From an optimization exercise on the open Yosys and OpenROAD flow, aimed at small area; shortcuts taken in it are not production practice. In this exercise RTL edits were held to simulation tests only and were not proved equivalent to the original. The series may have gaps, and a smaller design here may also do less where the tests do not look. Power is estimated from default activity; no workload was simulated.

## design.v

```verilog
module Pixel (
    input [4:0] cursor_x,
    input [4:0] cursor_y,
    input [4:0] pixel_x,
    input [4:0] pixel_y,
    input button1,
    input button2,
    input clock,
    input clr,
    output reg pixel_value
);
  parameter NX = 32;
  parameter NY = 24;
  always @(posedge clock) begin
    if (clr) pixel_value <= 0;
    else if (cursor_x == pixel_x && cursor_y == pixel_y) begin
      if (button1) pixel_value <= 1;
      else if (button2) pixel_value <= 0;
    end
  end
endmodule
module Grid (
    input [4:0] cursor_x,
    input [4:0] cursor_y,
    input button1,
    input button2,
    input clock,
    input clr,
    output [NX*NY-1:0] pixel_values_1d
);
  parameter NX = 32;
  parameter NY = 24;
  genvar i, j;
  generate
    for (i = 0; i < NX; i = i + 1) begin
      for (j = 0; j < NY; j = j + 1) begin
        Pixel pixel (
            .cursor_x(cursor_x),
            .cursor_y(cursor_y),
            .pixel_x(i),
            .pixel_y(j),
            .button1(button1),
            .button2(button2),
            .clock(clock),
            .clr(clr),
            .pixel_value(pixel_values_1d[i*NY+j])
        );
      end
    end
  endgenerate
endmodule
`timescale 1ns / 1ps
module vga640x480 (
    input wire dclk,   
    input wire clr,   
    input wire [4:0] cursor_x,   
    input wire [4:0] cursor_y,   
    input wire button1,   
    input wire button2,   
    output reg hsync,   
    output reg vsync,   
    output reg [2:0] red,   
    output reg [2:0] green,   
    output reg [1:0] blue   
);
  parameter hpixels = 800;   
  parameter vlines = 521;   
  parameter hpulse = 96;   
  parameter vpulse = 2;   
  parameter hbp = 244;   
  parameter hfp = 884;   
  parameter vbp = 31;   
  parameter vfp = 511;   
  reg [9:0] hc;
  reg [9:0] vc;
  parameter NX = 32;
  parameter NY = 24;
  wire [NX*NY-1:0] pixel_values_1d;
   Grid grid (
      .cursor_x(cursor_x),
      .cursor_y(cursor_y),
      .button1(button1),
      .button2(button2),
      .clock(dclk),
      .clr(clr),
      .pixel_values_1d(pixel_values_1d)
  );
  always @(posedge dclk) begin
    if (clr) begin
      hsync <= 1;
      vsync <= 1;
      hc <= 0;
      vc <= 0;
    end else begin
    hsync <= ~(hc >= 8 && hc < 104);
    vsync <= ~(vc >= 2 && vc < 4);
    hc <= hc == 799 ? 0 : hc + 1;   
    if (hc == 799) vc <= vc == 524 ? 0 : vc + 1;   
    end
  end
  wire is_red;
  wire is_blue;
  wire is_normal;
  wire [4:0] hc_scaled = (hc - hbp) / (20);
  wire [4:0] vc_scaled = (vc - vbp) / (20);
  assign is_red = cursor_x == hc_scaled && cursor_y == vc_scaled && !button2;
  assign is_blue = cursor_x == hc_scaled && cursor_y == vc_scaled && !button1 && button2;
  assign is_normal = !is_red && !is_blue;
  always @(*) begin
    if (vc >= vbp && vc < vfp) begin
      if (hc >= hbp && hc < (hbp + 640)) begin
        red = is_red ? 3'b111 : is_blue ? 3'b000 : pixel_values_1d[hc_scaled*24+vc_scaled] ? 0 : 3'b111;
        green = is_red ? 3'b000 : is_blue ? 3'b000 : pixel_values_1d[hc_scaled*24+vc_scaled] ? 0 : 3'b111;
        blue = is_red ? 3'b000 : is_blue ? 3'b111 : pixel_values_1d[hc_scaled*24+vc_scaled] ? 0 : 2'b11;
      end   
      else begin
        red   = 0;
        green = 0;
        blue  = 0;
      end
    end   
    else begin
      red   = 0;
      green = 0;
      blue  = 0;
    end
  end
endmodule
```

## run.sh

```bash
#!/bin/bash
# synth_recipe.tcl (not shown) runs the flow's synth.tcl, then flattens the netlist and writes it again
# the make line also repeats each setting of config.mk as NAME=value (left out here)
make -C /OpenROAD-flow-scripts/flow DESIGN_CONFIG=/design/flow/config.mk WORK_HOME=/design/flow/orfs CLKGATE_MAP_FILE= SYNTH_SCRIPT=/design/flow/synth_recipe.tcl finish
```

## config.mk

```make
export PLATFORM = sky130hd
export DESIGN_NAME = vga640x480
export DESIGN_NICKNAME = vga640x480
export VERILOG_FILES = /design/flow/design.v
export SDC_FILE = /design/flow/constraint.sdc
export NUM_CORES = 4
export LEC_CHECK = 0
export CAP_MARGIN = 20
export CORE_MARGIN = 2
export CORE_UTILIZATION = 40
export PLACE_DENSITY = 0.6
export SLEW_MARGIN = 20
```

## constraint.sdc

```tcl
create_clock -name core_clock -period 13.0 [get_ports {dclk}]
set_input_delay 2.6000 -clock core_clock [delete_from_list [all_inputs] [get_ports {dclk}]]
set_output_delay 2.6000 -clock core_clock [all_outputs]
set_load 0.01 [all_outputs]
```

==> run summary, run 1 <==
Status
The flow ran to the end and the layout has no timing, DRC or antenna violations.

Pwr
The power drawn by the combinational cells is 0.415 mW. The clock group share of total power is 46.9%. The clock distribution power is 2.51 mW. Registers are responsible for 45.3% of the overall power. In this run, the combinational gates consume 7.8% of the power. The total design power is 5.35 mW. The cell area power density is 122 nW/um^2.

In this run the power spent charging and discharging nets is 1.40 mW. The maximum VDD drop is 84.1 uV.

Floorplanning
In this run the core area contains 116 standard-cell rows. The total die area is 103000 um^2. The die is 321 um wide. During I/O placement, the number of pins put on the boundary was 24. The initial cell density of the core is 40.3%.

Synthesis
The most common flop cell mapped by yosys is dfxtp_1. The async set-or-reset flop fraction in the synthesized netlist is 0%. The top cell type by area accounts for 39.3% of the synthesized area. Sorting the synthesized cells by area gives the leading types as dfxtp_1, nand3_1, a21oi_1. The most frequent cell after synthesis is nand3_1. The gate count of the mapped netlist is 5331. The synthesized netlist devotes 1.05% of its cell area to XOR and XNOR gates.

The sequential cell area fraction in the yosys report is 39.3%. The top cell type by total area after synthesis is dfxtp_1. The summed instance area of the synthesized netlist is 40200 um^2.

CTS
The hold buffer count at CTS is 0. The clock transition at the register clock pins on the worst setup and hold paths after CTS is 0.05 ns. The CTS tree is done.

The clock tree root buffer cell is clkbuf_16. The number of sinks driven by the clock tree is 790. Once the clock tree was built, the setup fixing pass inserted 0 buffers. The buffer levels on the longest clock path is 3. The H-tree was split into 3 levels. The number of buffers created by CTS is 89.

Layout
Leaving out fill and tap cells, the most frequent cell in the layout is nand3_1. grid.genblk1.genblk1.pixel.pixel_value holds more flip-flops than any other register. The growth of design area from synthesis to finish is 8.67%.

Critical path
Among all stages on the critical path, the largest delay is contributed by ha_2. The sort of element at the end of the critical path is a primary output. The kind of launch point of the worst setup path is a flip-flop. The worst endpoint data arrival time is 9.80 ns. The startpoint identified for the worst register-to-register timing path is vc[6]$_SDFFE_PP0P_. The critical path in this run is classified as reg2out. The library cell appearing most often on the critical path is nand2_1.

The number of cells on the worst reg-to-reg path is 5. The delay contributed by the slowest stage of the critical path is 0.84 ns.

GRT
For met3 alone, demand over resource in global routing was 10.2%. For this run, the total global-route usage over all layers was measured as 34.1%. The number of global-route vias before repair is 37300.

The most congested layer reported by global routing is met2.

Detailed routing
The initial detailed-routing violation count is 7711. For this block, the routed nets add up to 183 mm of wire. For this block, wires on met1 add up to 72.7 mm.

STA
Based on the critical path, the design can be clocked at up to 0.0806 GHz. Dividing the final minimum period by the clock period gives 95.4%. Across the routed clock network, the largest skew measured is 0.00824 ns. In the final timing run, aggregate negative setup slack is 0 ns. Setup repair after global routing left no endpoint under its margin.

Place
The count of buffers added on input and output ports is 23.

Worst hold path
The start point of the worst hold path is hc[0]$_SDFF_PP0_.
## run 1: metrics by stage
stage | instances | hold WS [ns] | utilization (%) | setup WS, ns | area (um^2)
5_1_grt | 6312 | 0.466 | 43.8 | 0.0556 | 43700
3_3_place_gp | 6159 | 0.429 | 40.9 | 1.71 | 40900
4_1_cts | 6311 | 0.452 | 43.7 | 0.738 | 43700
2_1_floorplan | 5331 | 0.417 | - | 3.42 | 40200
3_5_place_dp | 6159 | 0.440 | 40.9 | 1.44 | 40900
6_report | 6313 | 0.447 | 43.8 | 0.597 | 43700
## run 1: worst max-delay path, delay by kind of cell (launching register included)
| family | cells | cell delay, ns |
|---|---|---|
| AND/OR/NAND/NOR | 10 | 2.15 |
| adder cells (fa/ha/maj) | 3 | 1.35 |
| multiplexers | 1 | 0.37 |
| XOR/XNOR | 1 | 0.26 |
| AO/OA/AOI/OAI | 12 | 3.09 |
| buffers and inverters | 4 | 1.43 |
| flip-flops | 1 | 0.50 |
## run 1: layout make-up
cell class	count	share of cell area, %
multi-input cells	3903	50.4
well taps	1298	3.72
flip-flops and latches	790	36.2
diodes	2	0.0115
clock inverters	23	0.576
clock buffers	129	5.86
repair buffers	150	3.05
inverters	18	0.155
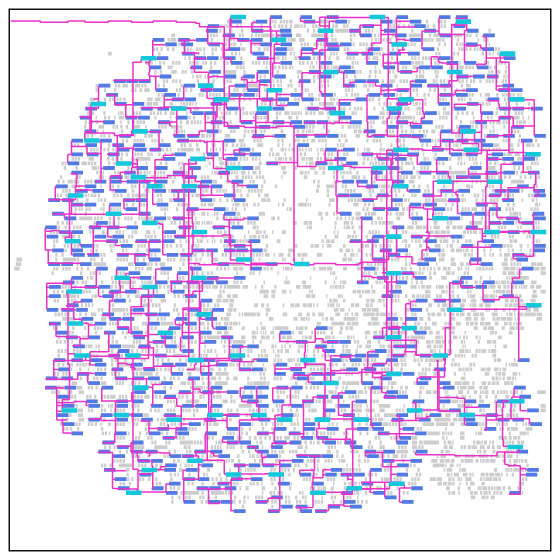
run_1/clk_routes.png
[flip-flops] blue | count: 790
[clock drivers] cyan | count: 89
[clock wires] magenta | length: 10700 um
routed clock nets: 90
flops lie: widely spread

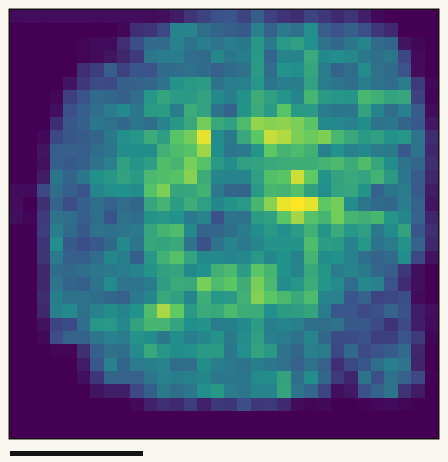
run_1/metal_density.png
The bar under the picture is 100 um long. The die is cut into 32 by 32 equal tiles; dark purple is low, yellow is high, scaled to the fullest tile. Values are wire area over tile area, all layers added.
densest ninth of the die: middle
mean over tiles: 0.32
tiles over half the peak: 25%
nearly empty tiles: 19%

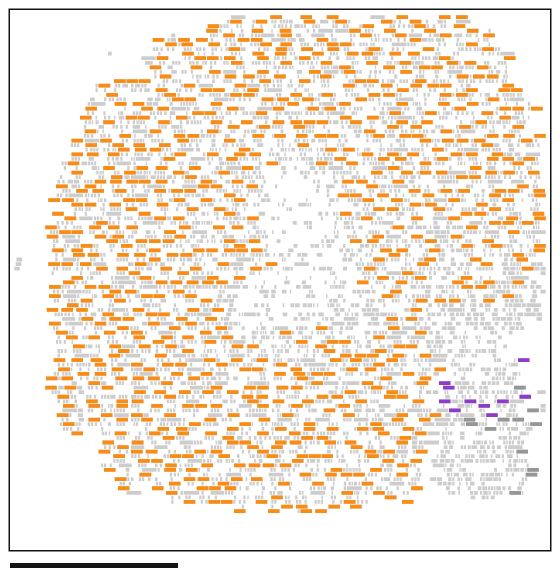
run_1/flops_by_reg.png
The bar under the picture is 100 um long. Other sequential cells in the stronger gray, the rest of the logic in the fainter gray.
[`grid.genblk1.genblk1.pixel.pixel_value`] orange | flops: 768 | where: widely spread
[`hc`] purple | flops: 10 | where: bottom right
Storage cell area: 15800 um^2
utilization after layout: 43.8%
sequential-cell power consumption: 2.42 mW

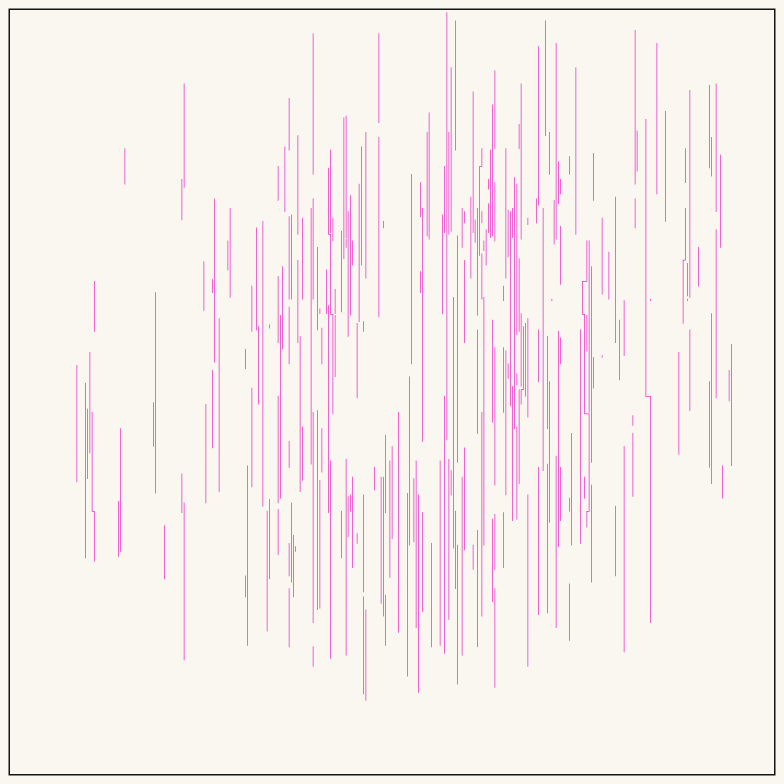
run_1/layer_met4.png
longest straight run: 180 um
wire length on this layer: 10600 um

--- run 2 (diff from run 1) ---
==> design.v (replaced) <==
module Pixel (
    input  clock,
    input  col,
    input  row_set,
    input  row_clr,
    output reg pixel_value
);
  wire n1 = ~(pixel_value | (col & row_set));
  always @(posedge clock) pixel_value <= ~(n1 | (col & row_clr));
endmodule
module vga640x480 (
    input wire dclk,
    input wire clr,
    input wire [4:0] cursor_x,
    input wire [4:0] cursor_y,
    input wire button1,
    input wire button2,
    output reg hsync,
    output reg vsync,
    output reg [2:0] red,
    output reg [2:0] green,
    output reg [1:0] blue
);
  localparam NX = 28;
  localparam NY = 24;
  reg [5:0] hb;   
  reg [4:0] hs;   
  reg [4:0] vb;   
  reg [4:0] vs;   
  wire line_end = (hb == 6'd27) && (hs == 5'd15);
  wire hs_end = (hs == 5'd19);
  wire vs_end = (vs == 5'd19) || (vb == 5'd26 && vs == 5'd4);
  always @(posedge dclk) begin
    if (clr) begin
      hb <= 6'd27;
      hs <= 5'd16;
      vb <= 5'd24;
      vs <= 5'd14;
      hsync <= 1'b1;
      vsync <= 1'b1;
    end else begin
      hsync <= ~((hb == 6'd28 && hs >= 5'd4) || (hb >= 6'd29 && hb <= 6'd32));
      vsync <= ~(vb == 5'd24 && (vs == 5'd16 || vs == 5'd17));
      hs <= hs_end ? 5'd0 : hs + 5'd1;
      if (hs_end) hb <= (hb == 6'd39) ? 6'd0 : hb + 6'd1;
      if (line_end) begin
        vs <= vs_end ? 5'd0 : vs + 5'd1;
        if (vs_end) vb <= (vb == 5'd26) ? 5'd0 : vb + 5'd1;
      end
    end
  end
  wire [NX-1:0] col_line;
  wire [NY-1:0] row_set, row_clr;
  genvar i, j;
  generate
    for (i = 0; i < NX; i = i + 1) begin : gcol
      assign col_line[i] = clr | (cursor_x == i);
    end
    for (j = 0; j < NY; j = j + 1) begin : grow
      assign row_set[j] = ~clr & button1 & (cursor_y == j);
      assign row_clr[j] = clr | (~button1 & button2 & (cursor_y == j));
    end
  endgenerate
  wire [NX*NY-1:0] cells;
  generate
    for (i = 0; i < NX; i = i + 1) begin : gx
      for (j = 0; j < NY; j = j + 1) begin : gy
        Pixel pixel (
            .clock(dclk),
            .col(col_line[i]),
            .row_set(row_set[j]),
            .row_clr(row_clr[j]),
            .pixel_value(cells[i*NY+j])
        );
      end
    end
  endgenerate
  wire [NY-1:0] rsel;
  wire [NX-1:0] csel;
  wire [NX-1:0] colv;
  generate
    for (j = 0; j < NY; j = j + 1) begin : grs
      assign rsel[j] = (vb == j);
    end
    for (i = 0; i < NX; i = i + 1) begin : gcs
      assign csel[i] = (hb == i);
      assign colv[i] = |(cells[i*NY+:NY] & rsel);
    end
  endgenerate
  wire pix = |(colv & csel);
  wire vis = (hb < 6'd27 || (hb == 6'd27 && hs < 5'd16)) && (vb < 5'd24);
  wire cur = (cursor_x == hb[4:0]) && (cursor_y == vb);
  wire is_red = cur & ~button2;
  wire is_blue = cur & ~button1 & button2;
  wire white = ~is_red & ~is_blue & ~pix;
  always @(*) begin
    red = {3{vis & (is_red | white)}};
    green = {3{vis & white}};
    blue = {2{vis & (is_blue | white)}};
  end
endmodule
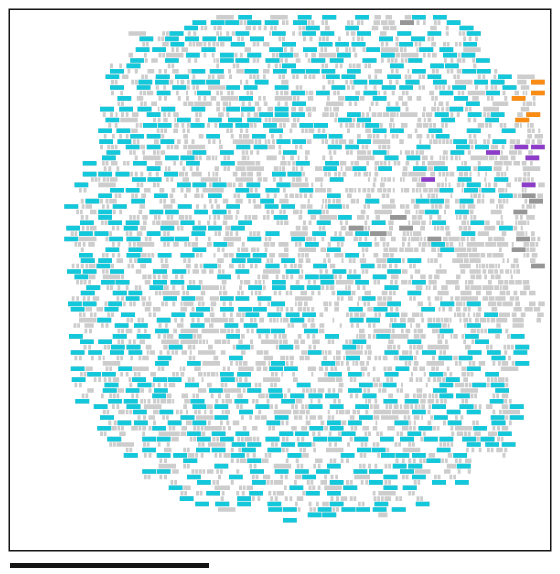
run_2/flops_by_reg.png
The bar under the picture is 100 um long. Other sequential cells in the stronger gray, the rest of the logic in the fainter gray.
[`hb`] purple | flops: 6 | where: top right
[`gx.gy.pixel.pixel_value`] cyan | flops: 672 | where: widely spread
[`hs`] orange | flops: 5 | where: top right

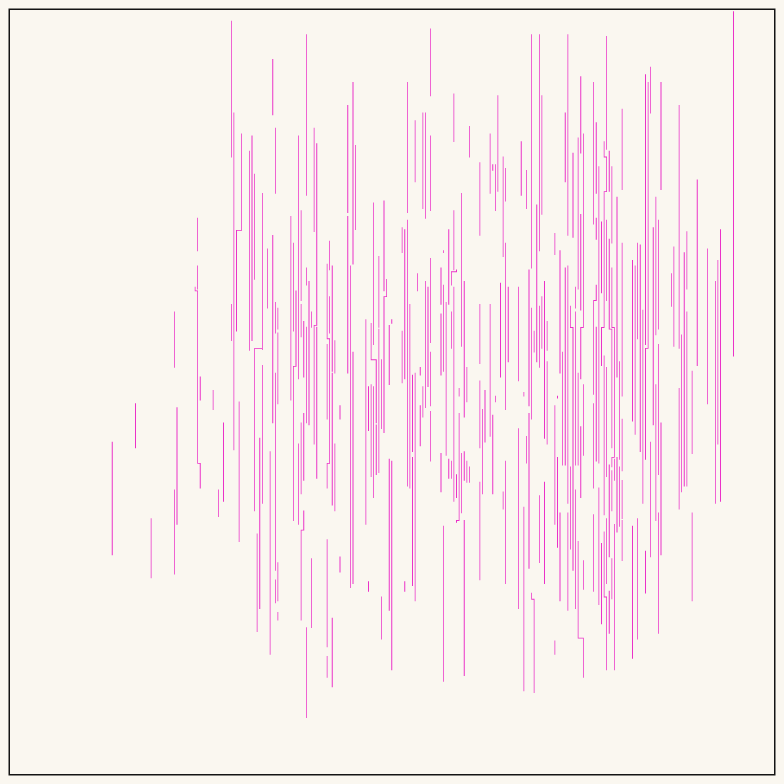
run_2/layer_met4.png
main direction: vertical
share of all routed wire: 7.8%
wire length on this layer: 10800 um
vias after detailed routing: 29100
WL final: 138 mm

==> run 2 against run 1 <==
  * Via count down 31%
  * Clock skew down 0.0018 ns
  * Worst setup slack better by 3.5 ns
  * Synthesized area down 29%
  * Largest power group unchanged
  * Combinational power down 48%
  * Synthesized cell count down 38%
  * Final area down 26%
  * Non-clock buffer count up 2
  * Sequential share of layout area up 6.6 points
  * Utilization up 2.0 points
  * Routed wire length down 25%
  * Sequential power down 12%
==> run summary, run 2 <==
Synthesis
The most common flop cell mapped by yosys was dfxtp_1 (unchanged). Largest cells by area after synthesis: dfxtp_1, o21ai_0, clkbuf_1 (was dfxtp_1, nand3_1, a21oi_1). The gate count of the mapped netlist is 3290 (was 5331). The most frequent cell after synthesis was o21ai_0 (was nand3_1).

The summed instance area of the synthesized netlist came to 28600 um^2 (was 40200 um^2). The share of the synthesized area in the top cell type is 48.6% (was 39.3%).

GRT
The number of global-route vias before repair is 26600 (was 37300). The global router's overall resource usage is 36.2% (was 34.1%).

Layout
The growth of design area from synthesis to finish came to 13.7% (was 8.67%). The final non-filler cell total is 4199 (was 6313). The count of multi-input gates was 2225 (was 3903).

The largest register by flop count is gx.gy.pixel.pixel_value (was grid.genblk1.genblk1.pixel.pixel_value). The fraction of cell area in non-clock buffers is 3.73% (was 3.05%). The final instance area is 32500 um^2 (was 43700 um^2).

The clock-cell share of area is 7.49% (was 6.44%). The number of ordinary inverters in the final layout came to 41 (was 18). The total area of sequential cells is 13900 um^2 (was 15800 um^2). The antenna cell count is 4 (was 2). The clock tree buffer count of the final layout was 111 (was 129). The core occupancy in the finished layout is 45.8% (was 43.8%). The count of plain and timing-repair buffers in the layout is 152 (was 150). The sequential cell count is 695 (was 790). The share of the final layout cell area in multi-input gates is 41.8% (was 50.4%).

The largest contributor to cell area by class is flip-flops and latches (was multi-input gates).

Critical path
The total buffers and inverters traversed by the critical path is 3 (was 4). The depth of the most critical reg-to-reg path is 8 (was 5). The family with the most delay on the worst path is compound AO/OA/AOI/OAI gates (unchanged).

The library cell appearing most often on the critical path is buf_4 (was nand2_1). The kind of launch point of the worst setup path is a flip-flop (unchanged). The critical setup path kind is reg2out (unchanged).

The delay contributed by the slowest stage of the critical path is 0.89 ns (was 0.84 ns).

Pwr
The proportion of power drawn by flip-flops and latches is 47.3% (was 45.3%). The clock distribution power is 2.17 mW (was 2.51 mW). The total design power is 4.53 mW (was 5.35 mW). The clock group share of total power is 47.9% (was 46.9%). The flip-flop and latch power is 2.14 mW (was 2.42 mW).

The power drawn by the combinational cells is 0.215 mW (was 0.415 mW). The combinational group share of total power is 4.7% (was 7.8%). The total net switching power is 1.10 mW (was 1.40 mW). The maximum VDD drop was 89.2 uV (was 84.1 uV).

Floorplanning
The number of ports placed on the die boundary is 24 (unchanged). The width of the chip is 272 um (was 321 um). The total die area is 73700 um^2 (was 103000 um^2).

The number of tapcells was 950 (was 1298). The number of cell rows came to 98 (was 116). The initial cell density of the core came to 40.3% (about the same).

Status
Outcome: no timing/DRC/antenna violations (unchanged).

STA
RSZ-0062 raised after global routing: no (unchanged). The final hold slack was 0.474 ns (was 0.447 ns). The maximum achievable frequency is 0.113 GHz (was 0.0806 GHz).

The minimum setup slack in the final design is 4.13 ns (was 0.597 ns). The final clock skew was 0.00640 ns (was 0.00824 ns). The setup total negative slack is 0 ns (unchanged).

The final cycle utilization of the critical path came to 68.2% (was 95.4%).

CTS
The hold buffer count at CTS is 0 (unchanged). The number of sinks driven by the clock tree is 695 (was 790). The clock tree root buffer cell is clkbuf_16 (unchanged). The CTS tree is done (unchanged).

Detailed routing
The initial detailed-routing violation count came to 5076 (was 7711).

Worst hold path
The start point of the worst hold path is gx[4].gy[22].pixel.pixel_value$_DFF_P_ (was hc[0]$_SDFF_PP0_).

Place
The number of buffers inserted by port buffering is 23 (unchanged). The post-placement setup slack came to 4.69 ns (was 1.44 ns). The cell count after placement came to 4063 (was 6159).
run 2: cell families (layout without fill, tap and decap cells):
logic type	Yosys count	in the layout	synth area share (%)
other	0	4	0
adders and majority gates	16	16	0.699
buffers and inverters	370	325	5.56
xor gates and xnor gates	14	14	0.428
AOI/OAI and AO/OA	1755	1755	33.9
DFF	695	695	48.6
muxes	121	121	4.70
and+or+nand+nor	319	319	6.08
run 2: how the worst max path moves through the flow:
stage / endpoint / slack, ns / depth (start not counted)
2_1_floorplan: red[1] / 6.10 / 9
3_3_place_gp: red[0] / 4.71 / 9
3_5_place_dp: red[2] / 4.69 / 9
4_1_cts: red[2] / 4.53 / 12
5_1_grt: blue[1] / 4.26 / 10
6_report: red[2] / 4.13 / 9
run 2: per-layer routing:
| layer | vias up | global-route usage (%) | wire (um) |
|---|---|---|---|
| li1 | 12000 | - | - |
| met1 | 13900 | 46.7 | 50900 |
| met2 | 2479 | 49.8 | 54000 |
| met5 | - | 0 | 145 |
| met4 | 14 | 23.9 | 10800 |
| met3 | 682 | 13.8 | 22000 |
run 2: tightest hold or removal path: stages (launching register included):
cell     delay [ns]
dfxtp_1        0.32
o21ai_0        0.07
o21ai_0        0.06
run_2/metal_density.png
The bar under the picture is 100 um long. The die is cut into 27 by 27 equal tiles; dark purple is low, yellow is high, scaled to the fullest tile. Values are wire area over tile area, all layers added.
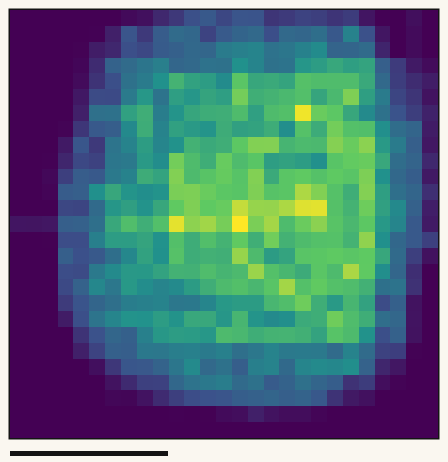

## Run 3: files that changed since run 2, shown whole
removed: run.sh
==> design.v <==
module Pixel (
    input  clock,
    input  col,
    input  row_set,
    input  row_clr,
    output reg pixel_value
);
  wire n1 = ~(pixel_value | (col & row_set));
  always @(posedge clock) pixel_value <= ~(n1 | (col & row_clr));
endmodule
module vga640x480 (
    input wire dclk,
    input wire clr,
    input wire [4:0] cursor_x,
    input wire [4:0] cursor_y,
    input wire button1,
    input wire button2,
    output wire hsync,
    output wire vsync,
    output reg [2:0] red,
    output reg [2:0] green,
    output reg [1:0] blue
);
  localparam NX = 28;
  localparam NY = 24;
  reg [5:0] hb;   
  reg [4:0] hs;   
  reg [4:0] vb;   
  reg [4:0] vs;   
  wire line_end = (hb == 6'd27) && (hs == 5'd15);
  wire hs_end = (hs == 5'd19);
  wire vs_end = (vs == 5'd19) || (vb == 5'd26 && vs == 5'd4);
  wire hc0 = (hb == 6'd27) && (hs == 5'd16);
  assign hsync = ~((hb == 6'd28 && hs >= 5'd5) || (hb >= 6'd29 && hb <= 6'd32) ||
                   (hb == 6'd33 && hs == 5'd0));
  assign vsync = ~(vb == 5'd24 && (hc0 ? (vs == 5'd17 || vs == 5'd18) :
                                          (vs == 5'd16 || vs == 5'd17)));
  always @(posedge dclk) begin
    if (clr) begin
      hb <= 6'd27;
      hs <= 5'd16;
      vb <= 5'd24;
      vs <= 5'd14;
    end else begin
      hs <= hs_end ? 5'd0 : hs + 5'd1;
      if (hs_end) hb <= (hb == 6'd39) ? 6'd0 : hb + 6'd1;
      if (line_end) begin
        vs <= vs_end ? 5'd0 : vs + 5'd1;
        if (vs_end) vb <= (vb == 5'd26) ? 5'd0 : vb + 5'd1;
      end
    end
  end
  wire [3:0] cx_lo, cy_lo;
  wire [7:0] cx_hi, cy_hi;
  wire set_en = ~clr & button1;
  wire clr_en = ~button1 & button2;
  genvar i, j;
  generate
    for (j = 0; j < 4; j = j + 1) begin : gpw1
      assign cx_lo[j] = cursor_x[1:0] == j;
      assign cy_lo[j] = cursor_y[1:0] == j;
    end
    for (j = 0; j < 8; j = j + 1) begin : gpw2
      assign cx_hi[j] = cursor_x[4:2] == j;
      assign cy_hi[j] = cursor_y[4:2] == j;
    end
  endgenerate
  wire [NX-1:0] col_line;
  wire [NY-1:0] row_set, row_clr;
  generate
    for (i = 0; i < NX; i = i + 1) begin : gcol
      assign col_line[i] = clr | (cx_lo[i%4] & cx_hi[i/4]);
    end
    for (j = 0; j < NY; j = j + 1) begin : grow
      assign row_set[j] = set_en & cy_lo[j%4] & cy_hi[j/4];
      assign row_clr[j] = clr | (clr_en & cy_lo[j%4] & cy_hi[j/4]);
    end
  endgenerate
  wire [NX*NY-1:0] cells;
  generate
    for (i = 0; i < NX; i = i + 1) begin : gx
      for (j = 0; j < NY; j = j + 1) begin : gy
        Pixel pixel (
            .clock(dclk),
            .col(col_line[i]),
            .row_set(row_set[j]),
            .row_clr(row_clr[j]),
            .pixel_value(cells[i*NY+j])
        );
      end
    end
  endgenerate
  wire [3:0] rd_rlo, rd_clo;
  wire [7:0] rd_rhi, rd_chi;
  generate
    for (j = 0; j < 4; j = j + 1) begin : gpr1
      assign rd_rlo[j] = vb[1:0] == j;
      assign rd_clo[j] = hb[1:0] == j;
    end
    for (j = 0; j < 8; j = j + 1) begin : gpr2
      assign rd_rhi[j] = vb[4:2] == j;
      assign rd_chi[j] = hb[4:2] == j;
    end
  endgenerate
  wire [NY-1:0] rsel;
  wire [NX-1:0] csel;
  wire [NX-1:0] colv;
  generate
    for (j = 0; j < NY; j = j + 1) begin : grs
      assign rsel[j] = rd_rlo[j%4] & rd_rhi[j/4];
    end
    for (i = 0; i < NX; i = i + 1) begin : gcs
      wire [NY/3-1:0] g;
      assign csel[i] = rd_clo[i%4] & rd_chi[i/4];
      for (j = 0; j < NY / 3; j = j + 1) begin : gg
        assign g[j] = ~(cells[i*NY+3*j] & rsel[3*j] | cells[i*NY+3*j+1] & rsel[3*j+1] |
                        cells[i*NY+3*j+2] & rsel[3*j+2]);
      end
      assign colv[i] = ~(&g);
    end
  endgenerate
  wire pix = |(colv & csel);
  wire vis = (hb < 6'd27 || (hb == 6'd27 && hs < 5'd16)) && (vb < 5'd24);
  wire cur = (cursor_x == hb[4:0]) && (cursor_y == vb);
  wire is_red = cur & ~button2;
  wire is_blue = cur & ~button1 & button2;
  wire white = ~is_red & ~is_blue & ~pix;
  always @(*) begin
    red = {3{vis & (is_red | white)}};
    green = {3{vis & white}};
    blue = {2{vis & (is_blue | white)}};
  end
endmodule
==> flow/run.sh <==
#!/bin/bash
set -euo pipefail
W=$(pwd)
F=$W/flow
R=$W/orfs/results/$FLOW_PLATFORM/vga640x480/base

# 1. the standard synthesis, for reference
bash standard.sh synth > $W/log_std_synth.txt 2>&1
cp $R/1_2_yosys.v $W/std_netlist.v

# 2. the same synthesis with the area script for ABC
cp -r $FLOW_HOME/scripts $W/scripts_area
cp $F/area.abc $W/scripts_area/abc_area.script
make -C $FLOW_HOME DESIGN_CONFIG=$FLOW_CONFIG WORK_HOME=$W/orfs_area CLKGATE_MAP_FILE= \
  SYNTH_SCRIPT=$W/synth_recipe.tcl SCRIPTS_DIR=$W/scripts_area ABC_AREA=1 \
  synth > $W/log_area_synth.txt 2>&1
A=$W/orfs_area/results/$FLOW_PLATFORM/vga640x480/base/1_2_yosys.v

# 3. same registers (instance name and cell) as the standard synthesis?
regs() { grep -oE '^ *sky130_fd_sc_hd__(df|ed|sd|se)[a-z0-9_]* +[^ ]+' "$1" | sed 's/  */ /g' | sort; }
if diff <(regs $W/std_netlist.v) <(regs $A) > $W/log_regdiff.txt && [ "$(regs $A | wc -l)" -gt 0 ]; then
  echo "using area netlist" > $W/log_choice.txt
  cp $A $R/1_2_yosys.v
  touch $R/1_2_yosys.v
else
  echo "registers differ: using standard netlist" > $W/log_choice.txt
fi

# 4. the standard layout, with the layout options in flow/env.sh
if [ -f $F/env.sh ]; then source $F/env.sh; fi
bash standard.sh finish > $W/log_finish.txt 2>&1
==> flow/area.abc <==
&get -n
&st
&dch -f
&nf -a -R 1000
&put
==> flow/env.sh <==
# options for the ORFS steps (read by their scripts from the environment)
export BUFFER_PORTS_ARGS="-buffer_cell sky130_fd_sc_hd__buf_1"
export CTS_ARGS="-sink_clustering_enable -repair_clock_nets -dont_use_dummy_load -buf_list sky130_fd_sc_hd__clkbuf_8 -sink_clustering_size 20 -sink_clustering_max_diameter 50"
==> standard.sh <==
#!/bin/bash
# synth_recipe.tcl (not shown) runs the flow's synth.tcl, then flattens the netlist and writes it again
# the make line also repeats each setting of config.mk as NAME=value (left out here)
make -C /OpenROAD-flow-scripts/flow DESIGN_CONFIG=/design/flow/config.mk WORK_HOME=/design/flow/orfs CLKGATE_MAP_FILE= SYNTH_SCRIPT=/design/flow/synth_recipe.tcl "${@:-finish}"
==> config.mk <==
export PLATFORM = sky130hd
export DESIGN_NAME = vga640x480
export DESIGN_NICKNAME = vga640x480
export VERILOG_FILES = /design/flow/design.v
export SDC_FILE = /design/flow/constraint.sdc
export NUM_CORES = 4
export LEC_CHECK = 0
export CAP_MARGIN = 0
export CORE_MARGIN = 2
export CORE_UTILIZATION = 55
export PLACE_DENSITY = 0.7
export SLEW_MARGIN = 0
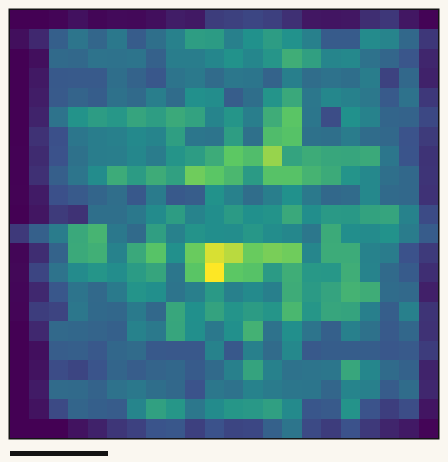
run_3/metal_density.png
The bar under the picture is 50 um long. The die is cut into 22 by 22 equal tiles; dark purple is low, yellow is high, scaled to the fullest tile. Values are wire area over tile area, all layers added.
densest ninth of the die: middle
nearly empty tiles: 5.4%
fullest tile: 0.90
tiles over half the peak: 24%
mean over tiles: 0.33

==> run 3 against run 2 <==
  * Routed wire length fell by 35%
  * Still clean
  * Die area fell by 35%
  * Largest power group is now sequential cells
  * Power down 24%
  * Critical path depth decreased by 1
  * Critical endpoint is now red[1]
  * Largest cell class unchanged
==> run summary, run 3 <==
Pwr
The total design power is 3.42 mW (was 4.53 mW). The combinational group share of total power was 6.4% (was 4.7%). The maximum VDD drop came to 80.9 uV (was 89.2 uV).

The cell area power density was 123 nW/um^2 (was 139 nW/um^2). The proportion of power drawn by flip-flops and latches is 63.4% (was 47.3%). The total net switching power is 0.865 mW (was 1.10 mW).

Critical path
The cell at the slowest stage of the critical path is nor4_1 (unchanged). The cell depth of the worst setup path is 8 (was 9). The delay contributed by the slowest stage of the critical path is 0.81 ns (was 0.89 ns). The kind of launch point of the worst setup path is a primary input (was flip-flop).

The depth of the most critical reg-to-reg path is 9 (was 8). The total buffers and inverters traversed by the critical path is 2 (was 3). The worst endpoint data arrival time is 5.07 ns (was 6.27 ns). The family with the most delay on the worst path is simple AND/OR/NAND/NOR gates (was compound AO/OA/AOI/OAI gates). The worst flop-to-flop path startpoint was hb[4]$_SDFFE_PP1N_ (was vb[3]$_SDFFE_PP1P_). The library cell appearing most often on the critical path was buf_1 (was buf_4). The sort of element at the end of the critical path is a primary output (unchanged). The endpoint of the most critical setup path is red[1] (was red[2]).

Ordered cell list for the critical path: buf_1 > xor2_1 > nor4_1 > nand4_1 > nor2_1 > nor3_1 > o21a_1 > buf_1 (was buf_4 > and4bb_2 > buf_4 > a2111oi_0 > a311oi_1 > nor4_1 > nand4_1 > o31ai_1 > clkdlybuf4s50_1). The critical setup path kind is in2out (was reg2out).

Floorplanning
The initial cell density of the core is 55.8% (was 40.3%). The number of ports placed on the die boundary is 24 (unchanged). The number of cell rows is 78 (was 98).

The number of tapcells came to 600 (was 950). The total die area is 47800 um^2 (was 73700 um^2). The width of the chip came to 219 um (was 272 um).

GRT
The global router's overall resource usage came to 36.3% (was 36.2%). The number of global-route vias before repair was 22300 (was 26600). The largest net degree at the start of global routing is 49 (was 97). The met3 demand-to-capacity share in global routing is 10.5% (was 13.8%). The met1 track utilization from global routing came to 47.2% (was 46.7%). The global routing usage on met2 is 56.8% (was 49.8%).

The most congested layer reported by global routing is met2 (unchanged).

Layout
The clock tree buffer count of the final layout is 53 (was 111). The most frequent standard cell in the layout excluding fill and tap cells is a21oi_1 (was o21ai_0). The fraction of cell area in non-clock buffers is 2.20% (was 3.73%).

Commonest cells after routing, fill and taps aside: a21oi_1, dfxtp_1, a222oi_1, nand2_1, buf_4 (was o21ai_0, dfxtp_1, buf_4, nand2_1, a22oi_1). The count of plain and timing-repair buffers in the layout was 93 (was 152). The growth of design area from synthesis to finish is 9.47% (was 13.7%). The antenna cell count is 2 (was 4). The number of fillers in the final layout is 3903 (was 6883). The fraction of area in registers is 50.0% (was 42.8%). The sequential cell count is 693 (was 695). The largest contributor to cell area by class was flip-flops and latches (unchanged). The share of the final layout cell area in multi-input gates is 42.3% (was 41.8%). The count of multi-input gates is 1990 (was 2225). The number of ordinary inverters in the final layout is 11 (was 41). The largest register by flop count is gx.gy.pixel.pixel_value (unchanged). The clock-cell share of area is 2.63% (was 7.49%).

The final non-filler cell total is 3442 (was 4199).

Detailed routing
The routed metal-1 wire length is 33.9 mm (was 50.9 mm). The uppermost metal layer occupied by signal nets is met5 (unchanged). The initial detailed-routing violation count is 4259 (was 5076). The overall via count from detail_route is 24300 (was 29100). The total wire length after detailed routing was 89.6 mm (was 138 mm). The met2 routed wirelength is 39.8 mm (was 54.0 mm).

CTS
The buffer count from post-CTS setup fixing is 0 (unchanged). The number of sinks driven by the clock tree is 693 (was 695). The clock tree root buffer cell is clkbuf_8 (was clkbuf_16). The hold buffer count at CTS is 0 (unchanged). The CTS tree was done (unchanged). The number of H-tree levels is 2 (was 3). The number of buffers created by CTS is 53 (was 74). The buffer levels on the longest clock path was 3 (unchanged).

The post-cts resize count is 0 (unchanged).

Synthesis
The summed instance area of the synthesized netlist came to 25400 um^2 (was 28600 um^2). The gate count of the mapped netlist is 2699 (was 3290).

Status
Outcome: no timing/DRC/antenna violations (unchanged).

Place
The cell count after placement came to 3387 (was 4063). The placed cell area was 27000 um^2 (was 30100 um^2). The number of buffers inserted by port buffering is 23 (unchanged).

Worst hold path
The start point of the worst hold path is gx[2].gy[15].pixel.pixel_value$_DFF_P_ (was gx[4].gy[22].pixel.pixel_value$_DFF_P_).

STA
The setup total negative slack was 0 ns (unchanged). The final cycle utilization of the critical path is 59.0% (was 68.2%). The maximum achievable frequency is 0.130 GHz (was 0.113 GHz).
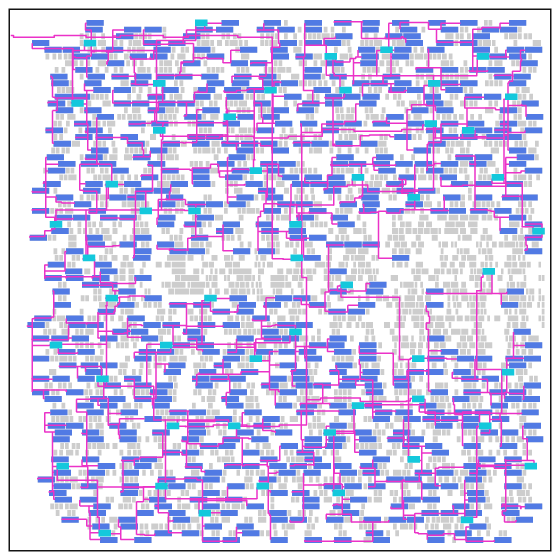
run_3/clk_routes.png
[clock drivers] cyan | count: 53
[clock wires] magenta | length: 7180 um
[flip-flops] blue | count: 693
routed clock nets: 54
clock latency of the later-clocked register in the worst-skew pair: 0.69 ns
worst clock skew: 0.0572 ns
clock network power: 1.03 mW
clock network power share: 30.2%

-- run 3: changes by cell type in the layout (fill, tap and decap cells not counted), sizes merged, moves of 37 or more --
cell    previous run  this run
o21ai           1331        21
a21oi            105      1363
a222oi             9       213
a22oi             95         1
mux2i             83         0
clkbuf           111        53
nand4             22        68
inv               42         1
buf              130        93
-- run 3: power by group through the flow --
stage / Sequential [mW] / Clock, mW / Combinational (mW)
after global routing: 2.17 / 1.12 / 0.232
after global placement: 2.22 / 0 / 0.204
final: 2.17 / 1.03 / 0.219
after floorplan: 2.21 / 0 / 0.119
after CTS: 2.17 / 1.04 / 0.210
after detailed placement: 2.22 / 0 / 0.210
-- run 3: worst register-to-register path: stages, from the launching register on --
cell	delay, ns
dfxtp_1	0.70
nand2_1	0.20
nor2_1	0.35
nand2_1	0.15
nor2_1	0.21
nand2_1	0.12
nor2_1	0.48
nand4_1	0.20
xor2_1	0.18
o21ai_0	0.15
-- run 3: per-stage QoR --
step           util [%]  hold slack [ns]  setup slack (ns)
3_5_place_dp       59.4            0.484              5.51
2_1_floorplan         -            0.467              6.67
3_3_place_gp       59.4            0.476              5.51
6_report           61.1            0.502              5.33
4_1_cts            61.0            0.506              5.50
5_1_grt            61.1            0.521              5.18
--- run 4 (diff from run 3) ---
==> flow/env.sh (replaced) <==
# options for the ORFS steps (read by their scripts from the environment)
export BUFFER_PORTS_ARGS="-buffer_cell sky130_fd_sc_hd__buf_1"
export CTS_ARGS="-sink_clustering_enable -repair_clock_nets -dont_use_dummy_load -buf_list sky130_fd_sc_hd__clkbuf_16 -sink_clustering_size 30 -sink_clustering_max_diameter 60"
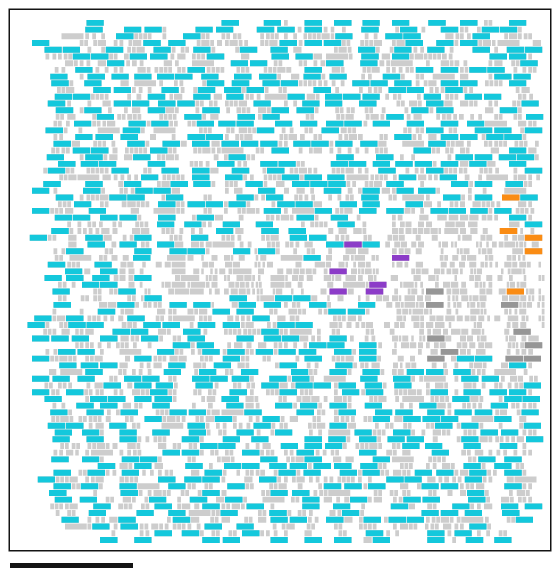
run_4/flops_by_reg.png
The bar under the picture is 50 um long. Other sequential cells in the stronger gray, the rest of the logic in the fainter gray.
[`hs`] orange | flops: 5 | where: right middle
[`gx.gy.pixel.pixel_value`] cyan | flops: 672 | where: widely spread
[`hb`] purple | flops: 6
not colored: 10
sequential-cell power consumption: 2.17 mW
Storage cell area: 13900 um^2
utilization after layout: 61.9%
share of the final layout cell area in sequential cells: 49.3%

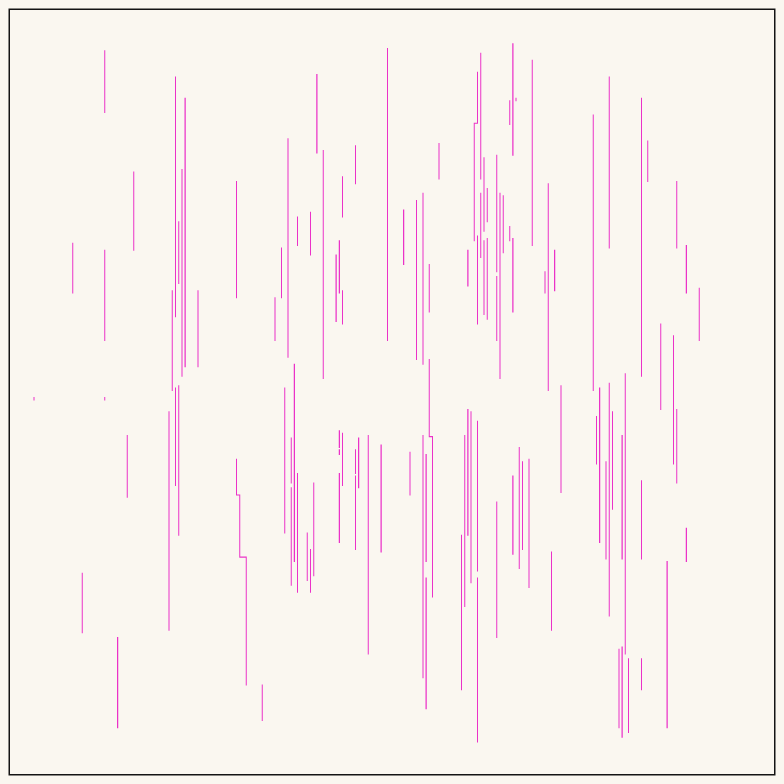
run_4/layer_met4.png
main direction: vertical
wire length on this layer: 3570 um
longest straight run: 83.6 um
share of all routed wire: 4.0%

==> run 4 against run 3 <==
  * Worst setup slack improved by 0.044 ns
  * Power rose by 8.0%
  * Via count rose by 0.37%
  * Synthesized area did not move
==> run summary, run 4 <==
Status
Outcome: no timing/DRC/antenna violations (unchanged).

Place
The cell count after placement is 3387 (unchanged). The placed cell area is 27000 um^2 (unchanged). The detailed placement HPWL is 50.1 mm (unchanged). The final estimated routing congestion in global placement is 0.947 (unchanged). The post-placement setup slack is 5.51 ns (unchanged). The number of buffers inserted by port buffering is 23 (unchanged).

STA
The final hold slack was 0.499 ns (was 0.502 ns). The setup total negative slack is 0 ns (unchanged). The count of pins over their slew limit is 0 (unchanged). The final cycle utilization of the critical path was 58.7% (was 59.0%). The maximum achievable frequency is 0.131 GHz (was 0.130 GHz). The minimum setup slack in the final design is 5.37 ns (was 5.33 ns). The final clock skew is 0.0358 ns (was 0.0572 ns). RSZ-0062 raised after global routing: no (unchanged).

The actual slew at the worst max-slew pin is 1.28 ns (was 1.27 ns).

Floorplanning
The number of cell rows is 78 (unchanged). The width of the chip was 219 um (unchanged). The area of the core came to 45500 um^2 (unchanged). The die extent in y is 219 um (unchanged). The total die area is 47800 um^2 (unchanged). The number of ports placed on the die boundary is 24 (unchanged). The initial cell density of the core is 55.8% (unchanged).

Synthesis
The summed instance area of the synthesized netlist is 25400 um^2 (unchanged). The gate count of the mapped netlist was 2699 (unchanged).

GRT
The first-pass GRT wire length is 133 mm (about the same). The most congested layer reported by global routing is met2 (unchanged). The largest net degree at the start of global routing is 49 (unchanged). The number of global-route vias before repair is 22300 (about the same).

The global routing usage on met2 is 57.1% (was 56.8%). The global router's overall resource usage is 36.3% (about the same). The met1 track utilization from global routing is 47.2% (about the same). The met3 demand-to-capacity share in global routing is 10.1% (was 10.5%).

Worst hold path
The worst hold path cell count is 2 (unchanged). The class of the tightest hold or removal check is reg2reg (unchanged). The start point of the worst hold path is gx[15].gy[23].pixel.pixel_value$_DFF_P_ (was gx[2].gy[15].pixel.pixel_value$_DFF_P_).

Layout
The most frequent standard cell in the layout excluding fill and tap cells is a21oi_1 (unchanged). The growth of design area from synthesis to finish is 11.0% (was 9.47%). The largest register by flop count is gx.gy.pixel.pixel_value (unchanged). The final non-filler cell total was 3434 (was 3442).

The final instance area is 28200 um^2 (was 27800 um^2). Commonest cells after routing, fill and taps aside: a21oi_1, dfxtp_1, a222oi_1, nand2_1, buf_4 (unchanged). The proportion of layout cells with a drive suffix above 1 is 6.00% (was 6.27%).

CTS
The number of sinks driven by the clock tree is 693 (unchanged). The number of buffers created by CTS is 45 (was 53). The hold buffer count at CTS is 0 (unchanged). The number of H-tree levels is 2 (unchanged). The CTS tree is done (unchanged). The buffer count from post-CTS setup fixing came to 0 (unchanged).

The clock transition at the register clock pins on the worst setup and hold paths after CTS is 0.06 ns (was 0.07 ns). The clock latency on the worst-skew pair came to 0.60 ns (was 0.69 ns). The clock tree root buffer cell is clkbuf_16 (was clkbuf_8). The buffer levels on the longest clock path is 3 (unchanged). The post-cts resize count is 0 (unchanged).

Critical path
The kind of launch point of the worst setup path is a primary input (unchanged). The depth of the most critical reg-to-reg path is 9 (unchanged). The delay contributed by the slowest stage of the critical path is 0.78 ns (was 0.81 ns). The critical setup path kind is in2out (unchanged). The cell at the slowest stage of the critical path is nor4_1 (unchanged).

The required time reported for the critical path endpoint is 10.40 ns (about the same). The worst flop-to-flop path startpoint is hb[4]$_SDFFE_PP1N_ (unchanged). The family with the most delay on the worst path is simple AND/OR/NAND/NOR gates (unchanged). Ordered cell list for the critical path: buf_1 > xor2_1 > nor4_1 > nand4_1 > nor2_1 > nor3_1 > o21a_1 > buf_1 (unchanged).

The library cell appearing most often on the critical path is buf_1 (unchanged). The total buffers and inverters traversed by the critical path is 2 (unchanged). The worst endpoint data arrival time is 5.03 ns (was 5.07 ns). The sort of element at the end of the critical path is a primary output (unchanged).

Detailed routing
The overall via count from detail_route is 24400 (was 24300). The initial detailed-routing violation count is 4480 (was 4259). The total wire length after detailed routing came to 89.7 mm (was 89.6 mm). The ratio of routed vias to standard cells is 7.09 (was 7.05). The number of iterations in the first detailed-routing pass is 7 (was 11).

Pwr
The total design power is 3.69 mW (was 3.42 mW). The cell area power density is 131 nW/um^2 (was 123 nW/um^2). The maximum VDD drop came to 85.4 uV (was 80.9 uV). The leakage power total is 9.69 nW (was 9.52 nW).
-- run 4: cell type report --
cell class                 instances  area, um^2
clock buffer                      45        1130
tap                              600         751
inverter                          11        41.3
fill                            3843       17300
multi-input combinational       1990       11800
antenna                            2        5.00
timing repair buffer              93         612
sequential                       693       13900
-- run 4: worst max path at each step --
stage,from,end,cells past startpoint
after floorplan,cursor_y[2],green[1],7
after detailed placement,cursor_x[1],red[1],8
after global placement,cursor_x[1],red[1],8
after CTS,cursor_x[1],red[1],8
after global routing,cursor_x[1],green[2],8
final,cursor_x[1],red[1],8
-- run 4: per-layer routing --
metal	routed length, um	vias up
li1	-	11000
met1	34300	11500
met2	40100	1560
met3	11700	271
met4	3570	4
met5	34	-
-- run 4: worst register-to-register path, stage by stage, from the launching register on --
cell and delay, ns:
dfxtp_1 0.68, nand2_1 0.21, nor2_1 0.34, nand2_1 0.14, nor2_1 0.21, nand2_1 0.12, nor2_1 0.46, nand4_1 0.18
xor2_1 0.18, o21ai_0 0.15
-- run 4: power by group --
part	switching [mW]	internal (mW)
Clock	0.690	0.613
Combinational	0.179	0.0399
Sequential	0.0185	2.15
--- run 5 (diff from run 4) ---
--- a/flow/run.sh
+++ b/flow/run.sh
@@ -28,4 +28,4 @@
 
 # 4. the standard layout, with the layout options in flow/env.sh
 if [ -f $F/env.sh ]; then source $F/env.sh; fi
-bash standard.sh finish > $W/log_finish.txt 2>&1
+bash standard.sh $FINISH_VARS finish > $W/log_finish.txt 2>&1
==> flow/env.sh (replaced) <==
# options for the ORFS steps (read by their scripts from the environment)
export BUFFER_PORTS_ARGS="-buffer_cell sky130_fd_sc_hd__buf_1"
export CTS_ARGS="-sink_clustering_enable -repair_clock_nets -dont_use_dummy_load -buf_list sky130_fd_sc_hd__clkbuf_8 -sink_clustering_size 16 -sink_clustering_max_diameter 40"
# make variables for the layout steps
FINISH_VARS="MATCH_CELL_FOOTPRINT=0"
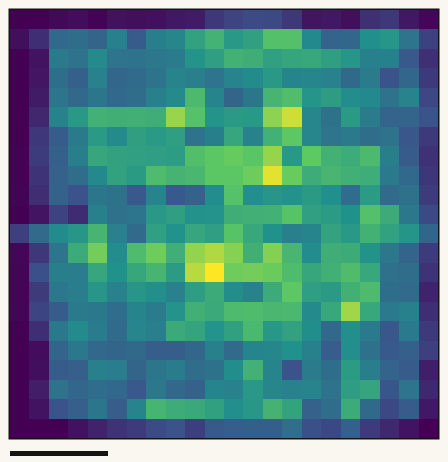
run_5/metal_density.png
The bar under the picture is 50 um long. The die is cut into 22 by 22 equal tiles; dark purple is low, yellow is high, scaled to the fullest tile. Values are wire area over tile area, all layers added.
densest ninth of the die: middle
nearly empty tiles: 5.4%
fullest tile: 0.80
mean over tiles: 0.33
Global Route Usage Sum: 36.6%
vias after detailed routing: 24500
WL final: 90.1 mm

==> run 5 against run 4 <==
  * Utilization about the same
  * Final cell count increased by 1.1%
  * Clock power is essentially flat
  * Power fell by 0.64%
  * Combinational power about the same
  * Global-route usage grew 0.32 points
  * Sequential power barely moved
  * Synthesized cell count did not move
  * Critical endpoint unchanged
  * Sequential share of layout area barely moved
  * Count of clock-buffer cells in the layout rose by 38
  * Still clean
  * Sequential cell count is the same
  * Synthesized area unchanged
==> run summary, run 5 <==
STA
RSZ-0062 raised after global routing: no (unchanged). The setup total negative slack is 0 ns (unchanged). The minimum setup slack in the final design is 5.32 ns (was 5.37 ns).

The number of endpoints with negative hold slack in the final report is 0 (unchanged). The count of pins over their slew limit came to 0 (unchanged). The remaining max-slew budget at the tightest pin is 14.8% (was 14.2%).

The maximum achievable frequency is 0.130 GHz (was 0.131 GHz). The final hold slack is 0.496 ns (was 0.499 ns). The final setup violation count came to 0 (unchanged). The actual slew at the worst max-slew pin is 1.27 ns (was 1.28 ns). The final cycle utilization of the critical path was 59.1% (was 58.7%). The post-layout minimum cycle time is 7.68 ns (was 7.63 ns).

Pwr
The cell area power density is 130 nW/um^2 (was 131 nW/um^2). The total design power is 3.67 mW (was 3.69 mW). The leakage power total is 9.73 nW (was 9.69 nW). The maximum VDD drop is 73.7 uV (was 85.4 uV).

CTS
The buffer levels on the longest clock path was 3 (unchanged). The clock transition at the register clock pins on the worst setup and hold paths after CTS came to 0.04 ns (was 0.06 ns). The number of sinks driven by the clock tree came to 693 (unchanged). The hold buffer count at CTS came to 0 (unchanged). The post-cts resize count came to 0 (unchanged). The number of H-tree levels is 3 (was 2). The number of buffers created by CTS is 83 (was 45). The clock tree root buffer cell is clkbuf_8 (was clkbuf_16).

The CTS tree is done (unchanged). The buffer count from post-CTS setup fixing is 0 (unchanged).

Critical path
The depth of the most critical reg-to-reg path came to 9 (unchanged). Ordered cell list for the critical path: buf_1 > xor2_1 > nor4_1 > nand4_1 > nor2_1 > nor3_1 > o21a_1 > buf_1 (unchanged). The cell at the slowest stage of the critical path is nor4_1 (unchanged). The delay contributed by the slowest stage of the critical path is 0.81 ns (was 0.78 ns). The required time reported for the critical path endpoint came to 10.40 ns (about the same). The highest fanout seen on the critical path was 14 (unchanged). The kind of launch point of the worst setup path is a primary input (unchanged). The sort of element at the end of the critical path is a primary output (unchanged). The library cell appearing most often on the critical path is buf_1 (unchanged). The critical setup path kind is in2out (unchanged). The worst endpoint data arrival time is 5.08 ns (was 5.03 ns).

Place
The number of buffers inserted by port buffering is 23 (unchanged). The detailed placement HPWL is 50.1 mm (unchanged). The final estimated routing congestion in global placement is 0.947 (unchanged). The post-placement setup slack was 5.51 ns (unchanged).

The placed cell area is 27000 um^2 (unchanged). The cell count after placement is 3387 (unchanged).

Layout
The growth of design area from synthesis to finish is 11.1% (was 11.0%). The number of fillers in the final layout is 3845 (was 3843). The flip-flop count of the largest register after layout is 672 (unchanged). The footprint of the multi-input gates is 11800 um^2 (unchanged). The final instance area is 28200 um^2 (about the same). The core occupancy in the finished layout is 62.0% (was 61.9%). The layout net count is 2902 (was 2864).

The proportion of layout cells with a drive suffix above 1 is 7.25% (was 6.00%). The final non-filler cell total is 3473 (was 3434). Largest registers: gx.gy.pixel.pixel_value x672, hb x6 (unchanged).

The most frequent standard cell in the layout excluding fill and tap cells was a21oi_1 (unchanged). The total area of sequential cells is 13900 um^2 (unchanged). The largest register by flop count is gx.gy.pixel.pixel_value (unchanged). Commonest cells after routing, fill and taps aside: a21oi_1, dfxtp_1, a222oi_1, clkbuf_8, nand2_1 (was a21oi_1, dfxtp_1, a222oi_1, nand2_1, buf_4).

GRT
The overflow left after global routing is 0 (unchanged). The first-pass GRT wire length came to 134 mm (was 133 mm). The met1 track utilization from global routing is 47.2% (about the same).

The global routing usage on met2 is 57.5% (was 57.1%). The number of global-route vias before repair came to 22600 (was 22300). The most congested layer reported by global routing is met2 (unchanged). The initial antenna violation count was 5 (unchanged).

The largest net degree at the start of global routing is 49 (unchanged). The met3 demand-to-capacity share in global routing came to 10.6% (was 10.1%).

Synthesis
The post-synth net total is 2729 (unchanged). The mean instance size in the synthesized netlist was 9.40 um^2 (unchanged). The total of warnings raised by yosys is 2 (unchanged). The summed instance area of the synthesized netlist is 25400 um^2 (unchanged). The gate count of the mapped netlist is 2699 (unchanged).

Detailed routing
The number of iterations in the first detailed-routing pass came to 8 (was 7). The uppermost metal layer occupied by signal nets was met5 (unchanged). The average wire length per cell after detail routing is 25.9 um (was 26.1 um).

The DRC violation count after routing is 0 (unchanged). The ratio of routed vias to standard cells is 7.07 (was 7.09). The routed metal-1 wire length came to 34.3 mm (about the same). The number of nets with antenna violations after detailed routing is 0 (unchanged). The met2 routed wirelength came to 40.2 mm (was 40.1 mm). The total met3 wirelength after detailed routing is 11.9 mm (was 11.7 mm).

The initial detailed-routing violation count was 4568 (was 4480).

Floorplanning
The width of the chip came to 219 um (unchanged). The initial cell density of the core was 55.8% (unchanged). The number of cell rows was 78 (unchanged). The area of the core is 45500 um^2 (unchanged). The die extent in y is 219 um (unchanged). The total die area is 47800 um^2 (unchanged).

The number of ports placed on the die boundary is 24 (unchanged).

Job
The count of maximum capacitance violations is 0 (unchanged).

Worst hold path
The class of the tightest hold or removal check is reg2reg (unchanged). The worst hold path cell count is 2 (unchanged).

Status
Outcome: no timing/DRC/antenna violations (unchanged).
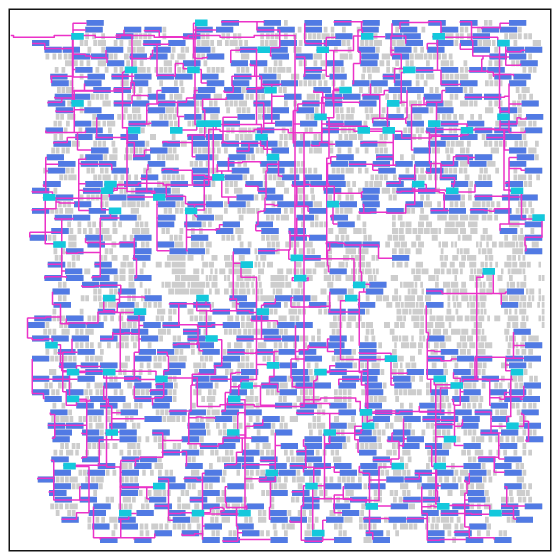
run_5/clk_routes.png
[flip-flops] blue | count: 693
[clock drivers] cyan | count: 83
[clock wires] magenta | length: 7540 um
routed clock nets: 84
flops lie: widely spread
clock network power share: 34.8%
worst clock skew: 0.0515 ns
clock latency of the later-clocked register in the worst-skew pair: 0.67 ns

-- run 5: worst paths after layout --
check / from / to / slack (ns)
max: cursor_x[1] / red[1] / 5.32
min: gx[12].gy[6].pixel.pixel_value$_DFF_P_ / gx[12].gy[6].pixel.pixel_value$_DFF_P_ / 0.50
max reg2reg: hb[4]$_SDFFE_PP1N_ / vb[0]$_SDFFE_PP0P_ / 10.22
min reg2reg: gx[12].gy[6].pixel.pixel_value$_DFF_P_ / gx[12].gy[6].pixel.pixel_value$_DFF_P_ / 0.50
-- run 5: final cells by class --
cell class                 instances  share of cell area, %
multi-input combinational       1990                   41.7
tap                              600                   2.66
sequential                       693                   49.2
inverter                          11                  0.147
clock buffer                      83                   4.05
antenna                            3                 0.0266
timing repair buffer              93                   2.17
-- run 5: power by group --
group / total [mW] / internal (mW) / switching [mW]
clock: 1.28 / 0.565 / 0.712
sequential: 2.17 / 2.15 / 0.0184
combinational: 0.219 / 0.0398 / 0.179
total: 3.67 / 2.76 / 0.910
-- run 5: critical path: cells and delay by family --
family	cells	cell delay, ns
compound gates	1	0.20
xor+xnor	1	0.14
buf+inv	2	0.73
simple gates	4	1.41
run_5/layer_met4.png
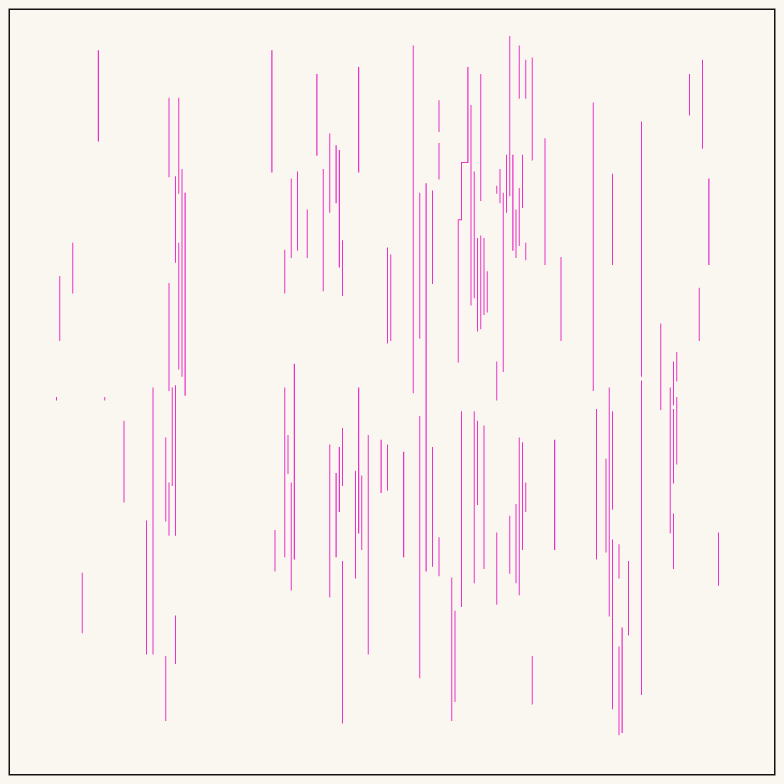

--- run 6 (diff from run 5) ---
--- a/flow/run.sh
+++ b/flow/run.sh
@@ -26,6 +26,13 @@
   echo "registers differ: using standard netlist" > $W/log_choice.txt
 fi
 
-# 4. the standard layout, with the layout options in flow/env.sh
+# 4. layout options (flow/env.sh); optionally upsize the drivers of
+#    high-fanout nets before placement
 if [ -f $F/env.sh ]; then source $F/env.sh; fi
+if [ -n "${UPSIZE_PER_LOAD_FF:-}" ]; then
+  cp $R/1_2_yosys.v $W/pre_upsize_netlist.v
+  python3 $F/upsize.py $FLOW_HOME/platforms/$FLOW_PLATFORM/lib/sky130_fd_sc_hd__tt_025C_1v80.lib \
+    $W/pre_upsize_netlist.v $R/1_2_yosys.v $UPSIZE_PER_LOAD_FF > $W/log_upsize.txt 2>&1
+  touch $R/1_2_yosys.v
+fi
 bash standard.sh $FINISH_VARS finish > $W/log_finish.txt 2>&1
==> flow/env.sh (replaced) <==
# options for the ORFS steps (read by their scripts from the environment)
export BUFFER_PORTS_ARGS="-buffer_cell sky130_fd_sc_hd__buf_1"
export CTS_ARGS="-sink_clustering_enable -repair_clock_nets -dont_use_dummy_load -buf_list sky130_fd_sc_hd__clkbuf_8 -sink_clustering_size 18 -sink_clustering_max_diameter 45"
# make variables for the layout steps
FINISH_VARS="MATCH_CELL_FOOTPRINT=0"
# estimated load per fanout pin (fF) for upsizing high-fanout drivers
UPSIZE_PER_LOAD_FF=5
==> flow/upsize.py (new file) <==
"""Upsizes the drivers of high-fanout nets in a Yosys netlist: each driver
becomes the smallest drive strength of its cell whose max_capacitance covers
an estimate of the net's load (pins plus wire). Flip-flops are left alone.
usage: upsize.py LIB IN OUT PER_LOAD_FF"""
import re, sys, collections
lib, src, dst, per = sys.argv[1], sys.argv[2], sys.argv[3], float(sys.argv[4])
L = open(lib).read()
cells = {}
for m in re.finditer(r'\n\s*cell\s*\(\s*"?(\w+)"?\s*\)\s*\{', L):
    body = L[m.end():m.end() + 200000]
    nxt = re.search(r'\n\s*cell\s*\(', body)
    if nxt: body = body[:nxt.start()]
    a = re.search(r'\barea\s*:\s*([\d.]+)', body)
    caps = [float(x) for x in re.findall(r'max_capacitance\s*:\s*([\d.]+)', body)]
    if a and caps: cells[m.group(1)] = (float(a.group(1)), min(caps))
dont = ('probe', 'lpflow')
t = open(src).read()
inst_re = re.compile(r'^(\s*)(sky130_fd_sc_hd__\w+)(\s+\S+\s*\()(.*?\);)', re.S | re.M)
outpins = {'X', 'Y', 'Q', 'Q_N', 'HI', 'LO', 'COUT', 'SUM'}
fo = collections.Counter()
for m in inst_re.finditer(t):
    for pin, net in re.findall(r'\.(\w+)\(([^()]*)\)', m.group(4)):
        if pin not in outpins: fo[net.strip()] += 1
changed = collections.Counter()
def repl(m):
    typ = m.group(2)
    if '__df' in typ or '__conb' in typ: return m.group(0)
    outs = [net.strip() for pin, net in re.findall(r'\.(\w+)\(([^()]*)\)', m.group(4)) if pin in outpins]
    if len(outs) != 1: return m.group(0)
    need = fo[outs[0]] * per / 1000.0
    base = re.sub(r'_\d+$', '', typ)
    if typ not in cells or cells[typ][1] >= need: return m.group(0)
    cands = [(a, c, n) for n, (a, c) in cells.items()
             if re.sub(r'_\d+$', '', n) == base and n != typ and c >= need and not any(d in n for d in dont)]
    if not cands: return m.group(0)
    a, c, n = min(cands)
    changed[(typ, n)] += 1
    return m.group(1) + n + m.group(3) + m.group(4)
t = inst_re.sub(repl, t)
open(dst, 'w').write(t)
for k, v in changed.items(): print(k, v)
--- a/config.mk
+++ b/config.mk
@@ -7,6 +7,6 @@
 export LEC_CHECK = 0
 export CAP_MARGIN = 0
 export CORE_MARGIN = 2
-export CORE_UTILIZATION = 55
-export PLACE_DENSITY = 0.7
+export CORE_UTILIZATION = 65
+export PLACE_DENSITY = 0.75
 export SLEW_MARGIN = 0
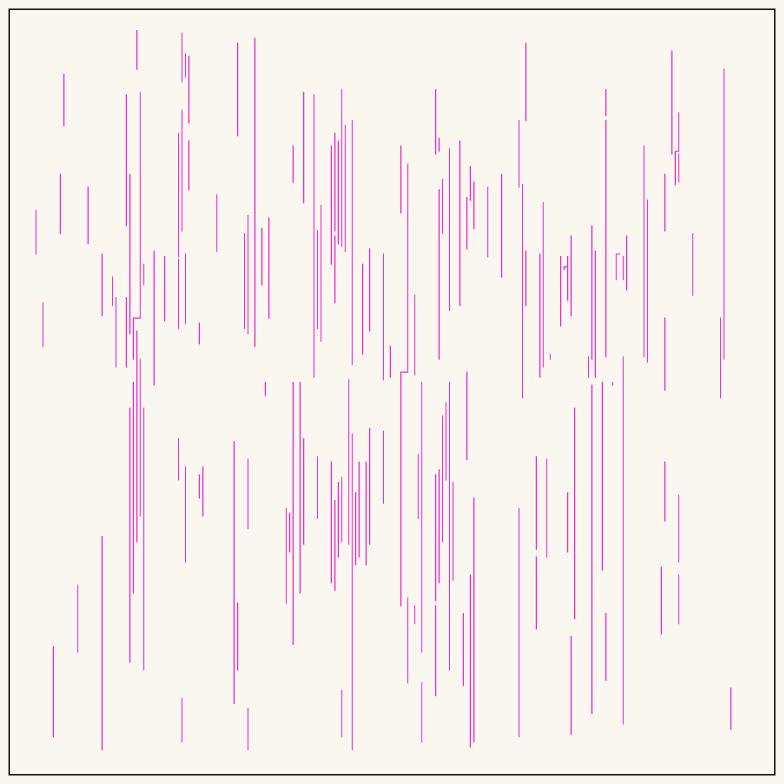
run_6/layer_met4.png
nets with wire on the layer: 99
wire length on this layer: 4550 um
longest straight run: 97.2 um
vias after detailed routing: 24800
WL final: 87.8 mm

==> run 6 against run 5 <==
  * Still clean on timing, DRC and antenna
  * Global-route usage rose by 4.7 points
  * Via count rose by 0.88%
  * Clock power fell by 15%
  * Die area fell by 14%
  * Power fell by 5.3%
  * Critical path type unchanged
  * Largest cell class unchanged
==> run summary, run 6 <==
Pwr
The clock group share of total power is 31.3% (was 34.8%). The total net switching power came to 0.874 mW (was 0.910 mW). The fraction of power spent switching nets is 25.2% (was 24.8%).

The flip-flop and latch power was 2.17 mW (about the same). The proportion of power drawn by flip-flops and latches is 62.5% (was 59.2%). The maximum VDD drop came to 98.7 uV (was 73.7 uV). The dominant power group is sequential cells (unchanged). The power drawn by the combinational cells is 0.216 mW (was 0.219 mW). The combinational group share of total power is 6.2% (was 6.0%). The cell area power density came to 125 nW/um^2 (was 130 nW/um^2). The internal portion of total power is 2.60 mW (was 2.76 mW).

The clock distribution power was 1.09 mW (was 1.28 mW). The leakage power total came to 9.52 nW (was 9.73 nW). The total design power is 3.47 mW (was 3.67 mW).

Critical path
Ordered cell list for the critical path: buf_1 > xor2_1 > nor4_1 > nand4_1 > nor2_1 > nor3_1 > o21a_1 > buf_1 (unchanged). The terminus of the critical flop-to-flop path is vb[0]$_SDFFE_PP0P_ (unchanged). The kind of launch point of the worst setup path is a primary input (unchanged). The depth of the most critical reg-to-reg path was 9 (unchanged).

The total buffers and inverters traversed by the critical path was 2 (unchanged). The highest fanout seen on the critical path is 14 (unchanged). The critical setup path kind is in2out (unchanged). The sort of element at the end of the critical path is a primary output (unchanged).

The worst flop-to-flop path startpoint is hb[4]$_SDFFE_PP1N_ (unchanged). The family with the most delay on the worst path is simple AND/OR/NAND/NOR gates (unchanged). The library cell appearing most often on the critical path was buf_1 (unchanged).

The required time reported for the critical path endpoint was 10.40 ns (about the same). The setup slack of the most critical reg-to-reg path is 10.23 ns (was 10.22 ns). The worst endpoint data arrival time was 5.17 ns (was 5.08 ns).

The delay contributed by the slowest stage of the critical path is 0.87 ns (was 0.81 ns). The cell at the slowest stage of the critical path is nor4_1 (unchanged).

STA
The final cycle utilization of the critical path came to 59.8% (was 59.1%). RSZ-0062 raised after global routing: no (unchanged). The number of endpoints with negative hold slack in the final report was 0 (unchanged).

The final clock skew was 0.0671 ns (was 0.0515 ns). The final setup violation count was 0 (unchanged). The maximum achievable frequency is 0.129 GHz (was 0.130 GHz).

The minimum setup slack in the final design is 5.23 ns (was 5.32 ns). The post-layout minimum cycle time is 7.77 ns (was 7.68 ns). The setup total negative slack came to 0 ns (unchanged). The count of pins over their slew limit came to 0 (unchanged).

The actual slew at the worst max-slew pin is 1.32 ns (was 1.27 ns). The final hold slack was 0.502 ns (was 0.496 ns). The remaining max-slew budget at the tightest pin is 11.9% (was 14.8%).

Floorplanning
The total die area is 40900 um^2 (was 47800 um^2). The number of cell rows is 72 (was 78). The width of the chip is 202 um (was 219 um). The initial cell density of the core is 66.0% (was 55.8%). The number of ports placed on the die boundary was 24 (unchanged). The area of the core is 38700 um^2 (was 45500 um^2). The die extent in y is 202 um (was 219 um).

CTS
The CTS tree is done (unchanged). The buffer count from post-CTS setup fixing was 0 (unchanged). The clock latency on the worst-skew pair is 0.70 ns (was 0.67 ns). The clock tree root buffer cell is clkbuf_8 (unchanged). The post-cts resize count came to 0 (unchanged).

The hold buffer count at CTS is 0 (unchanged). The number of buffers created by CTS was 60 (was 83). The buffer levels on the longest clock path is 3 (unchanged). The number of sinks driven by the clock tree came to 693 (unchanged).

The clock transition at the register clock pins on the worst setup and hold paths after CTS is 0.07 ns (was 0.04 ns). The number of H-tree levels is 2 (was 3).

Layout
The final non-filler cell total was 3353 (was 3473). The number of fillers in the final layout is 3097 (was 3845). The layout net count came to 2867 (was 2902). The flip-flop count of the largest register after layout is 672 (unchanged). The final instance area is 27700 um^2 (was 28200 um^2). Commonest cells after routing, fill and taps aside: a21oi_1, dfxtp_1, a222oi_1, nand2_1, nand4_1 (was a21oi_1, dfxtp_1, a222oi_1, clkbuf_8, nand2_1).

The growth of design area from synthesis to finish is 8.47% (was 11.1%). Largest registers: gx.gy.pixel.pixel_value x672, hb x6 (unchanged). The most frequent standard cell in the layout excluding fill and tap cells is a21oi_1 (unchanged). The largest register by flop count is gx.gy.pixel.pixel_value (unchanged).

The proportion of layout cells with a drive suffix above 1 is 6.42% (was 7.25%). The antenna cell count is 0 (was 3). The core occupancy in the finished layout is 71.6% (was 62.0%).

GRT
The met3 demand-to-capacity share in global routing was 11.2% (was 10.6%). The met1 track utilization from global routing is 53.9% (was 47.2%). The global router's overall resource usage was 41.3% (was 36.6%).

The overflow left after global routing is 0 (unchanged). The number of global-route vias before repair is 23000 (was 22600). The global routing usage on met2 is 62.7% (was 57.5%). The largest net degree at the start of global routing is 61 (was 49). The initial antenna violation count is 0 (was 5). The most congested layer reported by global routing is met2 (unchanged). The first-pass GRT wire length is 131 mm (was 134 mm).

Place
The number of buffers inserted by port buffering was 23 (unchanged). The detailed placement HPWL is 49.0 mm (was 50.1 mm). The post-placement setup slack is 5.45 ns (was 5.51 ns). The cell count after placement came to 3293 (was 3387). The placed cell area is 26900 um^2 (was 27000 um^2).

The final estimated routing congestion in global placement is 0.997 (was 0.947).

Detailed routing
The DRC violation count after routing came to 0 (unchanged). The number of nets with antenna violations after detailed routing came to 0 (unchanged). The initial detailed-routing violation count is 4256 (was 4568). The average wire length per cell after detail routing is 26.2 um (was 25.9 um). The number of iterations in the first detailed-routing pass is 14 (was 8). The ratio of routed vias to standard cells came to 7.38 (was 7.07).

Synthesis
The summed instance area of the synthesized netlist is 25600 um^2 (was 25400 um^2). The total of warnings raised by yosys was 2 (unchanged). The mean instance size in the synthesized netlist was 9.47 um^2 (was 9.40 um^2).

The post-synth net total is 2729 (unchanged). The gate count of the mapped netlist is 2699 (unchanged).

Worst hold path
The class of the tightest hold or removal check is reg2reg (unchanged). The start point of the worst hold path is gx[4].gy[10].pixel.pixel_value$_DFF_P_ (was gx[12].gy[6].pixel.pixel_value$_DFF_P_). The worst hold path cell count was 2 (unchanged). The end point of the worst hold path was gx[4].gy[10].pixel.pixel_value$_DFF_P_ (was gx[12].gy[6].pixel.pixel_value$_DFF_P_).

Job
The count of maximum capacitance violations is 0 (unchanged).

Status
Outcome: no timing/DRC/antenna violations (unchanged).
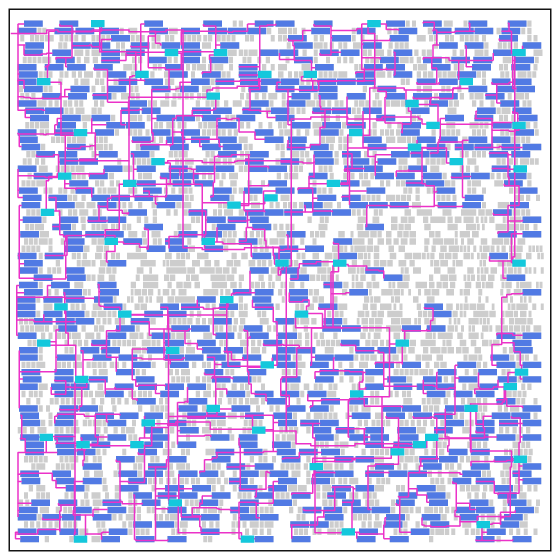
run_6/clk_routes.png
[flip-flops] blue | count: 693
[clock wires] magenta | length: 7100 um
[clock drivers] cyan | count: 60
flops lie: widely spread

-- run 6: cell types whose count changed in the layout (fill, tap and decap cells not counted), sizes merged --
cell    delta
diode      -3
clkinv     +1
clkbuf    -23
buf       -12
inv        -1
-- run 6: how the worst max path moves through the flow --
stage | start | end | slack, ns | cells after the start
floorplan | cursor_y[2] | green[1] | 6.66 | 7
global placement | cursor_x[1] | red[1] | 5.50 | 8
detailed placement | cursor_x[0] | red[1] | 5.45 | 8
CTS | cursor_x[0] | red[1] | 5.43 | 8
global route | vb[3]$_SDFFE_PP1P_ | green[1] | 5.12 | 13
finish | cursor_x[0] | red[1] | 5.23 | 8
-- run 6: layer usage --
| layer | share of wire, % | up-vias |
|---|---|---|
| met1 | 37 | 11600 |
| met5 | 0.10 | - |
| li1 | - | 11000 |
| met3 | 14 | 354 |
| met4 | 5.2 | 2 |
| met2 | 43 | 1793 |
-- run 6: cell type report --
type | count | area, um^2 | share of cell area, %
sequential | 693 | 13900 | 50.0
multi-input combinational | 1990 | 11800 | 42.6
clock buffer | 60 | 826 | 2.98
tap | 518 | 648 | 2.34
timing repair buffer | 81 | 522 | 1.88
inverter | 11 | 42.5 | 0.153
--- run 7 (diff from run 6) ---
--- a/design.v
+++ b/design.v
@@ -7,6 +7,21 @@
 );
   wire n1 = ~(pixel_value | (col & row_set));
   always @(posedge clock) pixel_value <= ~(n1 | (col & row_clr));
+endmodule
+module LineAnd (
+    input  a,
+    input  b,
+    output y
+);
+  assign y = a & b;
+endmodule
+module LineAndOr (
+    input  a,
+    input  b,
+    input  c,
+    output y
+);
+  assign y = (a & b) | c;
 endmodule
 module vga640x480 (
     input wire dclk,
@@ -67,13 +82,18 @@
   endgenerate
   wire [NX-1:0] col_line;
   wire [NY-1:0] row_set, row_clr;
+  wire [3:0] cy_lo_set, cy_lo_clr;
   generate
+    for (j = 0; j < 4; j = j + 1) begin : gpw3
+      assign cy_lo_set[j] = set_en & cy_lo[j];
+      assign cy_lo_clr[j] = clr_en & cy_lo[j];
+    end
     for (i = 0; i < NX; i = i + 1) begin : gcol
-      assign col_line[i] = clr | (cx_lo[i%4] & cx_hi[i/4]);
+      LineAndOr drv (.a(cx_lo[i%4]), .b(cx_hi[i/4]), .c(clr), .y(col_line[i]));
     end
     for (j = 0; j < NY; j = j + 1) begin : grow
-      assign row_set[j] = set_en & cy_lo[j%4] & cy_hi[j/4];
-      assign row_clr[j] = clr | (clr_en & cy_lo[j%4] & cy_hi[j/4]);
+      LineAnd drv_s (.a(cy_lo_set[j%4]), .b(cy_hi[j/4]), .y(row_set[j]));
+      LineAndOr drv_c (.a(cy_lo_clr[j%4]), .b(cy_hi[j/4]), .c(clr), .y(row_clr[j]));
     end
   endgenerate
   wire [NX*NY-1:0] cells;
@@ -107,7 +127,7 @@
   wire [NX-1:0] colv;
   generate
     for (j = 0; j < NY; j = j + 1) begin : grs
-      assign rsel[j] = rd_rlo[j%4] & rd_rhi[j/4];
+      LineAnd drv (.a(rd_rlo[j%4]), .b(rd_rhi[j/4]), .y(rsel[j]));
     end
     for (i = 0; i < NX; i = i + 1) begin : gcs
       wire [NY/3-1:0] g;
--- a/flow/run.sh
+++ b/flow/run.sh
@@ -3,6 +3,10 @@
 W=$(pwd)
 F=$W/flow
 R=$W/orfs/results/$FLOW_PLATFORM/vga640x480/base
+# layout options: environment for the ORFS scripts and make variables
+AREA_SYNTH_VARS=""
+FINISH_VARS=""
+if [ -f $F/env.sh ]; then source $F/env.sh; fi
 
 # 1. the standard synthesis, for reference
 bash standard.sh synth > $W/log_std_synth.txt 2>&1
@@ -12,7 +16,7 @@
 cp -r $FLOW_HOME/scripts $W/scripts_area
 cp $F/area.abc $W/scripts_area/abc_area.script
 make -C $FLOW_HOME DESIGN_CONFIG=$FLOW_CONFIG WORK_HOME=$W/orfs_area CLKGATE_MAP_FILE= \
-  SYNTH_SCRIPT=$W/synth_recipe.tcl SCRIPTS_DIR=$W/scripts_area ABC_AREA=1 \
+  SYNTH_SCRIPT=$W/synth_recipe.tcl SCRIPTS_DIR=$W/scripts_area ABC_AREA=1 $AREA_SYNTH_VARS \
   synth > $W/log_area_synth.txt 2>&1
 A=$W/orfs_area/results/$FLOW_PLATFORM/vga640x480/base/1_2_yosys.v
 
@@ -26,9 +30,7 @@
   echo "registers differ: using standard netlist" > $W/log_choice.txt
 fi
 
-# 4. layout options (flow/env.sh); optionally upsize the drivers of
-#    high-fanout nets before placement
-if [ -f $F/env.sh ]; then source $F/env.sh; fi
+# 4. optionally upsize the drivers of high-fanout nets before placement
 if [ -n "${UPSIZE_PER_LOAD_FF:-}" ]; then
   cp $R/1_2_yosys.v $W/pre_upsize_netlist.v
   python3 $F/upsize.py $FLOW_HOME/platforms/$FLOW_PLATFORM/lib/sky130_fd_sc_hd__tt_025C_1v80.lib \
==> flow/env.sh (replaced) <==
# Options for the layout steps, read by flow/run.sh.
# Environment for the ORFS scripts:
export BUFFER_PORTS_ARGS="-buffer_cell sky130_fd_sc_hd__buf_1"
export CTS_ARGS="-sink_clustering_enable -repair_clock_nets -dont_use_dummy_load -buf_list sky130_fd_sc_hd__clkbuf_8 -sink_clustering_size 18 -sink_clustering_max_diameter 45"
# make variables for the area synthesis and for the layout steps:
AREA_SYNTH_VARS="SYNTH_HIERARCHICAL=1"
FINISH_VARS="MATCH_CELL_FOOTPRINT=0"
# estimated load per fanout pin (fF) for upsizing high-fanout drivers:
UPSIZE_PER_LOAD_FF=7
==> run 7 against run 6 <==
  * Sequential share of layout area rose by 0.96 points
  * Combinational power barely moved
  * Clock power fell by 4%
  * First-iteration DRC count fell by 9.0%
  * Fmax rose by 4.7%
  * Final cell count fell by 3.5%
  * Synthesized area rose by 0.54%
  * Non-clock buffer count fell by 55
  * Clock skew rose by 0.024 ns
  * Largest power group unchanged
  * Highest routed layer is now met4
==> run summary, run 7 <==
Pwr
The leakage power total was 9.32 nW (was 9.52 nW). The cell area power density is 126 nW/um^2 (was 125 nW/um^2). The total design power came to 3.43 mW (was 3.47 mW). The maximum VDD drop is 112 uV (was 98.7 uV).

STA
The count of pins over their slew limit is 0 (unchanged). The post-layout minimum cycle time is 7.42 ns (was 7.77 ns). The remaining max-slew budget at the tightest pin was 26.6% (was 11.9%).

The setup total negative slack is 0 ns (unchanged). The actual slew at the worst max-slew pin is 1.10 ns (was 1.32 ns). The final setup violation count is 0 (unchanged). The minimum setup slack in the final design was 5.58 ns (was 5.23 ns). RSZ-0062 raised after global routing: no (unchanged).

The number of endpoints with negative hold slack in the final report is 0 (unchanged). The maximum achievable frequency is 0.135 GHz (was 0.129 GHz). The final cycle utilization of the critical path is 57.1% (was 59.8%). The final hold slack came to 0.505 ns (was 0.502 ns).

The final clock skew is 0.0912 ns (was 0.0671 ns).

Detailed routing
The ratio of routed vias to standard cells is 7.44 (was 7.38). The initial detailed-routing violation count was 3872 (was 4256). The average wire length per cell after detail routing was 26.7 um (was 26.2 um). The met2 routed wirelength came to 37.0 mm (was 38.1 mm). The number of iterations in the first detailed-routing pass is 10 (was 14). The routed metal-1 wire length came to 32.2 mm (was 32.5 mm). The total met3 wirelength after detailed routing is 12.8 mm (was 12.5 mm). The overall via count from detail_route is 24100 (was 24800). The uppermost metal layer occupied by signal nets is met4 (was met5). The number of nets with antenna violations after detailed routing was 0 (unchanged).

The DRC violation count after routing is 0 (unchanged). The total wire length after detailed routing came to 86.3 mm (was 87.8 mm).

Worst hold path
The class of the tightest hold or removal check is reg2reg (unchanged). The worst hold path cell count is 2 (unchanged).

CTS
The buffer levels on the longest clock path is 3 (unchanged). The post-cts resize count is 0 (unchanged). The hold buffer count at CTS was 0 (unchanged).

The clock transition at the register clock pins on the worst setup and hold paths after CTS came to 0.06 ns (was 0.07 ns). The buffer count from post-CTS setup fixing came to 0 (unchanged). The clock tree root buffer cell is clkbuf_8 (unchanged).

The number of buffers created by CTS is 57 (was 60). The number of sinks driven by the clock tree came to 693 (unchanged). The clock latency on the worst-skew pair is 0.70 ns (about the same).

The number of H-tree levels came to 2 (unchanged). The CTS tree is done (unchanged).

GRT
The number of global-route vias before repair was 22500 (was 23000). The initial antenna violation count is 0 (unchanged). The global router's overall resource usage is 41.0% (was 41.3%).

The largest net degree at the start of global routing was 75 (was 61). The first-pass GRT wire length came to 130 mm (was 131 mm). The most congested layer reported by global routing is met2 (unchanged). The global routing usage on met2 is 61.6% (was 62.7%).

The overflow left after global routing is 0 (unchanged). The met1 track utilization from global routing is 53.2% (was 53.9%). The met3 demand-to-capacity share in global routing is 12.7% (was 11.2%).

Layout
The number of fillers in the final layout is 3108 (was 3097). The footprint of the multi-input gates came to 11800 um^2 (about the same). The most frequent standard cell in the layout excluding fill and tap cells is a21oi_1 (unchanged). The antenna cell count came to 0 (unchanged).

The largest register by flop count is gx.gy.pixel.pixel_value (unchanged). The growth of design area from synthesis to finish is 5.86% (was 8.47%). The total area of sequential cells is 13900 um^2 (unchanged).

The final instance area is 27200 um^2 (was 27700 um^2). Commonest cells after routing, fill and taps aside: a21oi_1, dfxtp_1, a222oi_1, nand4_1, clkbuf_8 (was a21oi_1, dfxtp_1, a222oi_1, nand2_1, nand4_1). Largest registers: gx.gy.pixel.pixel_value x672, hb x6 (unchanged). The layout net count is 2749 (was 2867). The proportion of layout cells with a drive suffix above 1 came to 6.07% (was 6.42%). The flip-flop count of the largest register after layout is 672 (unchanged). The final non-filler cell total is 3235 (was 3353).

Floorplanning
The die extent in y is 203 um (was 202 um). The total die area is 41100 um^2 (was 40900 um^2). The number of ports placed on the die boundary came to 24 (unchanged). The initial cell density of the core was 66.2% (was 66.0%).

The number of cell rows is 72 (unchanged). The width of the chip is 203 um (was 202 um). The area of the core is 38800 um^2 (was 38700 um^2).

Critical path
The kind of launch point of the worst setup path is a flip-flop (was primary input). The depth of the most critical reg-to-reg path is 7 (was 9). The critical setup path kind is reg2out (was in2out). The highest fanout seen on the critical path is 28 (was 14). The worst endpoint data arrival time came to 4.82 ns (was 5.17 ns). The sort of element at the end of the critical path is a primary output (unchanged). The required time reported for the critical path endpoint is 10.40 ns (about the same).

Status
Outcome: no timing/DRC/antenna violations (unchanged).

Place
The post-placement setup slack is 6.36 ns (was 5.45 ns). The placed cell area is 26400 um^2 (was 26900 um^2). The cell count after placement is 3178 (was 3293). The number of buffers inserted by port buffering was 23 (unchanged). The detailed placement HPWL is 47.6 mm (was 49.0 mm). The final estimated routing congestion in global placement came to 1.04 (was 0.997).

Synthesis
The post-synth net total is 2669 (was 2729). The gate count of the mapped netlist is 2639 (was 2699). The summed instance area of the synthesized netlist was 25700 um^2 (was 25600 um^2). The mean instance size in the synthesized netlist was 9.74 um^2 (was 9.47 um^2).

The total of warnings raised by yosys is 2 (unchanged).

Job
The count of maximum capacitance violations is 0 (unchanged).
## run 7: worst max-delay path: stages (launching register included)
cell and delay (ns):
dfxtp_1 0.48, clkinv_1 0.16, ha_1 0.33, and2_2 0.52
a222oi_1 0.44, nand4_1 0.28, o211ai_1 0.42, nand4_1 0.34
nor3_1 0.29, nand2_1 0.21, nor3_1 0.29, and2_0 0.22
buf_1 0.16
## run 7: final timing paths
path                                     startpoint                                      to  slack [ns]
max reg2reg                      hb[0]$_SDFFE_PP1N_                      vb[2]$_SDFFE_PP0P_       10.01
max                              vb[0]$_SDFFE_PP0P_                                green[0]        5.58
min reg2reg  gx[14].gy[2].pixel.pixel_value$_DFF_P_  gx[14].gy[2].pixel.pixel_value$_DFF_P_        0.50
min          gx[14].gy[2].pixel.pixel_value$_DFF_P_  gx[14].gy[2].pixel.pixel_value$_DFF_P_        0.50
## run 7: final cells by class
type	instances	area share (%)
flip-flops and latches	693	51.0
multi-input cells	1931	43.2
clock buffers	57	2.88
well taps	518	2.38
repair buffers	26	0.405
inverters	10	0.138
## run 7: report_power, final
group	switching (mW)	internal, mW	leakage, nW
logic	0.173	0.0422	3.32
registers	0.0181	2.15	5.59
clock network	0.659	0.390	0.410
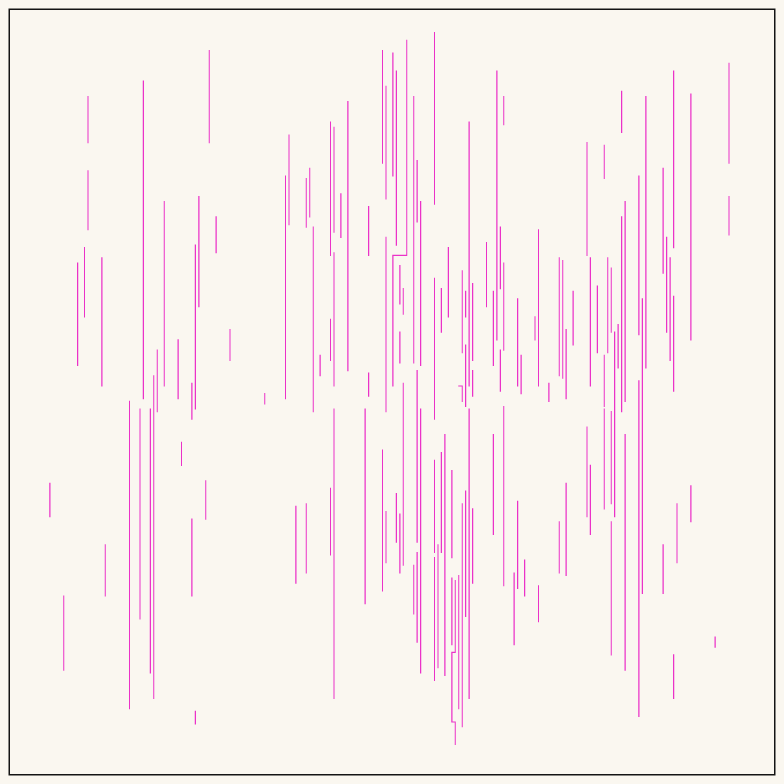
run_7/layer_met4.png
longest straight run: 89.1 um
wire length on this layer: 4420 um
main direction: vertical
nets with wire on the layer: 104

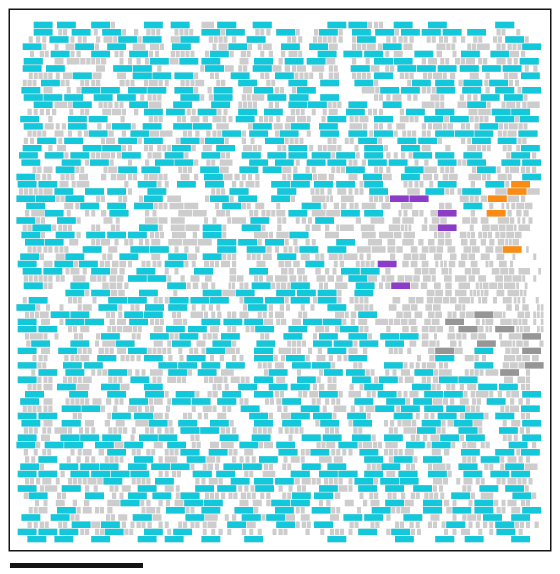
run_7/flops_by_reg.png
The bar under the picture is 50 um long. Other sequential cells in the stronger gray, the rest of the logic in the fainter gray.
[`hb`] purple | flops: 6 | where: right middle
[`gx.gy.pixel.pixel_value`] cyan | flops: 672 | where: widely spread
[`hs`] orange | flops: 5
share of the final layout cell area in sequential cells: 51.0%
utilization after layout: 70.1%

--- run 8 (diff from run 7) ---
==> flow/env.sh (replaced) <==
# Options for the layout steps, read by flow/run.sh.
# Environment for the ORFS scripts:
export BUFFER_PORTS_ARGS="-buffer_cell sky130_fd_sc_hd__buf_1"
export CTS_ARGS="-sink_clustering_enable -repair_clock_nets -dont_use_dummy_load -buf_list sky130_fd_sc_hd__clkbuf_8 -sink_clustering_size 18 -sink_clustering_max_diameter 45"
# make variables for the area synthesis and for the layout steps:
AREA_SYNTH_VARS="SYNTH_HIERARCHICAL=1 ADDER_MAP_FILE="
FINISH_VARS="MATCH_CELL_FOOTPRINT=0"
# estimated load per fanout pin (fF) for upsizing high-fanout drivers:
UPSIZE_PER_LOAD_FF=6
==> run 8 against run 7 <==
  * Still clean on timing, DRC and antenna
  * Die area down 1.6%
  * Via count shrank 0.45%
  * Global-route usage grew 0.48 points
  * Routed wire length is 0.19% higher
  * Sequential power about the same
  * Largest power group unchanged
  * Highest routed layer unchanged
==> run summary, run 8 <==
Pwr
The clock group share of total power was 30.7% (was 30.6%). The fraction of power spent switching nets is 24.7% (was 24.8%). The cell area power density is 127 nW/um^2 (was 126 nW/um^2).

The total net switching power is 0.845 mW (was 0.850 mW). The leakage power total is 9.35 nW (was 9.32 nW). The proportion of power drawn by flip-flops and latches came to 63.3% (was 63.2%). The maximum VDD drop is 111 uV (was 112 uV). The flip-flop and latch power is 2.17 mW (about the same).

The power drawn by the combinational cells is 0.206 mW (was 0.215 mW). The combinational group share of total power came to 6.0% (was 6.3%).

Critical path
The kind of launch point of the worst setup path is a flip-flop (unchanged). The critical setup path kind was reg2out (unchanged). The setup slack of the most critical reg-to-reg path came to 9.61 ns (was 10.01 ns). The worst endpoint data arrival time came to 4.74 ns (was 4.82 ns). The sort of element at the end of the critical path is a primary output (unchanged).

Floorplanning
The width of the chip came to 201 um (was 203 um). The area of the core is 38500 um^2 (was 38800 um^2). The die extent in y was 201 um (was 203 um).

The number of ports placed on the die boundary is 24 (unchanged). The initial cell density of the core is 65.7% (was 66.2%). The total die area is 40500 um^2 (was 41100 um^2).

Layout
The final instance area is 27000 um^2 (was 27200 um^2). The number of ordinary inverters in the final layout is 4 (was 10). The final non-filler cell total is 3258 (was 3235). The count of plain and timing-repair buffers in the layout is 51 (was 26). The antenna cell count is 0 (unchanged).

The clock-cell share of area was 2.91% (was 2.88%). The growth of design area from synthesis to finish is 6.70% (was 5.86%). The footprint of the multi-input gates is 11300 um^2 (was 11800 um^2).

The largest contributor to cell area by class was flip-flops and latches (unchanged). The sequential cell count is 693 (unchanged). The largest register by flop count is gx.gy.pixel.pixel_value (unchanged). The count of multi-input gates is 1935 (was 1931). Commonest cells after routing, fill and taps aside: a21oi_1, dfxtp_1, a222oi_1, nand4_1, clkbuf_8 (unchanged). The total area of sequential cells is 13900 um^2 (unchanged).

Largest registers: gx.gy.pixel.pixel_value x672, hb x6 (unchanged). The share of the final layout cell area in multi-input gates was 42.1% (was 43.2%). The clock tree buffer count of the final layout is 57 (unchanged).

The number of fillers in the final layout is 3062 (was 3108).

Synthesis
The post-synth net total is 2651 (was 2669). The gate count of the mapped netlist is 2637 (was 2639).

CTS
The hold buffer count at CTS is 0 (unchanged). The CTS tree is done (unchanged). The buffer count from post-CTS setup fixing is 0 (unchanged). The clock latency on the worst-skew pair is 0.69 ns (was 0.70 ns). The number of H-tree levels is 2 (unchanged).

The clock transition at the register clock pins on the worst setup and hold paths after CTS came to 0.10 ns (was 0.06 ns). The buffer levels on the longest clock path came to 3 (unchanged). The number of buffers created by CTS is 57 (unchanged).

The post-cts resize count is 0 (unchanged).

Place
The detailed placement HPWL came to 48.3 mm (was 47.6 mm). The cell count after placement is 3201 (was 3178). The placed cell area is 26200 um^2 (was 26400 um^2).

Detailed routing
The met2 routed wirelength is 37.4 mm (was 37.0 mm). The routed metal-1 wire length is 31.6 mm (was 32.2 mm). The initial detailed-routing violation count was 4170 (was 3872).

The DRC violation count after routing is 0 (unchanged). The total met3 wirelength after detailed routing is 13.3 mm (was 12.8 mm). The number of iterations in the first detailed-routing pass is 11 (was 10). The ratio of routed vias to standard cells came to 7.35 (was 7.44). The uppermost metal layer occupied by signal nets is met4 (unchanged). The number of nets with antenna violations after detailed routing was 0 (unchanged).

Job
The count of maximum capacitance violations came to 0 (unchanged).

GRT
The initial antenna violation count is 0 (unchanged). The overflow left after global routing is 0 (unchanged). The global router's overall resource usage is 41.4% (was 41.0%).

The met1 track utilization from global routing is 54.4% (was 53.2%). The number of global-route vias before repair is 22200 (was 22500). The most congested layer reported by global routing is met2 (unchanged).

Status
Outcome: no timing/DRC/antenna violations (unchanged).

STA
The final setup violation count is 0 (unchanged). The maximum achievable frequency is 0.136 GHz (was 0.135 GHz). The setup total negative slack came to 0 ns (unchanged). The count of pins over their slew limit was 0 (unchanged). The number of endpoints with negative hold slack in the final report is 0 (unchanged). The final cycle utilization of the critical path is 56.5% (was 57.1%). The post-layout minimum cycle time is 7.34 ns (was 7.42 ns). RSZ-0062 raised after global routing: no (unchanged). The final hold slack is 0.483 ns (was 0.505 ns).

Worst hold path
The class of the tightest hold or removal check is reg2reg (unchanged).
==> run 8: changes by cell type in the layout (fill, tap and decap cells not counted), moves of 9 or more <==
cell	delta
a21o_4	-28
nor2_1	+9
a21o_1	+25
buf_4	+25
nand2_1	+18
ha_1	-16
==> run 8: critical path, stage by stage (launching register included) <==
cell and delay, ns:
dfxtp_1 0.68, nor3b_1 0.16, and2_2 0.50, a222oi_1 0.51
nand4_1 0.27, o211ai_1 0.25, nand4_1 0.30, nor4_1 0.79
nand3_1 0.26, nand2_1 0.16, buf_1 0.16
==> run 8: path summary, 6_finish.rpt <==
kind / endpoint / cells past startpoint / from
worst max register to register: vb[4]$_SDFFE_PP1P_ / 10 / hb[3]$_SDFFE_PP1N_
worst min-delay path: vs[1]$_SDFFE_PP1P_ / 2 / vs[1]$_SDFFE_PP1P_
worst min register to register: vs[1]$_SDFFE_PP1P_ / 2 / vs[1]$_SDFFE_PP1P_
worst max-delay path: red[2] / 10 / vb[2]$_SDFFE_PP0P_
==> run 8: metrics by stage <==
stage	worst slack [ns]	power, mW
after floorplan	6.65	2.33
after global placement	6.39	2.40
after detailed placement	6.32	2.41
after CTS	5.99	3.42
after global routing	5.54	3.52
final	5.66	3.42
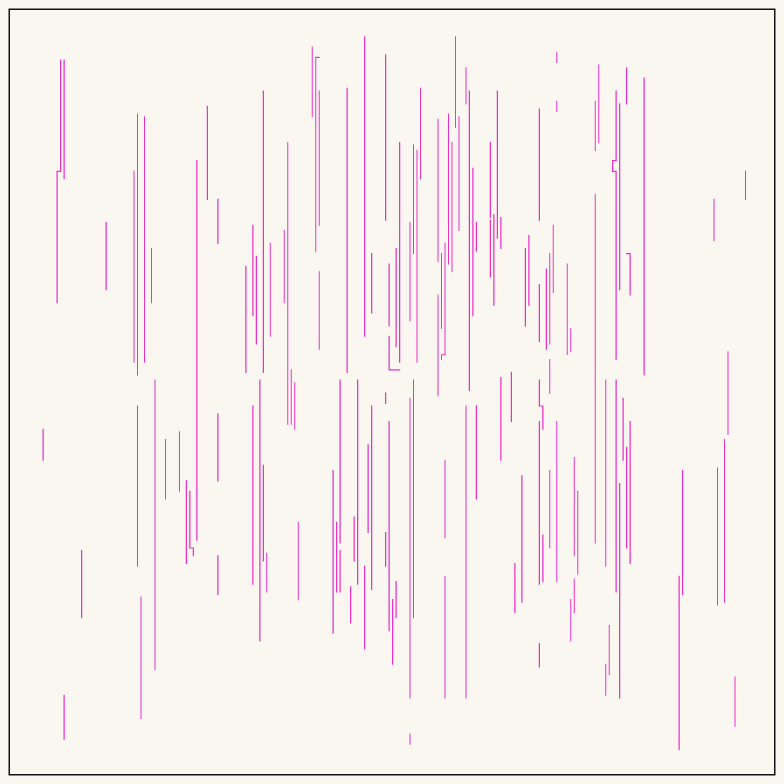
run_8/layer_met4.png
nets with wire on the layer: 91
wire length on this layer: 4230 um
main direction: vertical
longest straight run: 100 um
share of all routed wire: 4.9%
WL final: 86.5 mm
vias after detailed routing: 24000

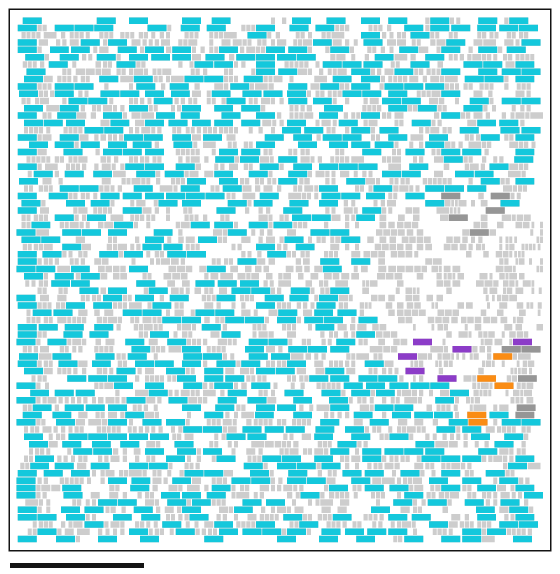
run_8/flops_by_reg.png
The bar under the picture is 50 um long. Other sequential cells in the stronger gray, the rest of the logic in the fainter gray.
[`hb`] purple | flops: 6
[`gx.gy.pixel.pixel_value`] cyan | flops: 672 | where: widely spread
[`hs`] orange | flops: 5
not colored: 10
utilization after layout: 70.1%
share of the final layout cell area in sequential cells: 51.5%

--- run 9 (diff from run 8) ---
--- a/flow/env.sh
+++ b/flow/env.sh
@@ -6,4 +6,4 @@
 AREA_SYNTH_VARS="SYNTH_HIERARCHICAL=1 ADDER_MAP_FILE="
 FINISH_VARS="MATCH_CELL_FOOTPRINT=0"
 # estimated load per fanout pin (fF) for upsizing high-fanout drivers:
-UPSIZE_PER_LOAD_FF=6
+UPSIZE_PER_LOAD_FF=7
--- a/config.mk
+++ b/config.mk
@@ -7,6 +7,6 @@
 export LEC_CHECK = 0
 export CAP_MARGIN = 0
 export CORE_MARGIN = 2
-export CORE_UTILIZATION = 65
-export PLACE_DENSITY = 0.75
+export CORE_UTILIZATION = 70
+export PLACE_DENSITY = 0.8
 export SLEW_MARGIN = 0
==> run 9 against run 8 <==
  * Still clean
  * Count of clock-buffer cells in the layout shrank 3
  * Synthesized area rose by 0.91%
  * Clock power about the same
  * Critical path type is now in2out
  * Critical endpoint is now blue[1]
  * Highest routed layer is now met5
==> run summary, run 9 <==
Critical path
The startpoint of the worst setup timing path is cursor_y[2] (was vb[2]$_SDFFE_PP0P_). The depth of the most critical reg-to-reg path was 10 (unchanged). The terminus of the critical flop-to-flop path is vb[3]$_SDFFE_PP1P_ (was vb[4]$_SDFFE_PP1P_). The worst endpoint data arrival time is 4.67 ns (was 4.74 ns). The total buffers and inverters traversed by the critical path is 2 (was 1).

Ordered cell list for the critical path: buf_1 > xor2_1 > nor4_1 > nand4_1 > nor2_1 > nor4_1 > nand3_1 > nand2_1 > buf_1 (was nor3b_1 > and2_2 > a222oi_1 > nand4_1 > o211ai_1 > nand4_1 > nor4_1 > nand3_1 > nand2_1 > buf_1). The worst flop-to-flop path startpoint was hb[3]$_SDFFE_PP1N_ (unchanged). The highest fanout seen on the critical path came to 7 (was 28).

The sort of element at the end of the critical path is a primary output (unchanged). The family with the most delay on the worst path is simple AND/OR/NAND/NOR gates (unchanged). The critical setup path kind was in2out (was reg2out). The cell depth of the worst setup path is 9 (was 10). The cell at the slowest stage of the critical path was nor4_1 (unchanged). The setup slack of the most critical reg-to-reg path came to 10.05 ns (was 9.61 ns). The required time reported for the critical path endpoint is 10.40 ns (about the same).

STA
RSZ-0062 raised after global routing: no (unchanged). The setup total negative slack came to 0 ns (unchanged). The maximum achievable frequency was 0.137 GHz (was 0.136 GHz). The remaining max-slew budget at the tightest pin is 17.8% (was 10.2%). The actual slew at the worst max-slew pin is 1.23 ns (was 1.34 ns). The final clock skew is 0.0238 ns (was 0.0611 ns).

The final cycle utilization of the critical path is 55.9% (was 56.5%). The final hold slack is 0.479 ns (was 0.483 ns). The post-layout minimum cycle time is 7.27 ns (was 7.34 ns). The final setup violation count is 0 (unchanged).

Detailed routing
The number of nets with antenna violations after detailed routing came to 0 (unchanged). The initial detailed-routing violation count is 3862 (was 4170). The met2 routed wirelength was 37.1 mm (was 37.4 mm).

The DRC violation count after routing was 0 (unchanged). The total met3 wirelength after detailed routing was 12.9 mm (was 13.3 mm). The number of iterations in the first detailed-routing pass is 8 (was 11). The uppermost metal layer occupied by signal nets is met5 (was met4). The total wire length after detailed routing is 84.9 mm (was 86.5 mm).

The routed metal-1 wire length is 29.6 mm (was 31.6 mm).

Worst hold path
The class of the tightest hold or removal check is reg2reg (unchanged). The start point of the worst hold path was vs[1]$_SDFFE_PP1P_ (unchanged). The worst hold path cell count came to 2 (unchanged).

Layout
The final non-filler cell total is 3173 (was 3258). The most frequent standard cell in the layout excluding fill and tap cells is a21oi_1 (unchanged). The proportion of layout cells with a drive suffix above 1 came to 5.98% (was 5.91%).

Commonest cells after routing, fill and taps aside: a21oi_1, dfxtp_1, a222oi_1, nand4_1, clkbuf_8 (unchanged). The core occupancy in the finished layout came to 75.2% (was 70.1%). The largest register by flop count is gx.gy.pixel.pixel_value (unchanged).

The flip-flop count of the largest register after layout is 672 (unchanged). The final instance area was 26900 um^2 (was 27000 um^2). The number of fillers in the final layout is 2649 (was 3062). The layout net count was 2727 (was 2756). Largest registers: gx.gy.pixel.pixel_value x672, hb x6 (unchanged).

GRT
The global routing usage on met2 is 67.0% (was 62.3%). The met3 demand-to-capacity share in global routing is 12.5% (was 12.7%). The largest net degree at the start of global routing is 61 (unchanged). The initial antenna violation count was 3 (was 0). The met1 track utilization from global routing came to 54.7% (was 54.4%). The most congested layer reported by global routing is met2 (unchanged). The number of global-route vias before repair is 22700 (was 22200).

Floorplanning
The die extent in y is 195 um (was 201 um). The width of the chip is 195 um (was 201 um). The initial cell density of the core is 71.3% (was 65.7%). The area of the core is 35700 um^2 (was 38500 um^2).

The number of cell rows came to 69 (was 72). The total die area was 38000 um^2 (was 40500 um^2).

Synthesis
The mean instance size in the synthesized netlist is 9.67 um^2 (was 9.58 um^2). The post-synth net total was 2651 (unchanged).

Place
The placed cell area is 26100 um^2 (was 26200 um^2). The cell count after placement is 3118 (was 3201). The number of buffers inserted by port buffering is 23 (unchanged). The final estimated routing congestion in global placement is 0.932 (was 1.05).

CTS
The hold buffer count at CTS is 0 (unchanged). The clock tree root buffer cell was clkbuf_8 (unchanged). The clock transition at the register clock pins on the worst setup and hold paths after CTS is 0.06 ns (was 0.10 ns).

The post-cts resize count is 0 (unchanged). The number of H-tree levels is 2 (unchanged). The number of sinks driven by the clock tree is 693 (unchanged). The CTS tree was done (unchanged). The number of buffers created by CTS was 54 (was 57).

The clock latency on the worst-skew pair is 0.68 ns (was 0.69 ns).

Pwr
The total design power is 3.40 mW (was 3.42 mW). The cell area power density is 126 nW/um^2 (was 127 nW/um^2). The leakage power total is 9.20 nW (was 9.35 nW).

Status
Outcome: no timing/DRC/antenna violations (unchanged).
## run 9: cell types whose count changed in the layout (fill, tap and decap cells not counted), sizes merged
| cell | change |
|---|---|
| buf | -26 |
| clkbuf | -3 |
| diode | +1 |
## run 9: report_power, final
part	switching (mW)	internal (mW)	leakage, nW	total (mW)
Clock	0.656	0.371	0.388	1.03
Sequential	0.0167	2.15	5.59	2.17
Combinational	0.165	0.0388	3.23	0.204
## run 9: final cells by class
cell class,count,area (um^2),area share (%)
multi-input cells,1935,11600,43.0
diodes,1,2.50,0.00931
well taps,461,577,2.15
repair buffers,25,103,0.382
clock buffers,54,743,2.76
inverters,4,15.0,0.0558
flip-flops and latches,693,13900,51.6
## run 9: worst max path at each step
| stage | end | slack (ns) |
|---|---|---|
| 2_1_floorplan | green[1] | 6.65 |
| 3_3_place_gp | blue[0] | 5.90 |
| 3_5_place_dp | blue[1] | 5.87 |
| 4_1_cts | blue[1] | 5.87 |
| 5_1_grt | blue[0] | 5.67 |
| 6_report | blue[1] | 5.73 |
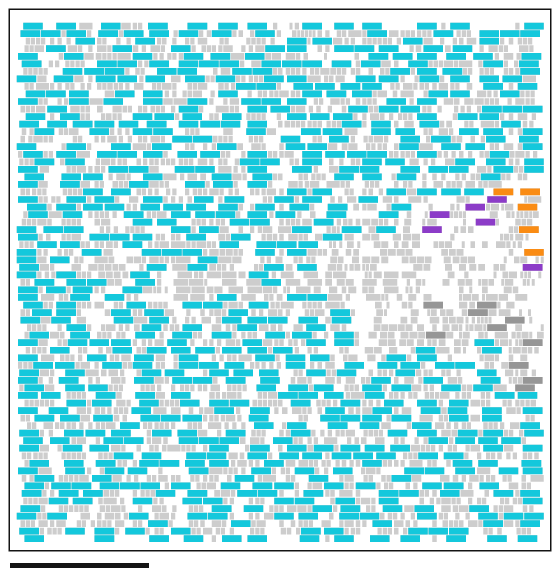
run_9/flops_by_reg.png
The bar under the picture is 50 um long. Other sequential cells in the stronger gray, the rest of the logic in the fainter gray.
[`hs`] orange | flops: 5
[`hb`] purple | flops: 6 | where: right middle
[`gx.gy.pixel.pixel_value`] cyan | flops: 672 | where: widely spread

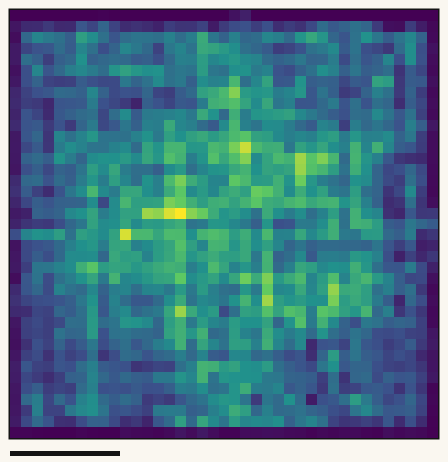
run_9/metal_density.png
The bar under the picture is 50 um long. The die is cut into 39 by 39 equal tiles; dark purple is low, yellow is high, scaled to the fullest tile. Values are wire area over tile area, all layers added.
mean over tiles: 0.41
fullest tile: 1.1
tiles over half the peak: 24%
nearly empty tiles: 3.8%
detail-routed net length per standard cell: 26.8 um
Global Route Usage Sum: 43.5%
vias after detailed routing: 24000

--- run 10 (diff from run 9) ---
--- a/flow/env.sh
+++ b/flow/env.sh
@@ -6,4 +6,4 @@
 AREA_SYNTH_VARS="SYNTH_HIERARCHICAL=1 ADDER_MAP_FILE="
 FINISH_VARS="MATCH_CELL_FOOTPRINT=0"
 # estimated load per fanout pin (fF) for upsizing high-fanout drivers:
-UPSIZE_PER_LOAD_FF=7
+UPSIZE_PER_LOAD_FF=6
--- a/config.mk
+++ b/config.mk
@@ -7,6 +7,6 @@
 export LEC_CHECK = 0
 export CAP_MARGIN = 0
 export CORE_MARGIN = 2
-export CORE_UTILIZATION = 70
-export PLACE_DENSITY = 0.8
+export CORE_UTILIZATION = 75
+export PLACE_DENSITY = 0.85
 export SLEW_MARGIN = 0
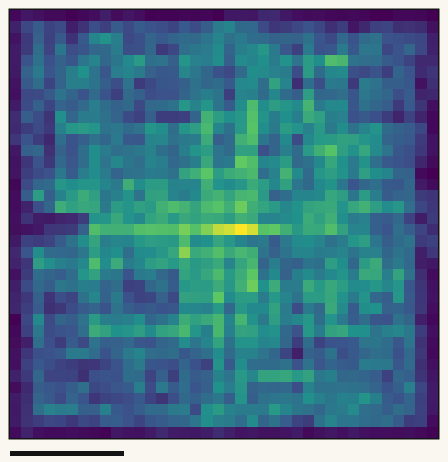
run_10/metal_density.png
The bar under the picture is 50 um long. The die is cut into 38 by 38 equal tiles; dark purple is low, yellow is high, scaled to the fullest tile. Values are wire area over tile area, all layers added.
tiles over half the peak: 20%
mean over tiles: 0.45
nearly empty tiles: 1.3%
WL final: 85.3 mm
detail-routed net length per standard cell: 26.8 um
vias after detailed routing: 24600
Global Route Usage Sum: 46.7%

==> run 10 against run 9 <==
  * Still clean
  * Routed wire length rose by 0.47%
  * Count of clock-buffer cells in the layout unchanged
  * Hold slack improved by 0.0031 ns
  * Sequential power barely moved
  * Combinational power hardly changed
  * Critical endpoint is now red[1]
==> run summary, run 10 <==
Pwr
The clock distribution power is 1.02 mW (was 1.03 mW). The total net switching power came to 0.836 mW (was 0.838 mW). The fraction of power spent switching nets was 24.6% (was 24.7%). The dominant power group is sequential cells (unchanged). The internal portion of total power is 2.56 mW (about the same). The total design power is 3.39 mW (was 3.40 mW). The leakage power total is 9.34 nW (was 9.20 nW).

The flip-flop and latch power is 2.17 mW (about the same). The maximum VDD drop was 109 uV (was 117 uV). The power drawn by the combinational cells is 0.206 mW (was 0.204 mW).

The proportion of power drawn by flip-flops and latches was 63.8% (about the same). The combinational group share of total power is 6.1% (was 6.0%). The cell area power density came to 126 nW/um^2 (about the same).

The clock group share of total power is 30.1% (was 30.2%).

Critical path
The sort of element at the end of the critical path is a primary output (unchanged). The cell at the slowest stage of the critical path is nor4_1 (unchanged). The depth of the most critical reg-to-reg path is 10 (unchanged).

The critical setup path kind is reg2out (was in2out). The required time reported for the critical path endpoint was 10.40 ns (about the same). The highest fanout seen on the critical path is 28 (was 7). The kind of launch point of the worst setup path is a flip-flop (was primary input). The library cell appearing most often on the critical path is nand4_1. The family with the most delay on the worst path is simple AND/OR/NAND/NOR gates (unchanged).

The cell depth of the worst setup path came to 10 (was 9). The startpoint of the worst setup timing path is vb[3]$_SDFFE_PP1P_ (was cursor_y[2]). The worst endpoint data arrival time is 4.86 ns (was 4.67 ns). The total buffers and inverters traversed by the critical path is 1 (was 2).

Ordered cell list for the critical path: nor2_1 > and2_2 > a222oi_1 > nand4_1 > o211ai_1 > nand4_1 > nor4_1 > nand3_1 > nand2_1 > buf_1 (was buf_1 > xor2_1 > nor4_1 > nand4_1 > nor2_1 > nor4_1 > nand3_1 > nand2_1 > buf_1). The delay contributed by the slowest stage of the critical path came to 0.98 ns (was 0.57 ns). The setup slack of the most critical reg-to-reg path came to 9.78 ns (was 10.05 ns). The endpoint of the most critical setup path is red[1] (was blue[1]). The worst flop-to-flop path startpoint is hb[3]$_SDFFE_PP1N_ (unchanged). The terminus of the critical flop-to-flop path was vb[3]$_SDFFE_PP1P_ (unchanged).

CTS
The buffer count from post-CTS setup fixing is 0 (unchanged). The number of buffers created by CTS is 54 (unchanged). The clock tree root buffer cell is clkbuf_8 (unchanged). The number of sinks driven by the clock tree is 693 (unchanged).

The clock latency on the worst-skew pair is 0.66 ns (was 0.68 ns). The post-cts resize count is 0 (unchanged). The number of H-tree levels is 2 (unchanged).

The clock transition at the register clock pins on the worst setup and hold paths after CTS was 0.05 ns (was 0.06 ns). The buffer levels on the longest clock path is 3 (unchanged). The CTS tree is done (unchanged). The hold buffer count at CTS was 0 (unchanged).

Floorplanning
The area of the core is 33400 um^2 (was 35700 um^2). The die extent in y is 188 um (was 195 um). The total die area came to 35200 um^2 (was 38000 um^2). The number of cell rows was 67 (was 69). The width of the chip is 188 um (was 195 um). The initial cell density of the core was 75.7% (was 71.3%).

The number of ports placed on the die boundary is 24 (unchanged).

STA
The actual slew at the worst max-slew pin came to 1.26 ns (was 1.23 ns). RSZ-0062 raised after global routing: no (unchanged). The setup total negative slack is 0 ns (unchanged). The number of endpoints with negative hold slack in the final report came to 0 (unchanged). The final cycle utilization of the critical path is 57.4% (was 55.9%). The remaining max-slew budget at the tightest pin is 15.8% (was 17.8%). The final setup violation count is 0 (unchanged). The final clock skew is 0.0383 ns (was 0.0238 ns). The maximum achievable frequency was 0.134 GHz (was 0.137 GHz). The post-layout minimum cycle time is 7.46 ns (was 7.27 ns).

The count of pins over their slew limit came to 0 (unchanged).

Layout
The antenna cell count came to 0 (was 1). The most frequent standard cell in the layout excluding fill and tap cells is a21oi_1 (unchanged). The flip-flop count of the largest register after layout is 672 (unchanged). The number of fillers in the final layout came to 2309 (was 2649).

The largest register by flop count is gx.gy.pixel.pixel_value (unchanged). Largest registers: gx.gy.pixel.pixel_value x672, hb x6 (unchanged). Commonest cells after routing, fill and taps aside: a21oi_1, dfxtp_1, a222oi_1, nand4_1, clkbuf_8 (unchanged). The growth of design area from synthesis to finish is 6.22% (was 5.44%). The proportion of layout cells with a drive suffix above 1 is 5.84% (was 5.98%). The layout net count is 2754 (was 2727).

The final non-filler cell total was 3186 (was 3173).

Detailed routing
The number of nets with antenna violations after detailed routing is 0 (unchanged). The number of iterations in the first detailed-routing pass is 11 (was 8). The ratio of routed vias to standard cells was 7.72 (was 7.58). The initial detailed-routing violation count is 4510 (was 3862). The DRC violation count after routing is 0 (unchanged).

GRT
The initial antenna violation count is 0 (was 3). The first-pass GRT wire length is 128 mm (about the same). The largest net degree at the start of global routing is 61 (unchanged). The overflow left after global routing is 0 (unchanged).

The number of global-route vias before repair is 22800 (was 22700).

Status
Outcome: no timing/DRC/antenna violations (unchanged).

Place
The number of buffers inserted by port buffering is 23 (unchanged). The final estimated routing congestion in global placement came to 1.05 (was 0.932). The detailed placement HPWL is 48.1 mm (was 47.6 mm). The cell count after placement is 3132 (was 3118).

Synthesis
The post-synth net total is 2651 (unchanged). The summed instance area of the synthesized netlist was 25300 um^2 (was 25500 um^2). The mean instance size in the synthesized netlist is 9.58 um^2 (was 9.67 um^2).

The gate count of the mapped netlist is 2637 (unchanged). The total of warnings raised by yosys was 2 (unchanged).

Worst hold path
The end point of the worst hold path is vs[1]$_SDFFE_PP1P_ (unchanged). The class of the tightest hold or removal check is reg2reg (unchanged). The start point of the worst hold path was vs[1]$_SDFFE_PP1P_ (unchanged).

The worst hold path cell count is 2 (unchanged).

Job
The count of maximum capacitance violations is 0 (unchanged).
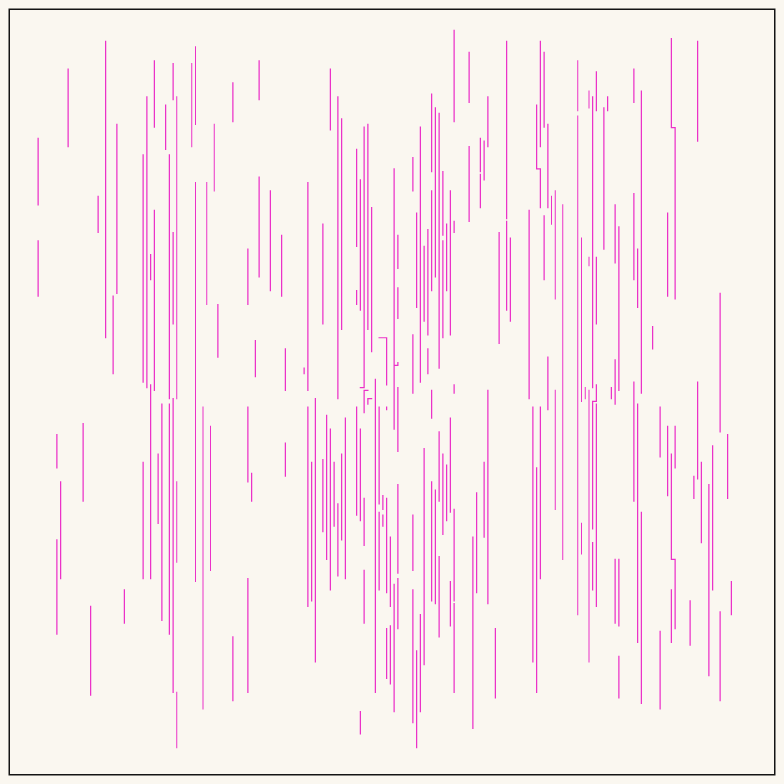
run_10/layer_met4.png
nets with wire on the layer: 136
main direction: vertical
longest straight run: 122 um
share of all routed wire: 6.6%

-- run 10: routing by layer --
layer / wire length [um] / GRT usage [%] / vias to the layer above
met5: 99 / 3.30 / -
met1: 29400 / 59.7 / 11200
met4: 5590 / 27.4 / 4
li1: - / - / 10800
met2: 36100 / 69.1 / 2039
met3: 14100 / 15.4 / 484
-- run 10: cell type report --
class | count | area, um^2 | area share [%]
Sequential cell | 693 | 13900 | 51.7
Multi-Input combinational cell | 1935 | 11300 | 42.3
Clock buffer | 54 | 743 | 2.77
Tap cell | 448 | 561 | 2.09
Timing Repair Buffer | 52 | 305 | 1.14
Inverter | 4 | 15.0 | 0.0559
-- run 10: through the flow --
stage | worst slack, ns | utilization, % | hold slack (ns) | instance area, um^2
2_1_floorplan | 6.65 | - | 0.439 | 25300
3_3_place_gp | 6.41 | 78.2 | 0.455 | 26100
3_5_place_dp | 6.38 | 78.2 | 0.468 | 26100
4_1_cts | 6.13 | 80.5 | 0.481 | 26800
5_1_grt | 5.57 | 80.5 | 0.503 | 26800
6_report | 5.54 | 80.5 | 0.482 | 26800
-- run 10: worst min-delay path: cells and delay by family (launching register included) --
family	cells	cell delay [ns]
flops	1	0.33
simple gates	2	0.10
run_10/clk_routes.png
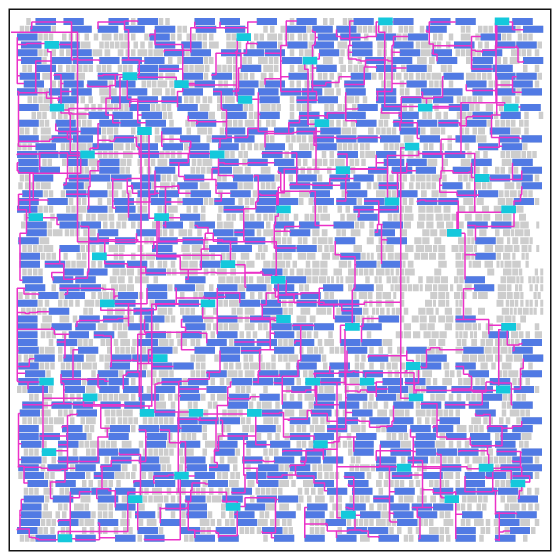

--- run 11 (diff from run 10) ---
--- a/flow/run.sh
+++ b/flow/run.sh
@@ -34,7 +34,7 @@
 if [ -n "${UPSIZE_PER_LOAD_FF:-}" ]; then
   cp $R/1_2_yosys.v $W/pre_upsize_netlist.v
   python3 $F/upsize.py $FLOW_HOME/platforms/$FLOW_PLATFORM/lib/sky130_fd_sc_hd__tt_025C_1v80.lib \
-    $W/pre_upsize_netlist.v $R/1_2_yosys.v $UPSIZE_PER_LOAD_FF > $W/log_upsize.txt 2>&1
+    $W/pre_upsize_netlist.v $R/1_2_yosys.v $UPSIZE_PER_LOAD_FF ${UPSIZE_MIN_FANOUT:-} > $W/log_upsize.txt 2>&1
   touch $R/1_2_yosys.v
 fi
 bash standard.sh $FINISH_VARS finish > $W/log_finish.txt 2>&1
--- a/flow/env.sh
+++ b/flow/env.sh
@@ -7,3 +7,5 @@
 FINISH_VARS="MATCH_CELL_FOOTPRINT=0"
 # estimated load per fanout pin (fF) for upsizing high-fanout drivers:
 UPSIZE_PER_LOAD_FF=6
+# drivers of this many pins or more always get a stronger cell:
+UPSIZE_MIN_FANOUT=20
--- a/flow/upsize.py
+++ b/flow/upsize.py
@@ -1,9 +1,12 @@
 """Upsizes the drivers of high-fanout nets in a Yosys netlist: each driver
 becomes the smallest drive strength of its cell whose max_capacitance covers
 an estimate of the net's load (pins plus wire). Flip-flops are left alone.
-usage: upsize.py LIB IN OUT PER_LOAD_FF"""
+A driver of MIN_FANOUT or more pins (if given) is always given a drive
+strength above its current one's max_capacitance.
+usage: upsize.py LIB IN OUT PER_LOAD_FF [MIN_FANOUT]"""
 import re, sys, collections
 lib, src, dst, per = sys.argv[1], sys.argv[2], sys.argv[3], float(sys.argv[4])
+min_fo = int(sys.argv[5]) if len(sys.argv) > 5 else 0
 L = open(lib).read()
 cells = {}
 for m in re.finditer(r'\n\s*cell\s*\(\s*"?(\w+)"?\s*\)\s*\{', L):
@@ -29,7 +32,9 @@
     if len(outs) != 1: return m.group(0)
     need = fo[outs[0]] * per / 1000.0
     base = re.sub(r'_\d+$', '', typ)
-    if typ not in cells or cells[typ][1] >= need: return m.group(0)
+    if typ not in cells: return m.group(0)
+    if min_fo and fo[outs[0]] >= min_fo: need = max(need, cells[typ][1] + 1e-6)
+    if cells[typ][1] >= need: return m.group(0)
     cands = [(a, c, n) for n, (a, c) in cells.items()
              if re.sub(r'_\d+$', '', n) == base and n != typ and c >= need and not any(d in n for d in dont)]
     if not cands: return m.group(0)
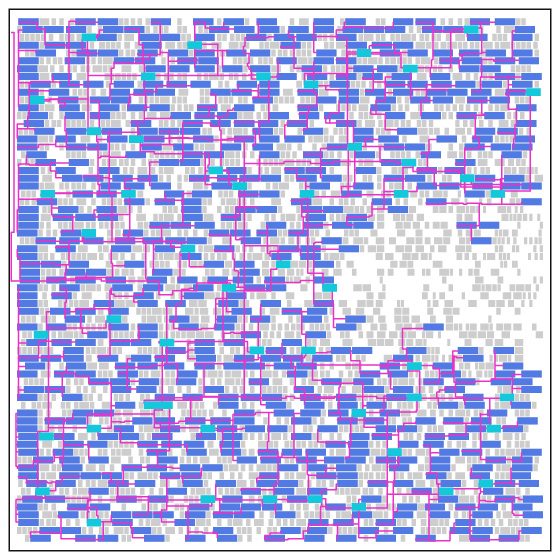
run_11/clk_routes.png
[clock drivers] cyan | count: 51
[flip-flops] blue | count: 693
[clock wires] magenta | length: 6440 um
flops lie: widely spread

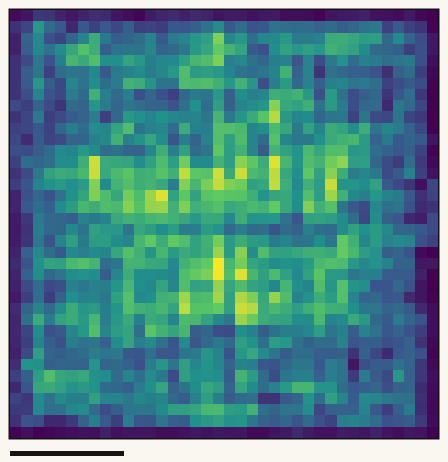
run_11/metal_density.png
The bar under the picture is 50 um long. The die is cut into 38 by 38 equal tiles; dark purple is low, yellow is high, scaled to the fullest tile. Values are wire area over tile area, all layers added.
mean over tiles: 0.46
densest ninth of the die: middle
nearly empty tiles: 1.4%
fullest tile: 1.1
tiles over half the peak: 34%
WL final: 86.1 mm
detail-routed net length per standard cell: 27.3 um
Global Route Usage Sum: 47.1%
vias after detailed routing: 24900

==> run 11 against run 10 <==
  * Utilization is 0.66 points lower
  * Clock skew up 0.015 ns
  * Non-clock buffer count is 28 lower
  * Hold slack improved by 0.0051 ns
  * Synthesized area up 0.12%
  * Final cell count shrank 0.97%
  * Count of clock-buffer cells in the layout decreased by 3
  * Worst setup slack gained 0.032 ns
  * Power decreased by 0.82%
  * Routed wire length up 0.93%
==> run summary, run 11 <==
Critical path
The worst endpoint data arrival time is 4.83 ns (was 4.86 ns). The family with the most delay on the worst path is simple AND/OR/NAND/NOR gates (unchanged). The critical setup path kind is reg2out (unchanged). Ordered cell list for the critical path: nor3b_1 > and2_2 > a222oi_1 > nand4_1 > o211ai_1 > nand4_1 > nor4_1 > nand3_1 > nand2_1 > buf_1 (was nor2_1 > and2_2 > a222oi_1 > nand4_1 > o211ai_1 > nand4_1 > nor4_1 > nand3_1 > nand2_1 > buf_1).

The library cell appearing most often on the critical path was nand4_1 (unchanged). The kind of launch point of the worst setup path is a flip-flop (unchanged). The depth of the most critical reg-to-reg path was 10 (unchanged). The sort of element at the end of the critical path is a primary output (unchanged). The delay contributed by the slowest stage of the critical path is 0.78 ns (was 0.98 ns). The required time reported for the critical path endpoint is 10.40 ns (about the same). The cell depth of the worst setup path was 10 (unchanged).

The cell at the slowest stage of the critical path is nor4_1 (unchanged). The highest fanout seen on the critical path came to 28 (unchanged). The total buffers and inverters traversed by the critical path is 1 (unchanged).

GRT
The overflow left after global routing came to 0 (unchanged). The initial antenna violation count is 0 (unchanged). The first-pass GRT wire length is 130 mm (was 128 mm). The number of global-route vias before repair is 23600 (was 22800).

CTS
The number of sinks driven by the clock tree came to 693 (unchanged). The clock latency on the worst-skew pair is 0.68 ns (was 0.66 ns). The clock transition at the register clock pins on the worst setup and hold paths after CTS is 0.11 ns (was 0.05 ns). The buffer levels on the longest clock path is 3 (unchanged). The hold buffer count at CTS is 0 (unchanged). The post-cts resize count is 0 (unchanged). The buffer count from post-CTS setup fixing is 0 (unchanged). The number of H-tree levels came to 2 (unchanged). The number of buffers created by CTS is 51 (was 54). The clock tree root buffer cell is clkbuf_8 (unchanged). The CTS tree is done (unchanged).

Place
The detailed placement HPWL came to 49.0 mm (was 48.1 mm). The number of buffers inserted by port buffering is 23 (unchanged). The cell count after placement is 3104 (was 3132). The post-placement setup slack is 6.33 ns (was 6.38 ns). The final estimated routing congestion in global placement is 0.999 (was 1.05). The placed cell area is 25900 um^2 (was 26100 um^2).

Worst hold path
The class of the tightest hold or removal check is reg2reg (unchanged). The worst hold path cell count is 2 (unchanged).

Layout
The largest register by flop count is gx.gy.pixel.pixel_value (unchanged). The layout net count is 2723 (was 2754). The antenna cell count came to 0 (unchanged). The proportion of layout cells with a drive suffix above 1 came to 5.65% (was 5.84%). The growth of design area from synthesis to finish is 5.22% (was 6.22%). The flip-flop count of the largest register after layout is 672 (unchanged). The footprint of the multi-input gates was 11400 um^2 (was 11300 um^2). The most frequent standard cell in the layout excluding fill and tap cells is a21oi_1 (unchanged). Largest registers: gx.gy.pixel.pixel_value x672, hb x6 (unchanged). The number of fillers in the final layout came to 2338 (was 2309). The final instance area was 26600 um^2 (was 26800 um^2). Commonest cells after routing, fill and taps aside: a21oi_1, dfxtp_1, a222oi_1, nand4_1, a21o_2 (was a21oi_1, dfxtp_1, a222oi_1, nand4_1, clkbuf_8). The core occupancy in the finished layout came to 79.8% (was 80.5%). The total area of sequential cells came to 13900 um^2 (unchanged). The final non-filler cell total is 3155 (was 3186).

Pwr
The maximum VDD drop is 120 uV (was 109 uV). The combinational group share of total power is 6.0% (was 6.1%). The clock group share of total power came to 29.7% (was 30.1%). The fraction of power spent switching nets came to 24.7% (was 24.6%). The total net switching power is 0.832 mW (was 0.836 mW). The total design power is 3.37 mW (was 3.39 mW). The proportion of power drawn by flip-flops and latches came to 64.4% (was 63.8%). The internal portion of total power came to 2.54 mW (was 2.56 mW). The cell area power density is 126 nW/um^2 (about the same).

Synthesis
The total of warnings raised by yosys was 2 (unchanged). The post-synth net total is 2651 (unchanged). The summed instance area of the synthesized netlist is 25300 um^2 (about the same). The mean instance size in the synthesized netlist is 9.59 um^2 (was 9.58 um^2).

The gate count of the mapped netlist is 2637 (unchanged).

Status
Outcome: no timing/DRC/antenna violations (unchanged).

Floorplanning
The width of the chip came to 188 um (about the same). The total die area came to 35200 um^2 (about the same). The area of the core is 33400 um^2 (unchanged). The initial cell density of the core is 75.8% (was 75.7%). The die extent in y was 188 um (about the same).

Detailed routing
The DRC violation count after routing is 0 (unchanged). The number of nets with antenna violations after detailed routing is 0 (unchanged). The initial detailed-routing violation count came to 4838 (was 4510).

The ratio of routed vias to standard cells is 7.89 (was 7.72). The number of iterations in the first detailed-routing pass is 12 (was 11).

STA
The final hold slack came to 0.488 ns (was 0.482 ns). The number of endpoints with negative hold slack in the final report is 0 (unchanged). The maximum achievable frequency was 0.135 GHz (was 0.134 GHz).

RSZ-0062 raised after global routing: no (unchanged). The post-layout minimum cycle time is 7.43 ns (was 7.46 ns). The setup total negative slack is 0 ns (unchanged). The count of pins over their slew limit is 0 (unchanged). The actual slew at the worst max-slew pin is 1.09 ns (was 1.26 ns). The minimum setup slack in the final design is 5.57 ns (was 5.54 ns). The remaining max-slew budget at the tightest pin is 27.2% (was 15.8%).

The final setup violation count is 0 (unchanged). The final cycle utilization of the critical path came to 57.2% (was 57.4%).

Job
The count of maximum capacitance violations came to 0 (unchanged).
## run 11: path summary, 6_finish.rpt
kind	from	to	slack (ns)
worst min-delay path	vs[1]$_SDFFE_PP1P_	vs[1]$_SDFFE_PP1P_	0.49
worst max register to register	hb[3]$_SDFFE_PP1N_	vb[3]$_SDFFE_PP1P_	9.75
worst min register to register	vs[1]$_SDFFE_PP1P_	vs[1]$_SDFFE_PP1P_	0.49
worst max-delay path	vb[4]$_SDFFE_PP1P_	red[2]	5.57
## run 11: per-layer routing
layer | track usage (%) | up-vias | wire length (um)
li1 | - | 10800 | -
met1 | 58.2 | 11400 | 29200
met2 | 70.6 | 2194 | 36400
met3 | 17.0 | 535 | 14400
met4 | 29.3 | 0 | 6120
met5 | 0 | - | 0
## run 11: cell type report
class | instances | area share, %
clock buffers | 51 | 2.64
multi-input cells | 1935 | 42.7
inverters | 4 | 0.0564
repair buffers | 24 | 0.357
flip-flops and latches | 693 | 52.1
well taps | 448 | 2.11
## run 11: power groups by stage
stage	Combinational [mW]	Sequential [mW]	Clock [mW]
after CTS	0.189	2.17	0.989
after floorplan	0.121	2.21	0
after detailed placement	0.189	2.21	0
final	0.201	2.17	0.999
after global placement	0.181	2.21	0
after global routing	0.210	2.17	1.06

afterwards: timing with drivers on the ports:
The results above use ideal ports. As a check the final layouts listed here were re-extracted and re-timed, cells and wires unchanged. Step 1 assumes that a clkbuf_16 drives the clock port and a buf_2 every other input. Step 2 moves the port delays by t, midway between the first and last clock arrival at a register: inputs arrive t later, outputs are due t later. That takes back most of the time a late clock gives input paths. Three values: ideal, step 1, step 2; two values: the first two.
| run | shift t [ns] | setup WS [ns] | worst setup path after step 2 | latest minus earliest clock arrival (ns) | pins driven straight from the clock port |
|---|---|---|---|---|---|
| run 1 | 0.722 | 0.597 / 0.523 / 1.245 | register to output | 0.037 / 0.037 | 1 |
| run 2 | 0.711 | 4.128 / 4.059 / 4.327 | input to output | 0.025 / 0.024 | 1 |
| run 3 | 0.738 | 5.327 / 5.257 / 5.257 | input to output | 0.091 / 0.090 | 1 |
| run 4 | 0.647 | 5.371 / 5.305 / 5.305 | input to output | 0.059 / 0.059 | 1 |
| run 5 | 0.720 | 5.315 / 5.247 / 5.247 | input to output | 0.078 / 0.079 | 1 |
| run 6 | 0.739 | 5.232 / 5.178 / 5.181 | input to output | 0.102 / 0.102 | 1 |
| run 7 | 0.723 | 5.581 / 5.525 / 6.216 | input to output | 0.108 / 0.108 | 1 |
| run 8 | 0.729 | 5.656 / 5.601 / 6.264 | input to output | 0.089 / 0.090 | 1 |
| run 9 | 0.744 | 5.727 / 5.701 / 5.701 | input to output | 0.080 / 0.081 | 1 |
| run 10 | 0.716 | 5.537 / 5.482 / 6.198 | register to output | 0.074 / 0.074 | 1 |
| run 11 | 0.716 | 5.569 / 5.515 / 6.231 | register to output | 0.078 / 0.078 | 1 |
After both steps every run listed still meets setup and hold. The setup slack of run 3, which loses most, moves by -0.070 ns with the drivers and by -0.070 ns with both steps.
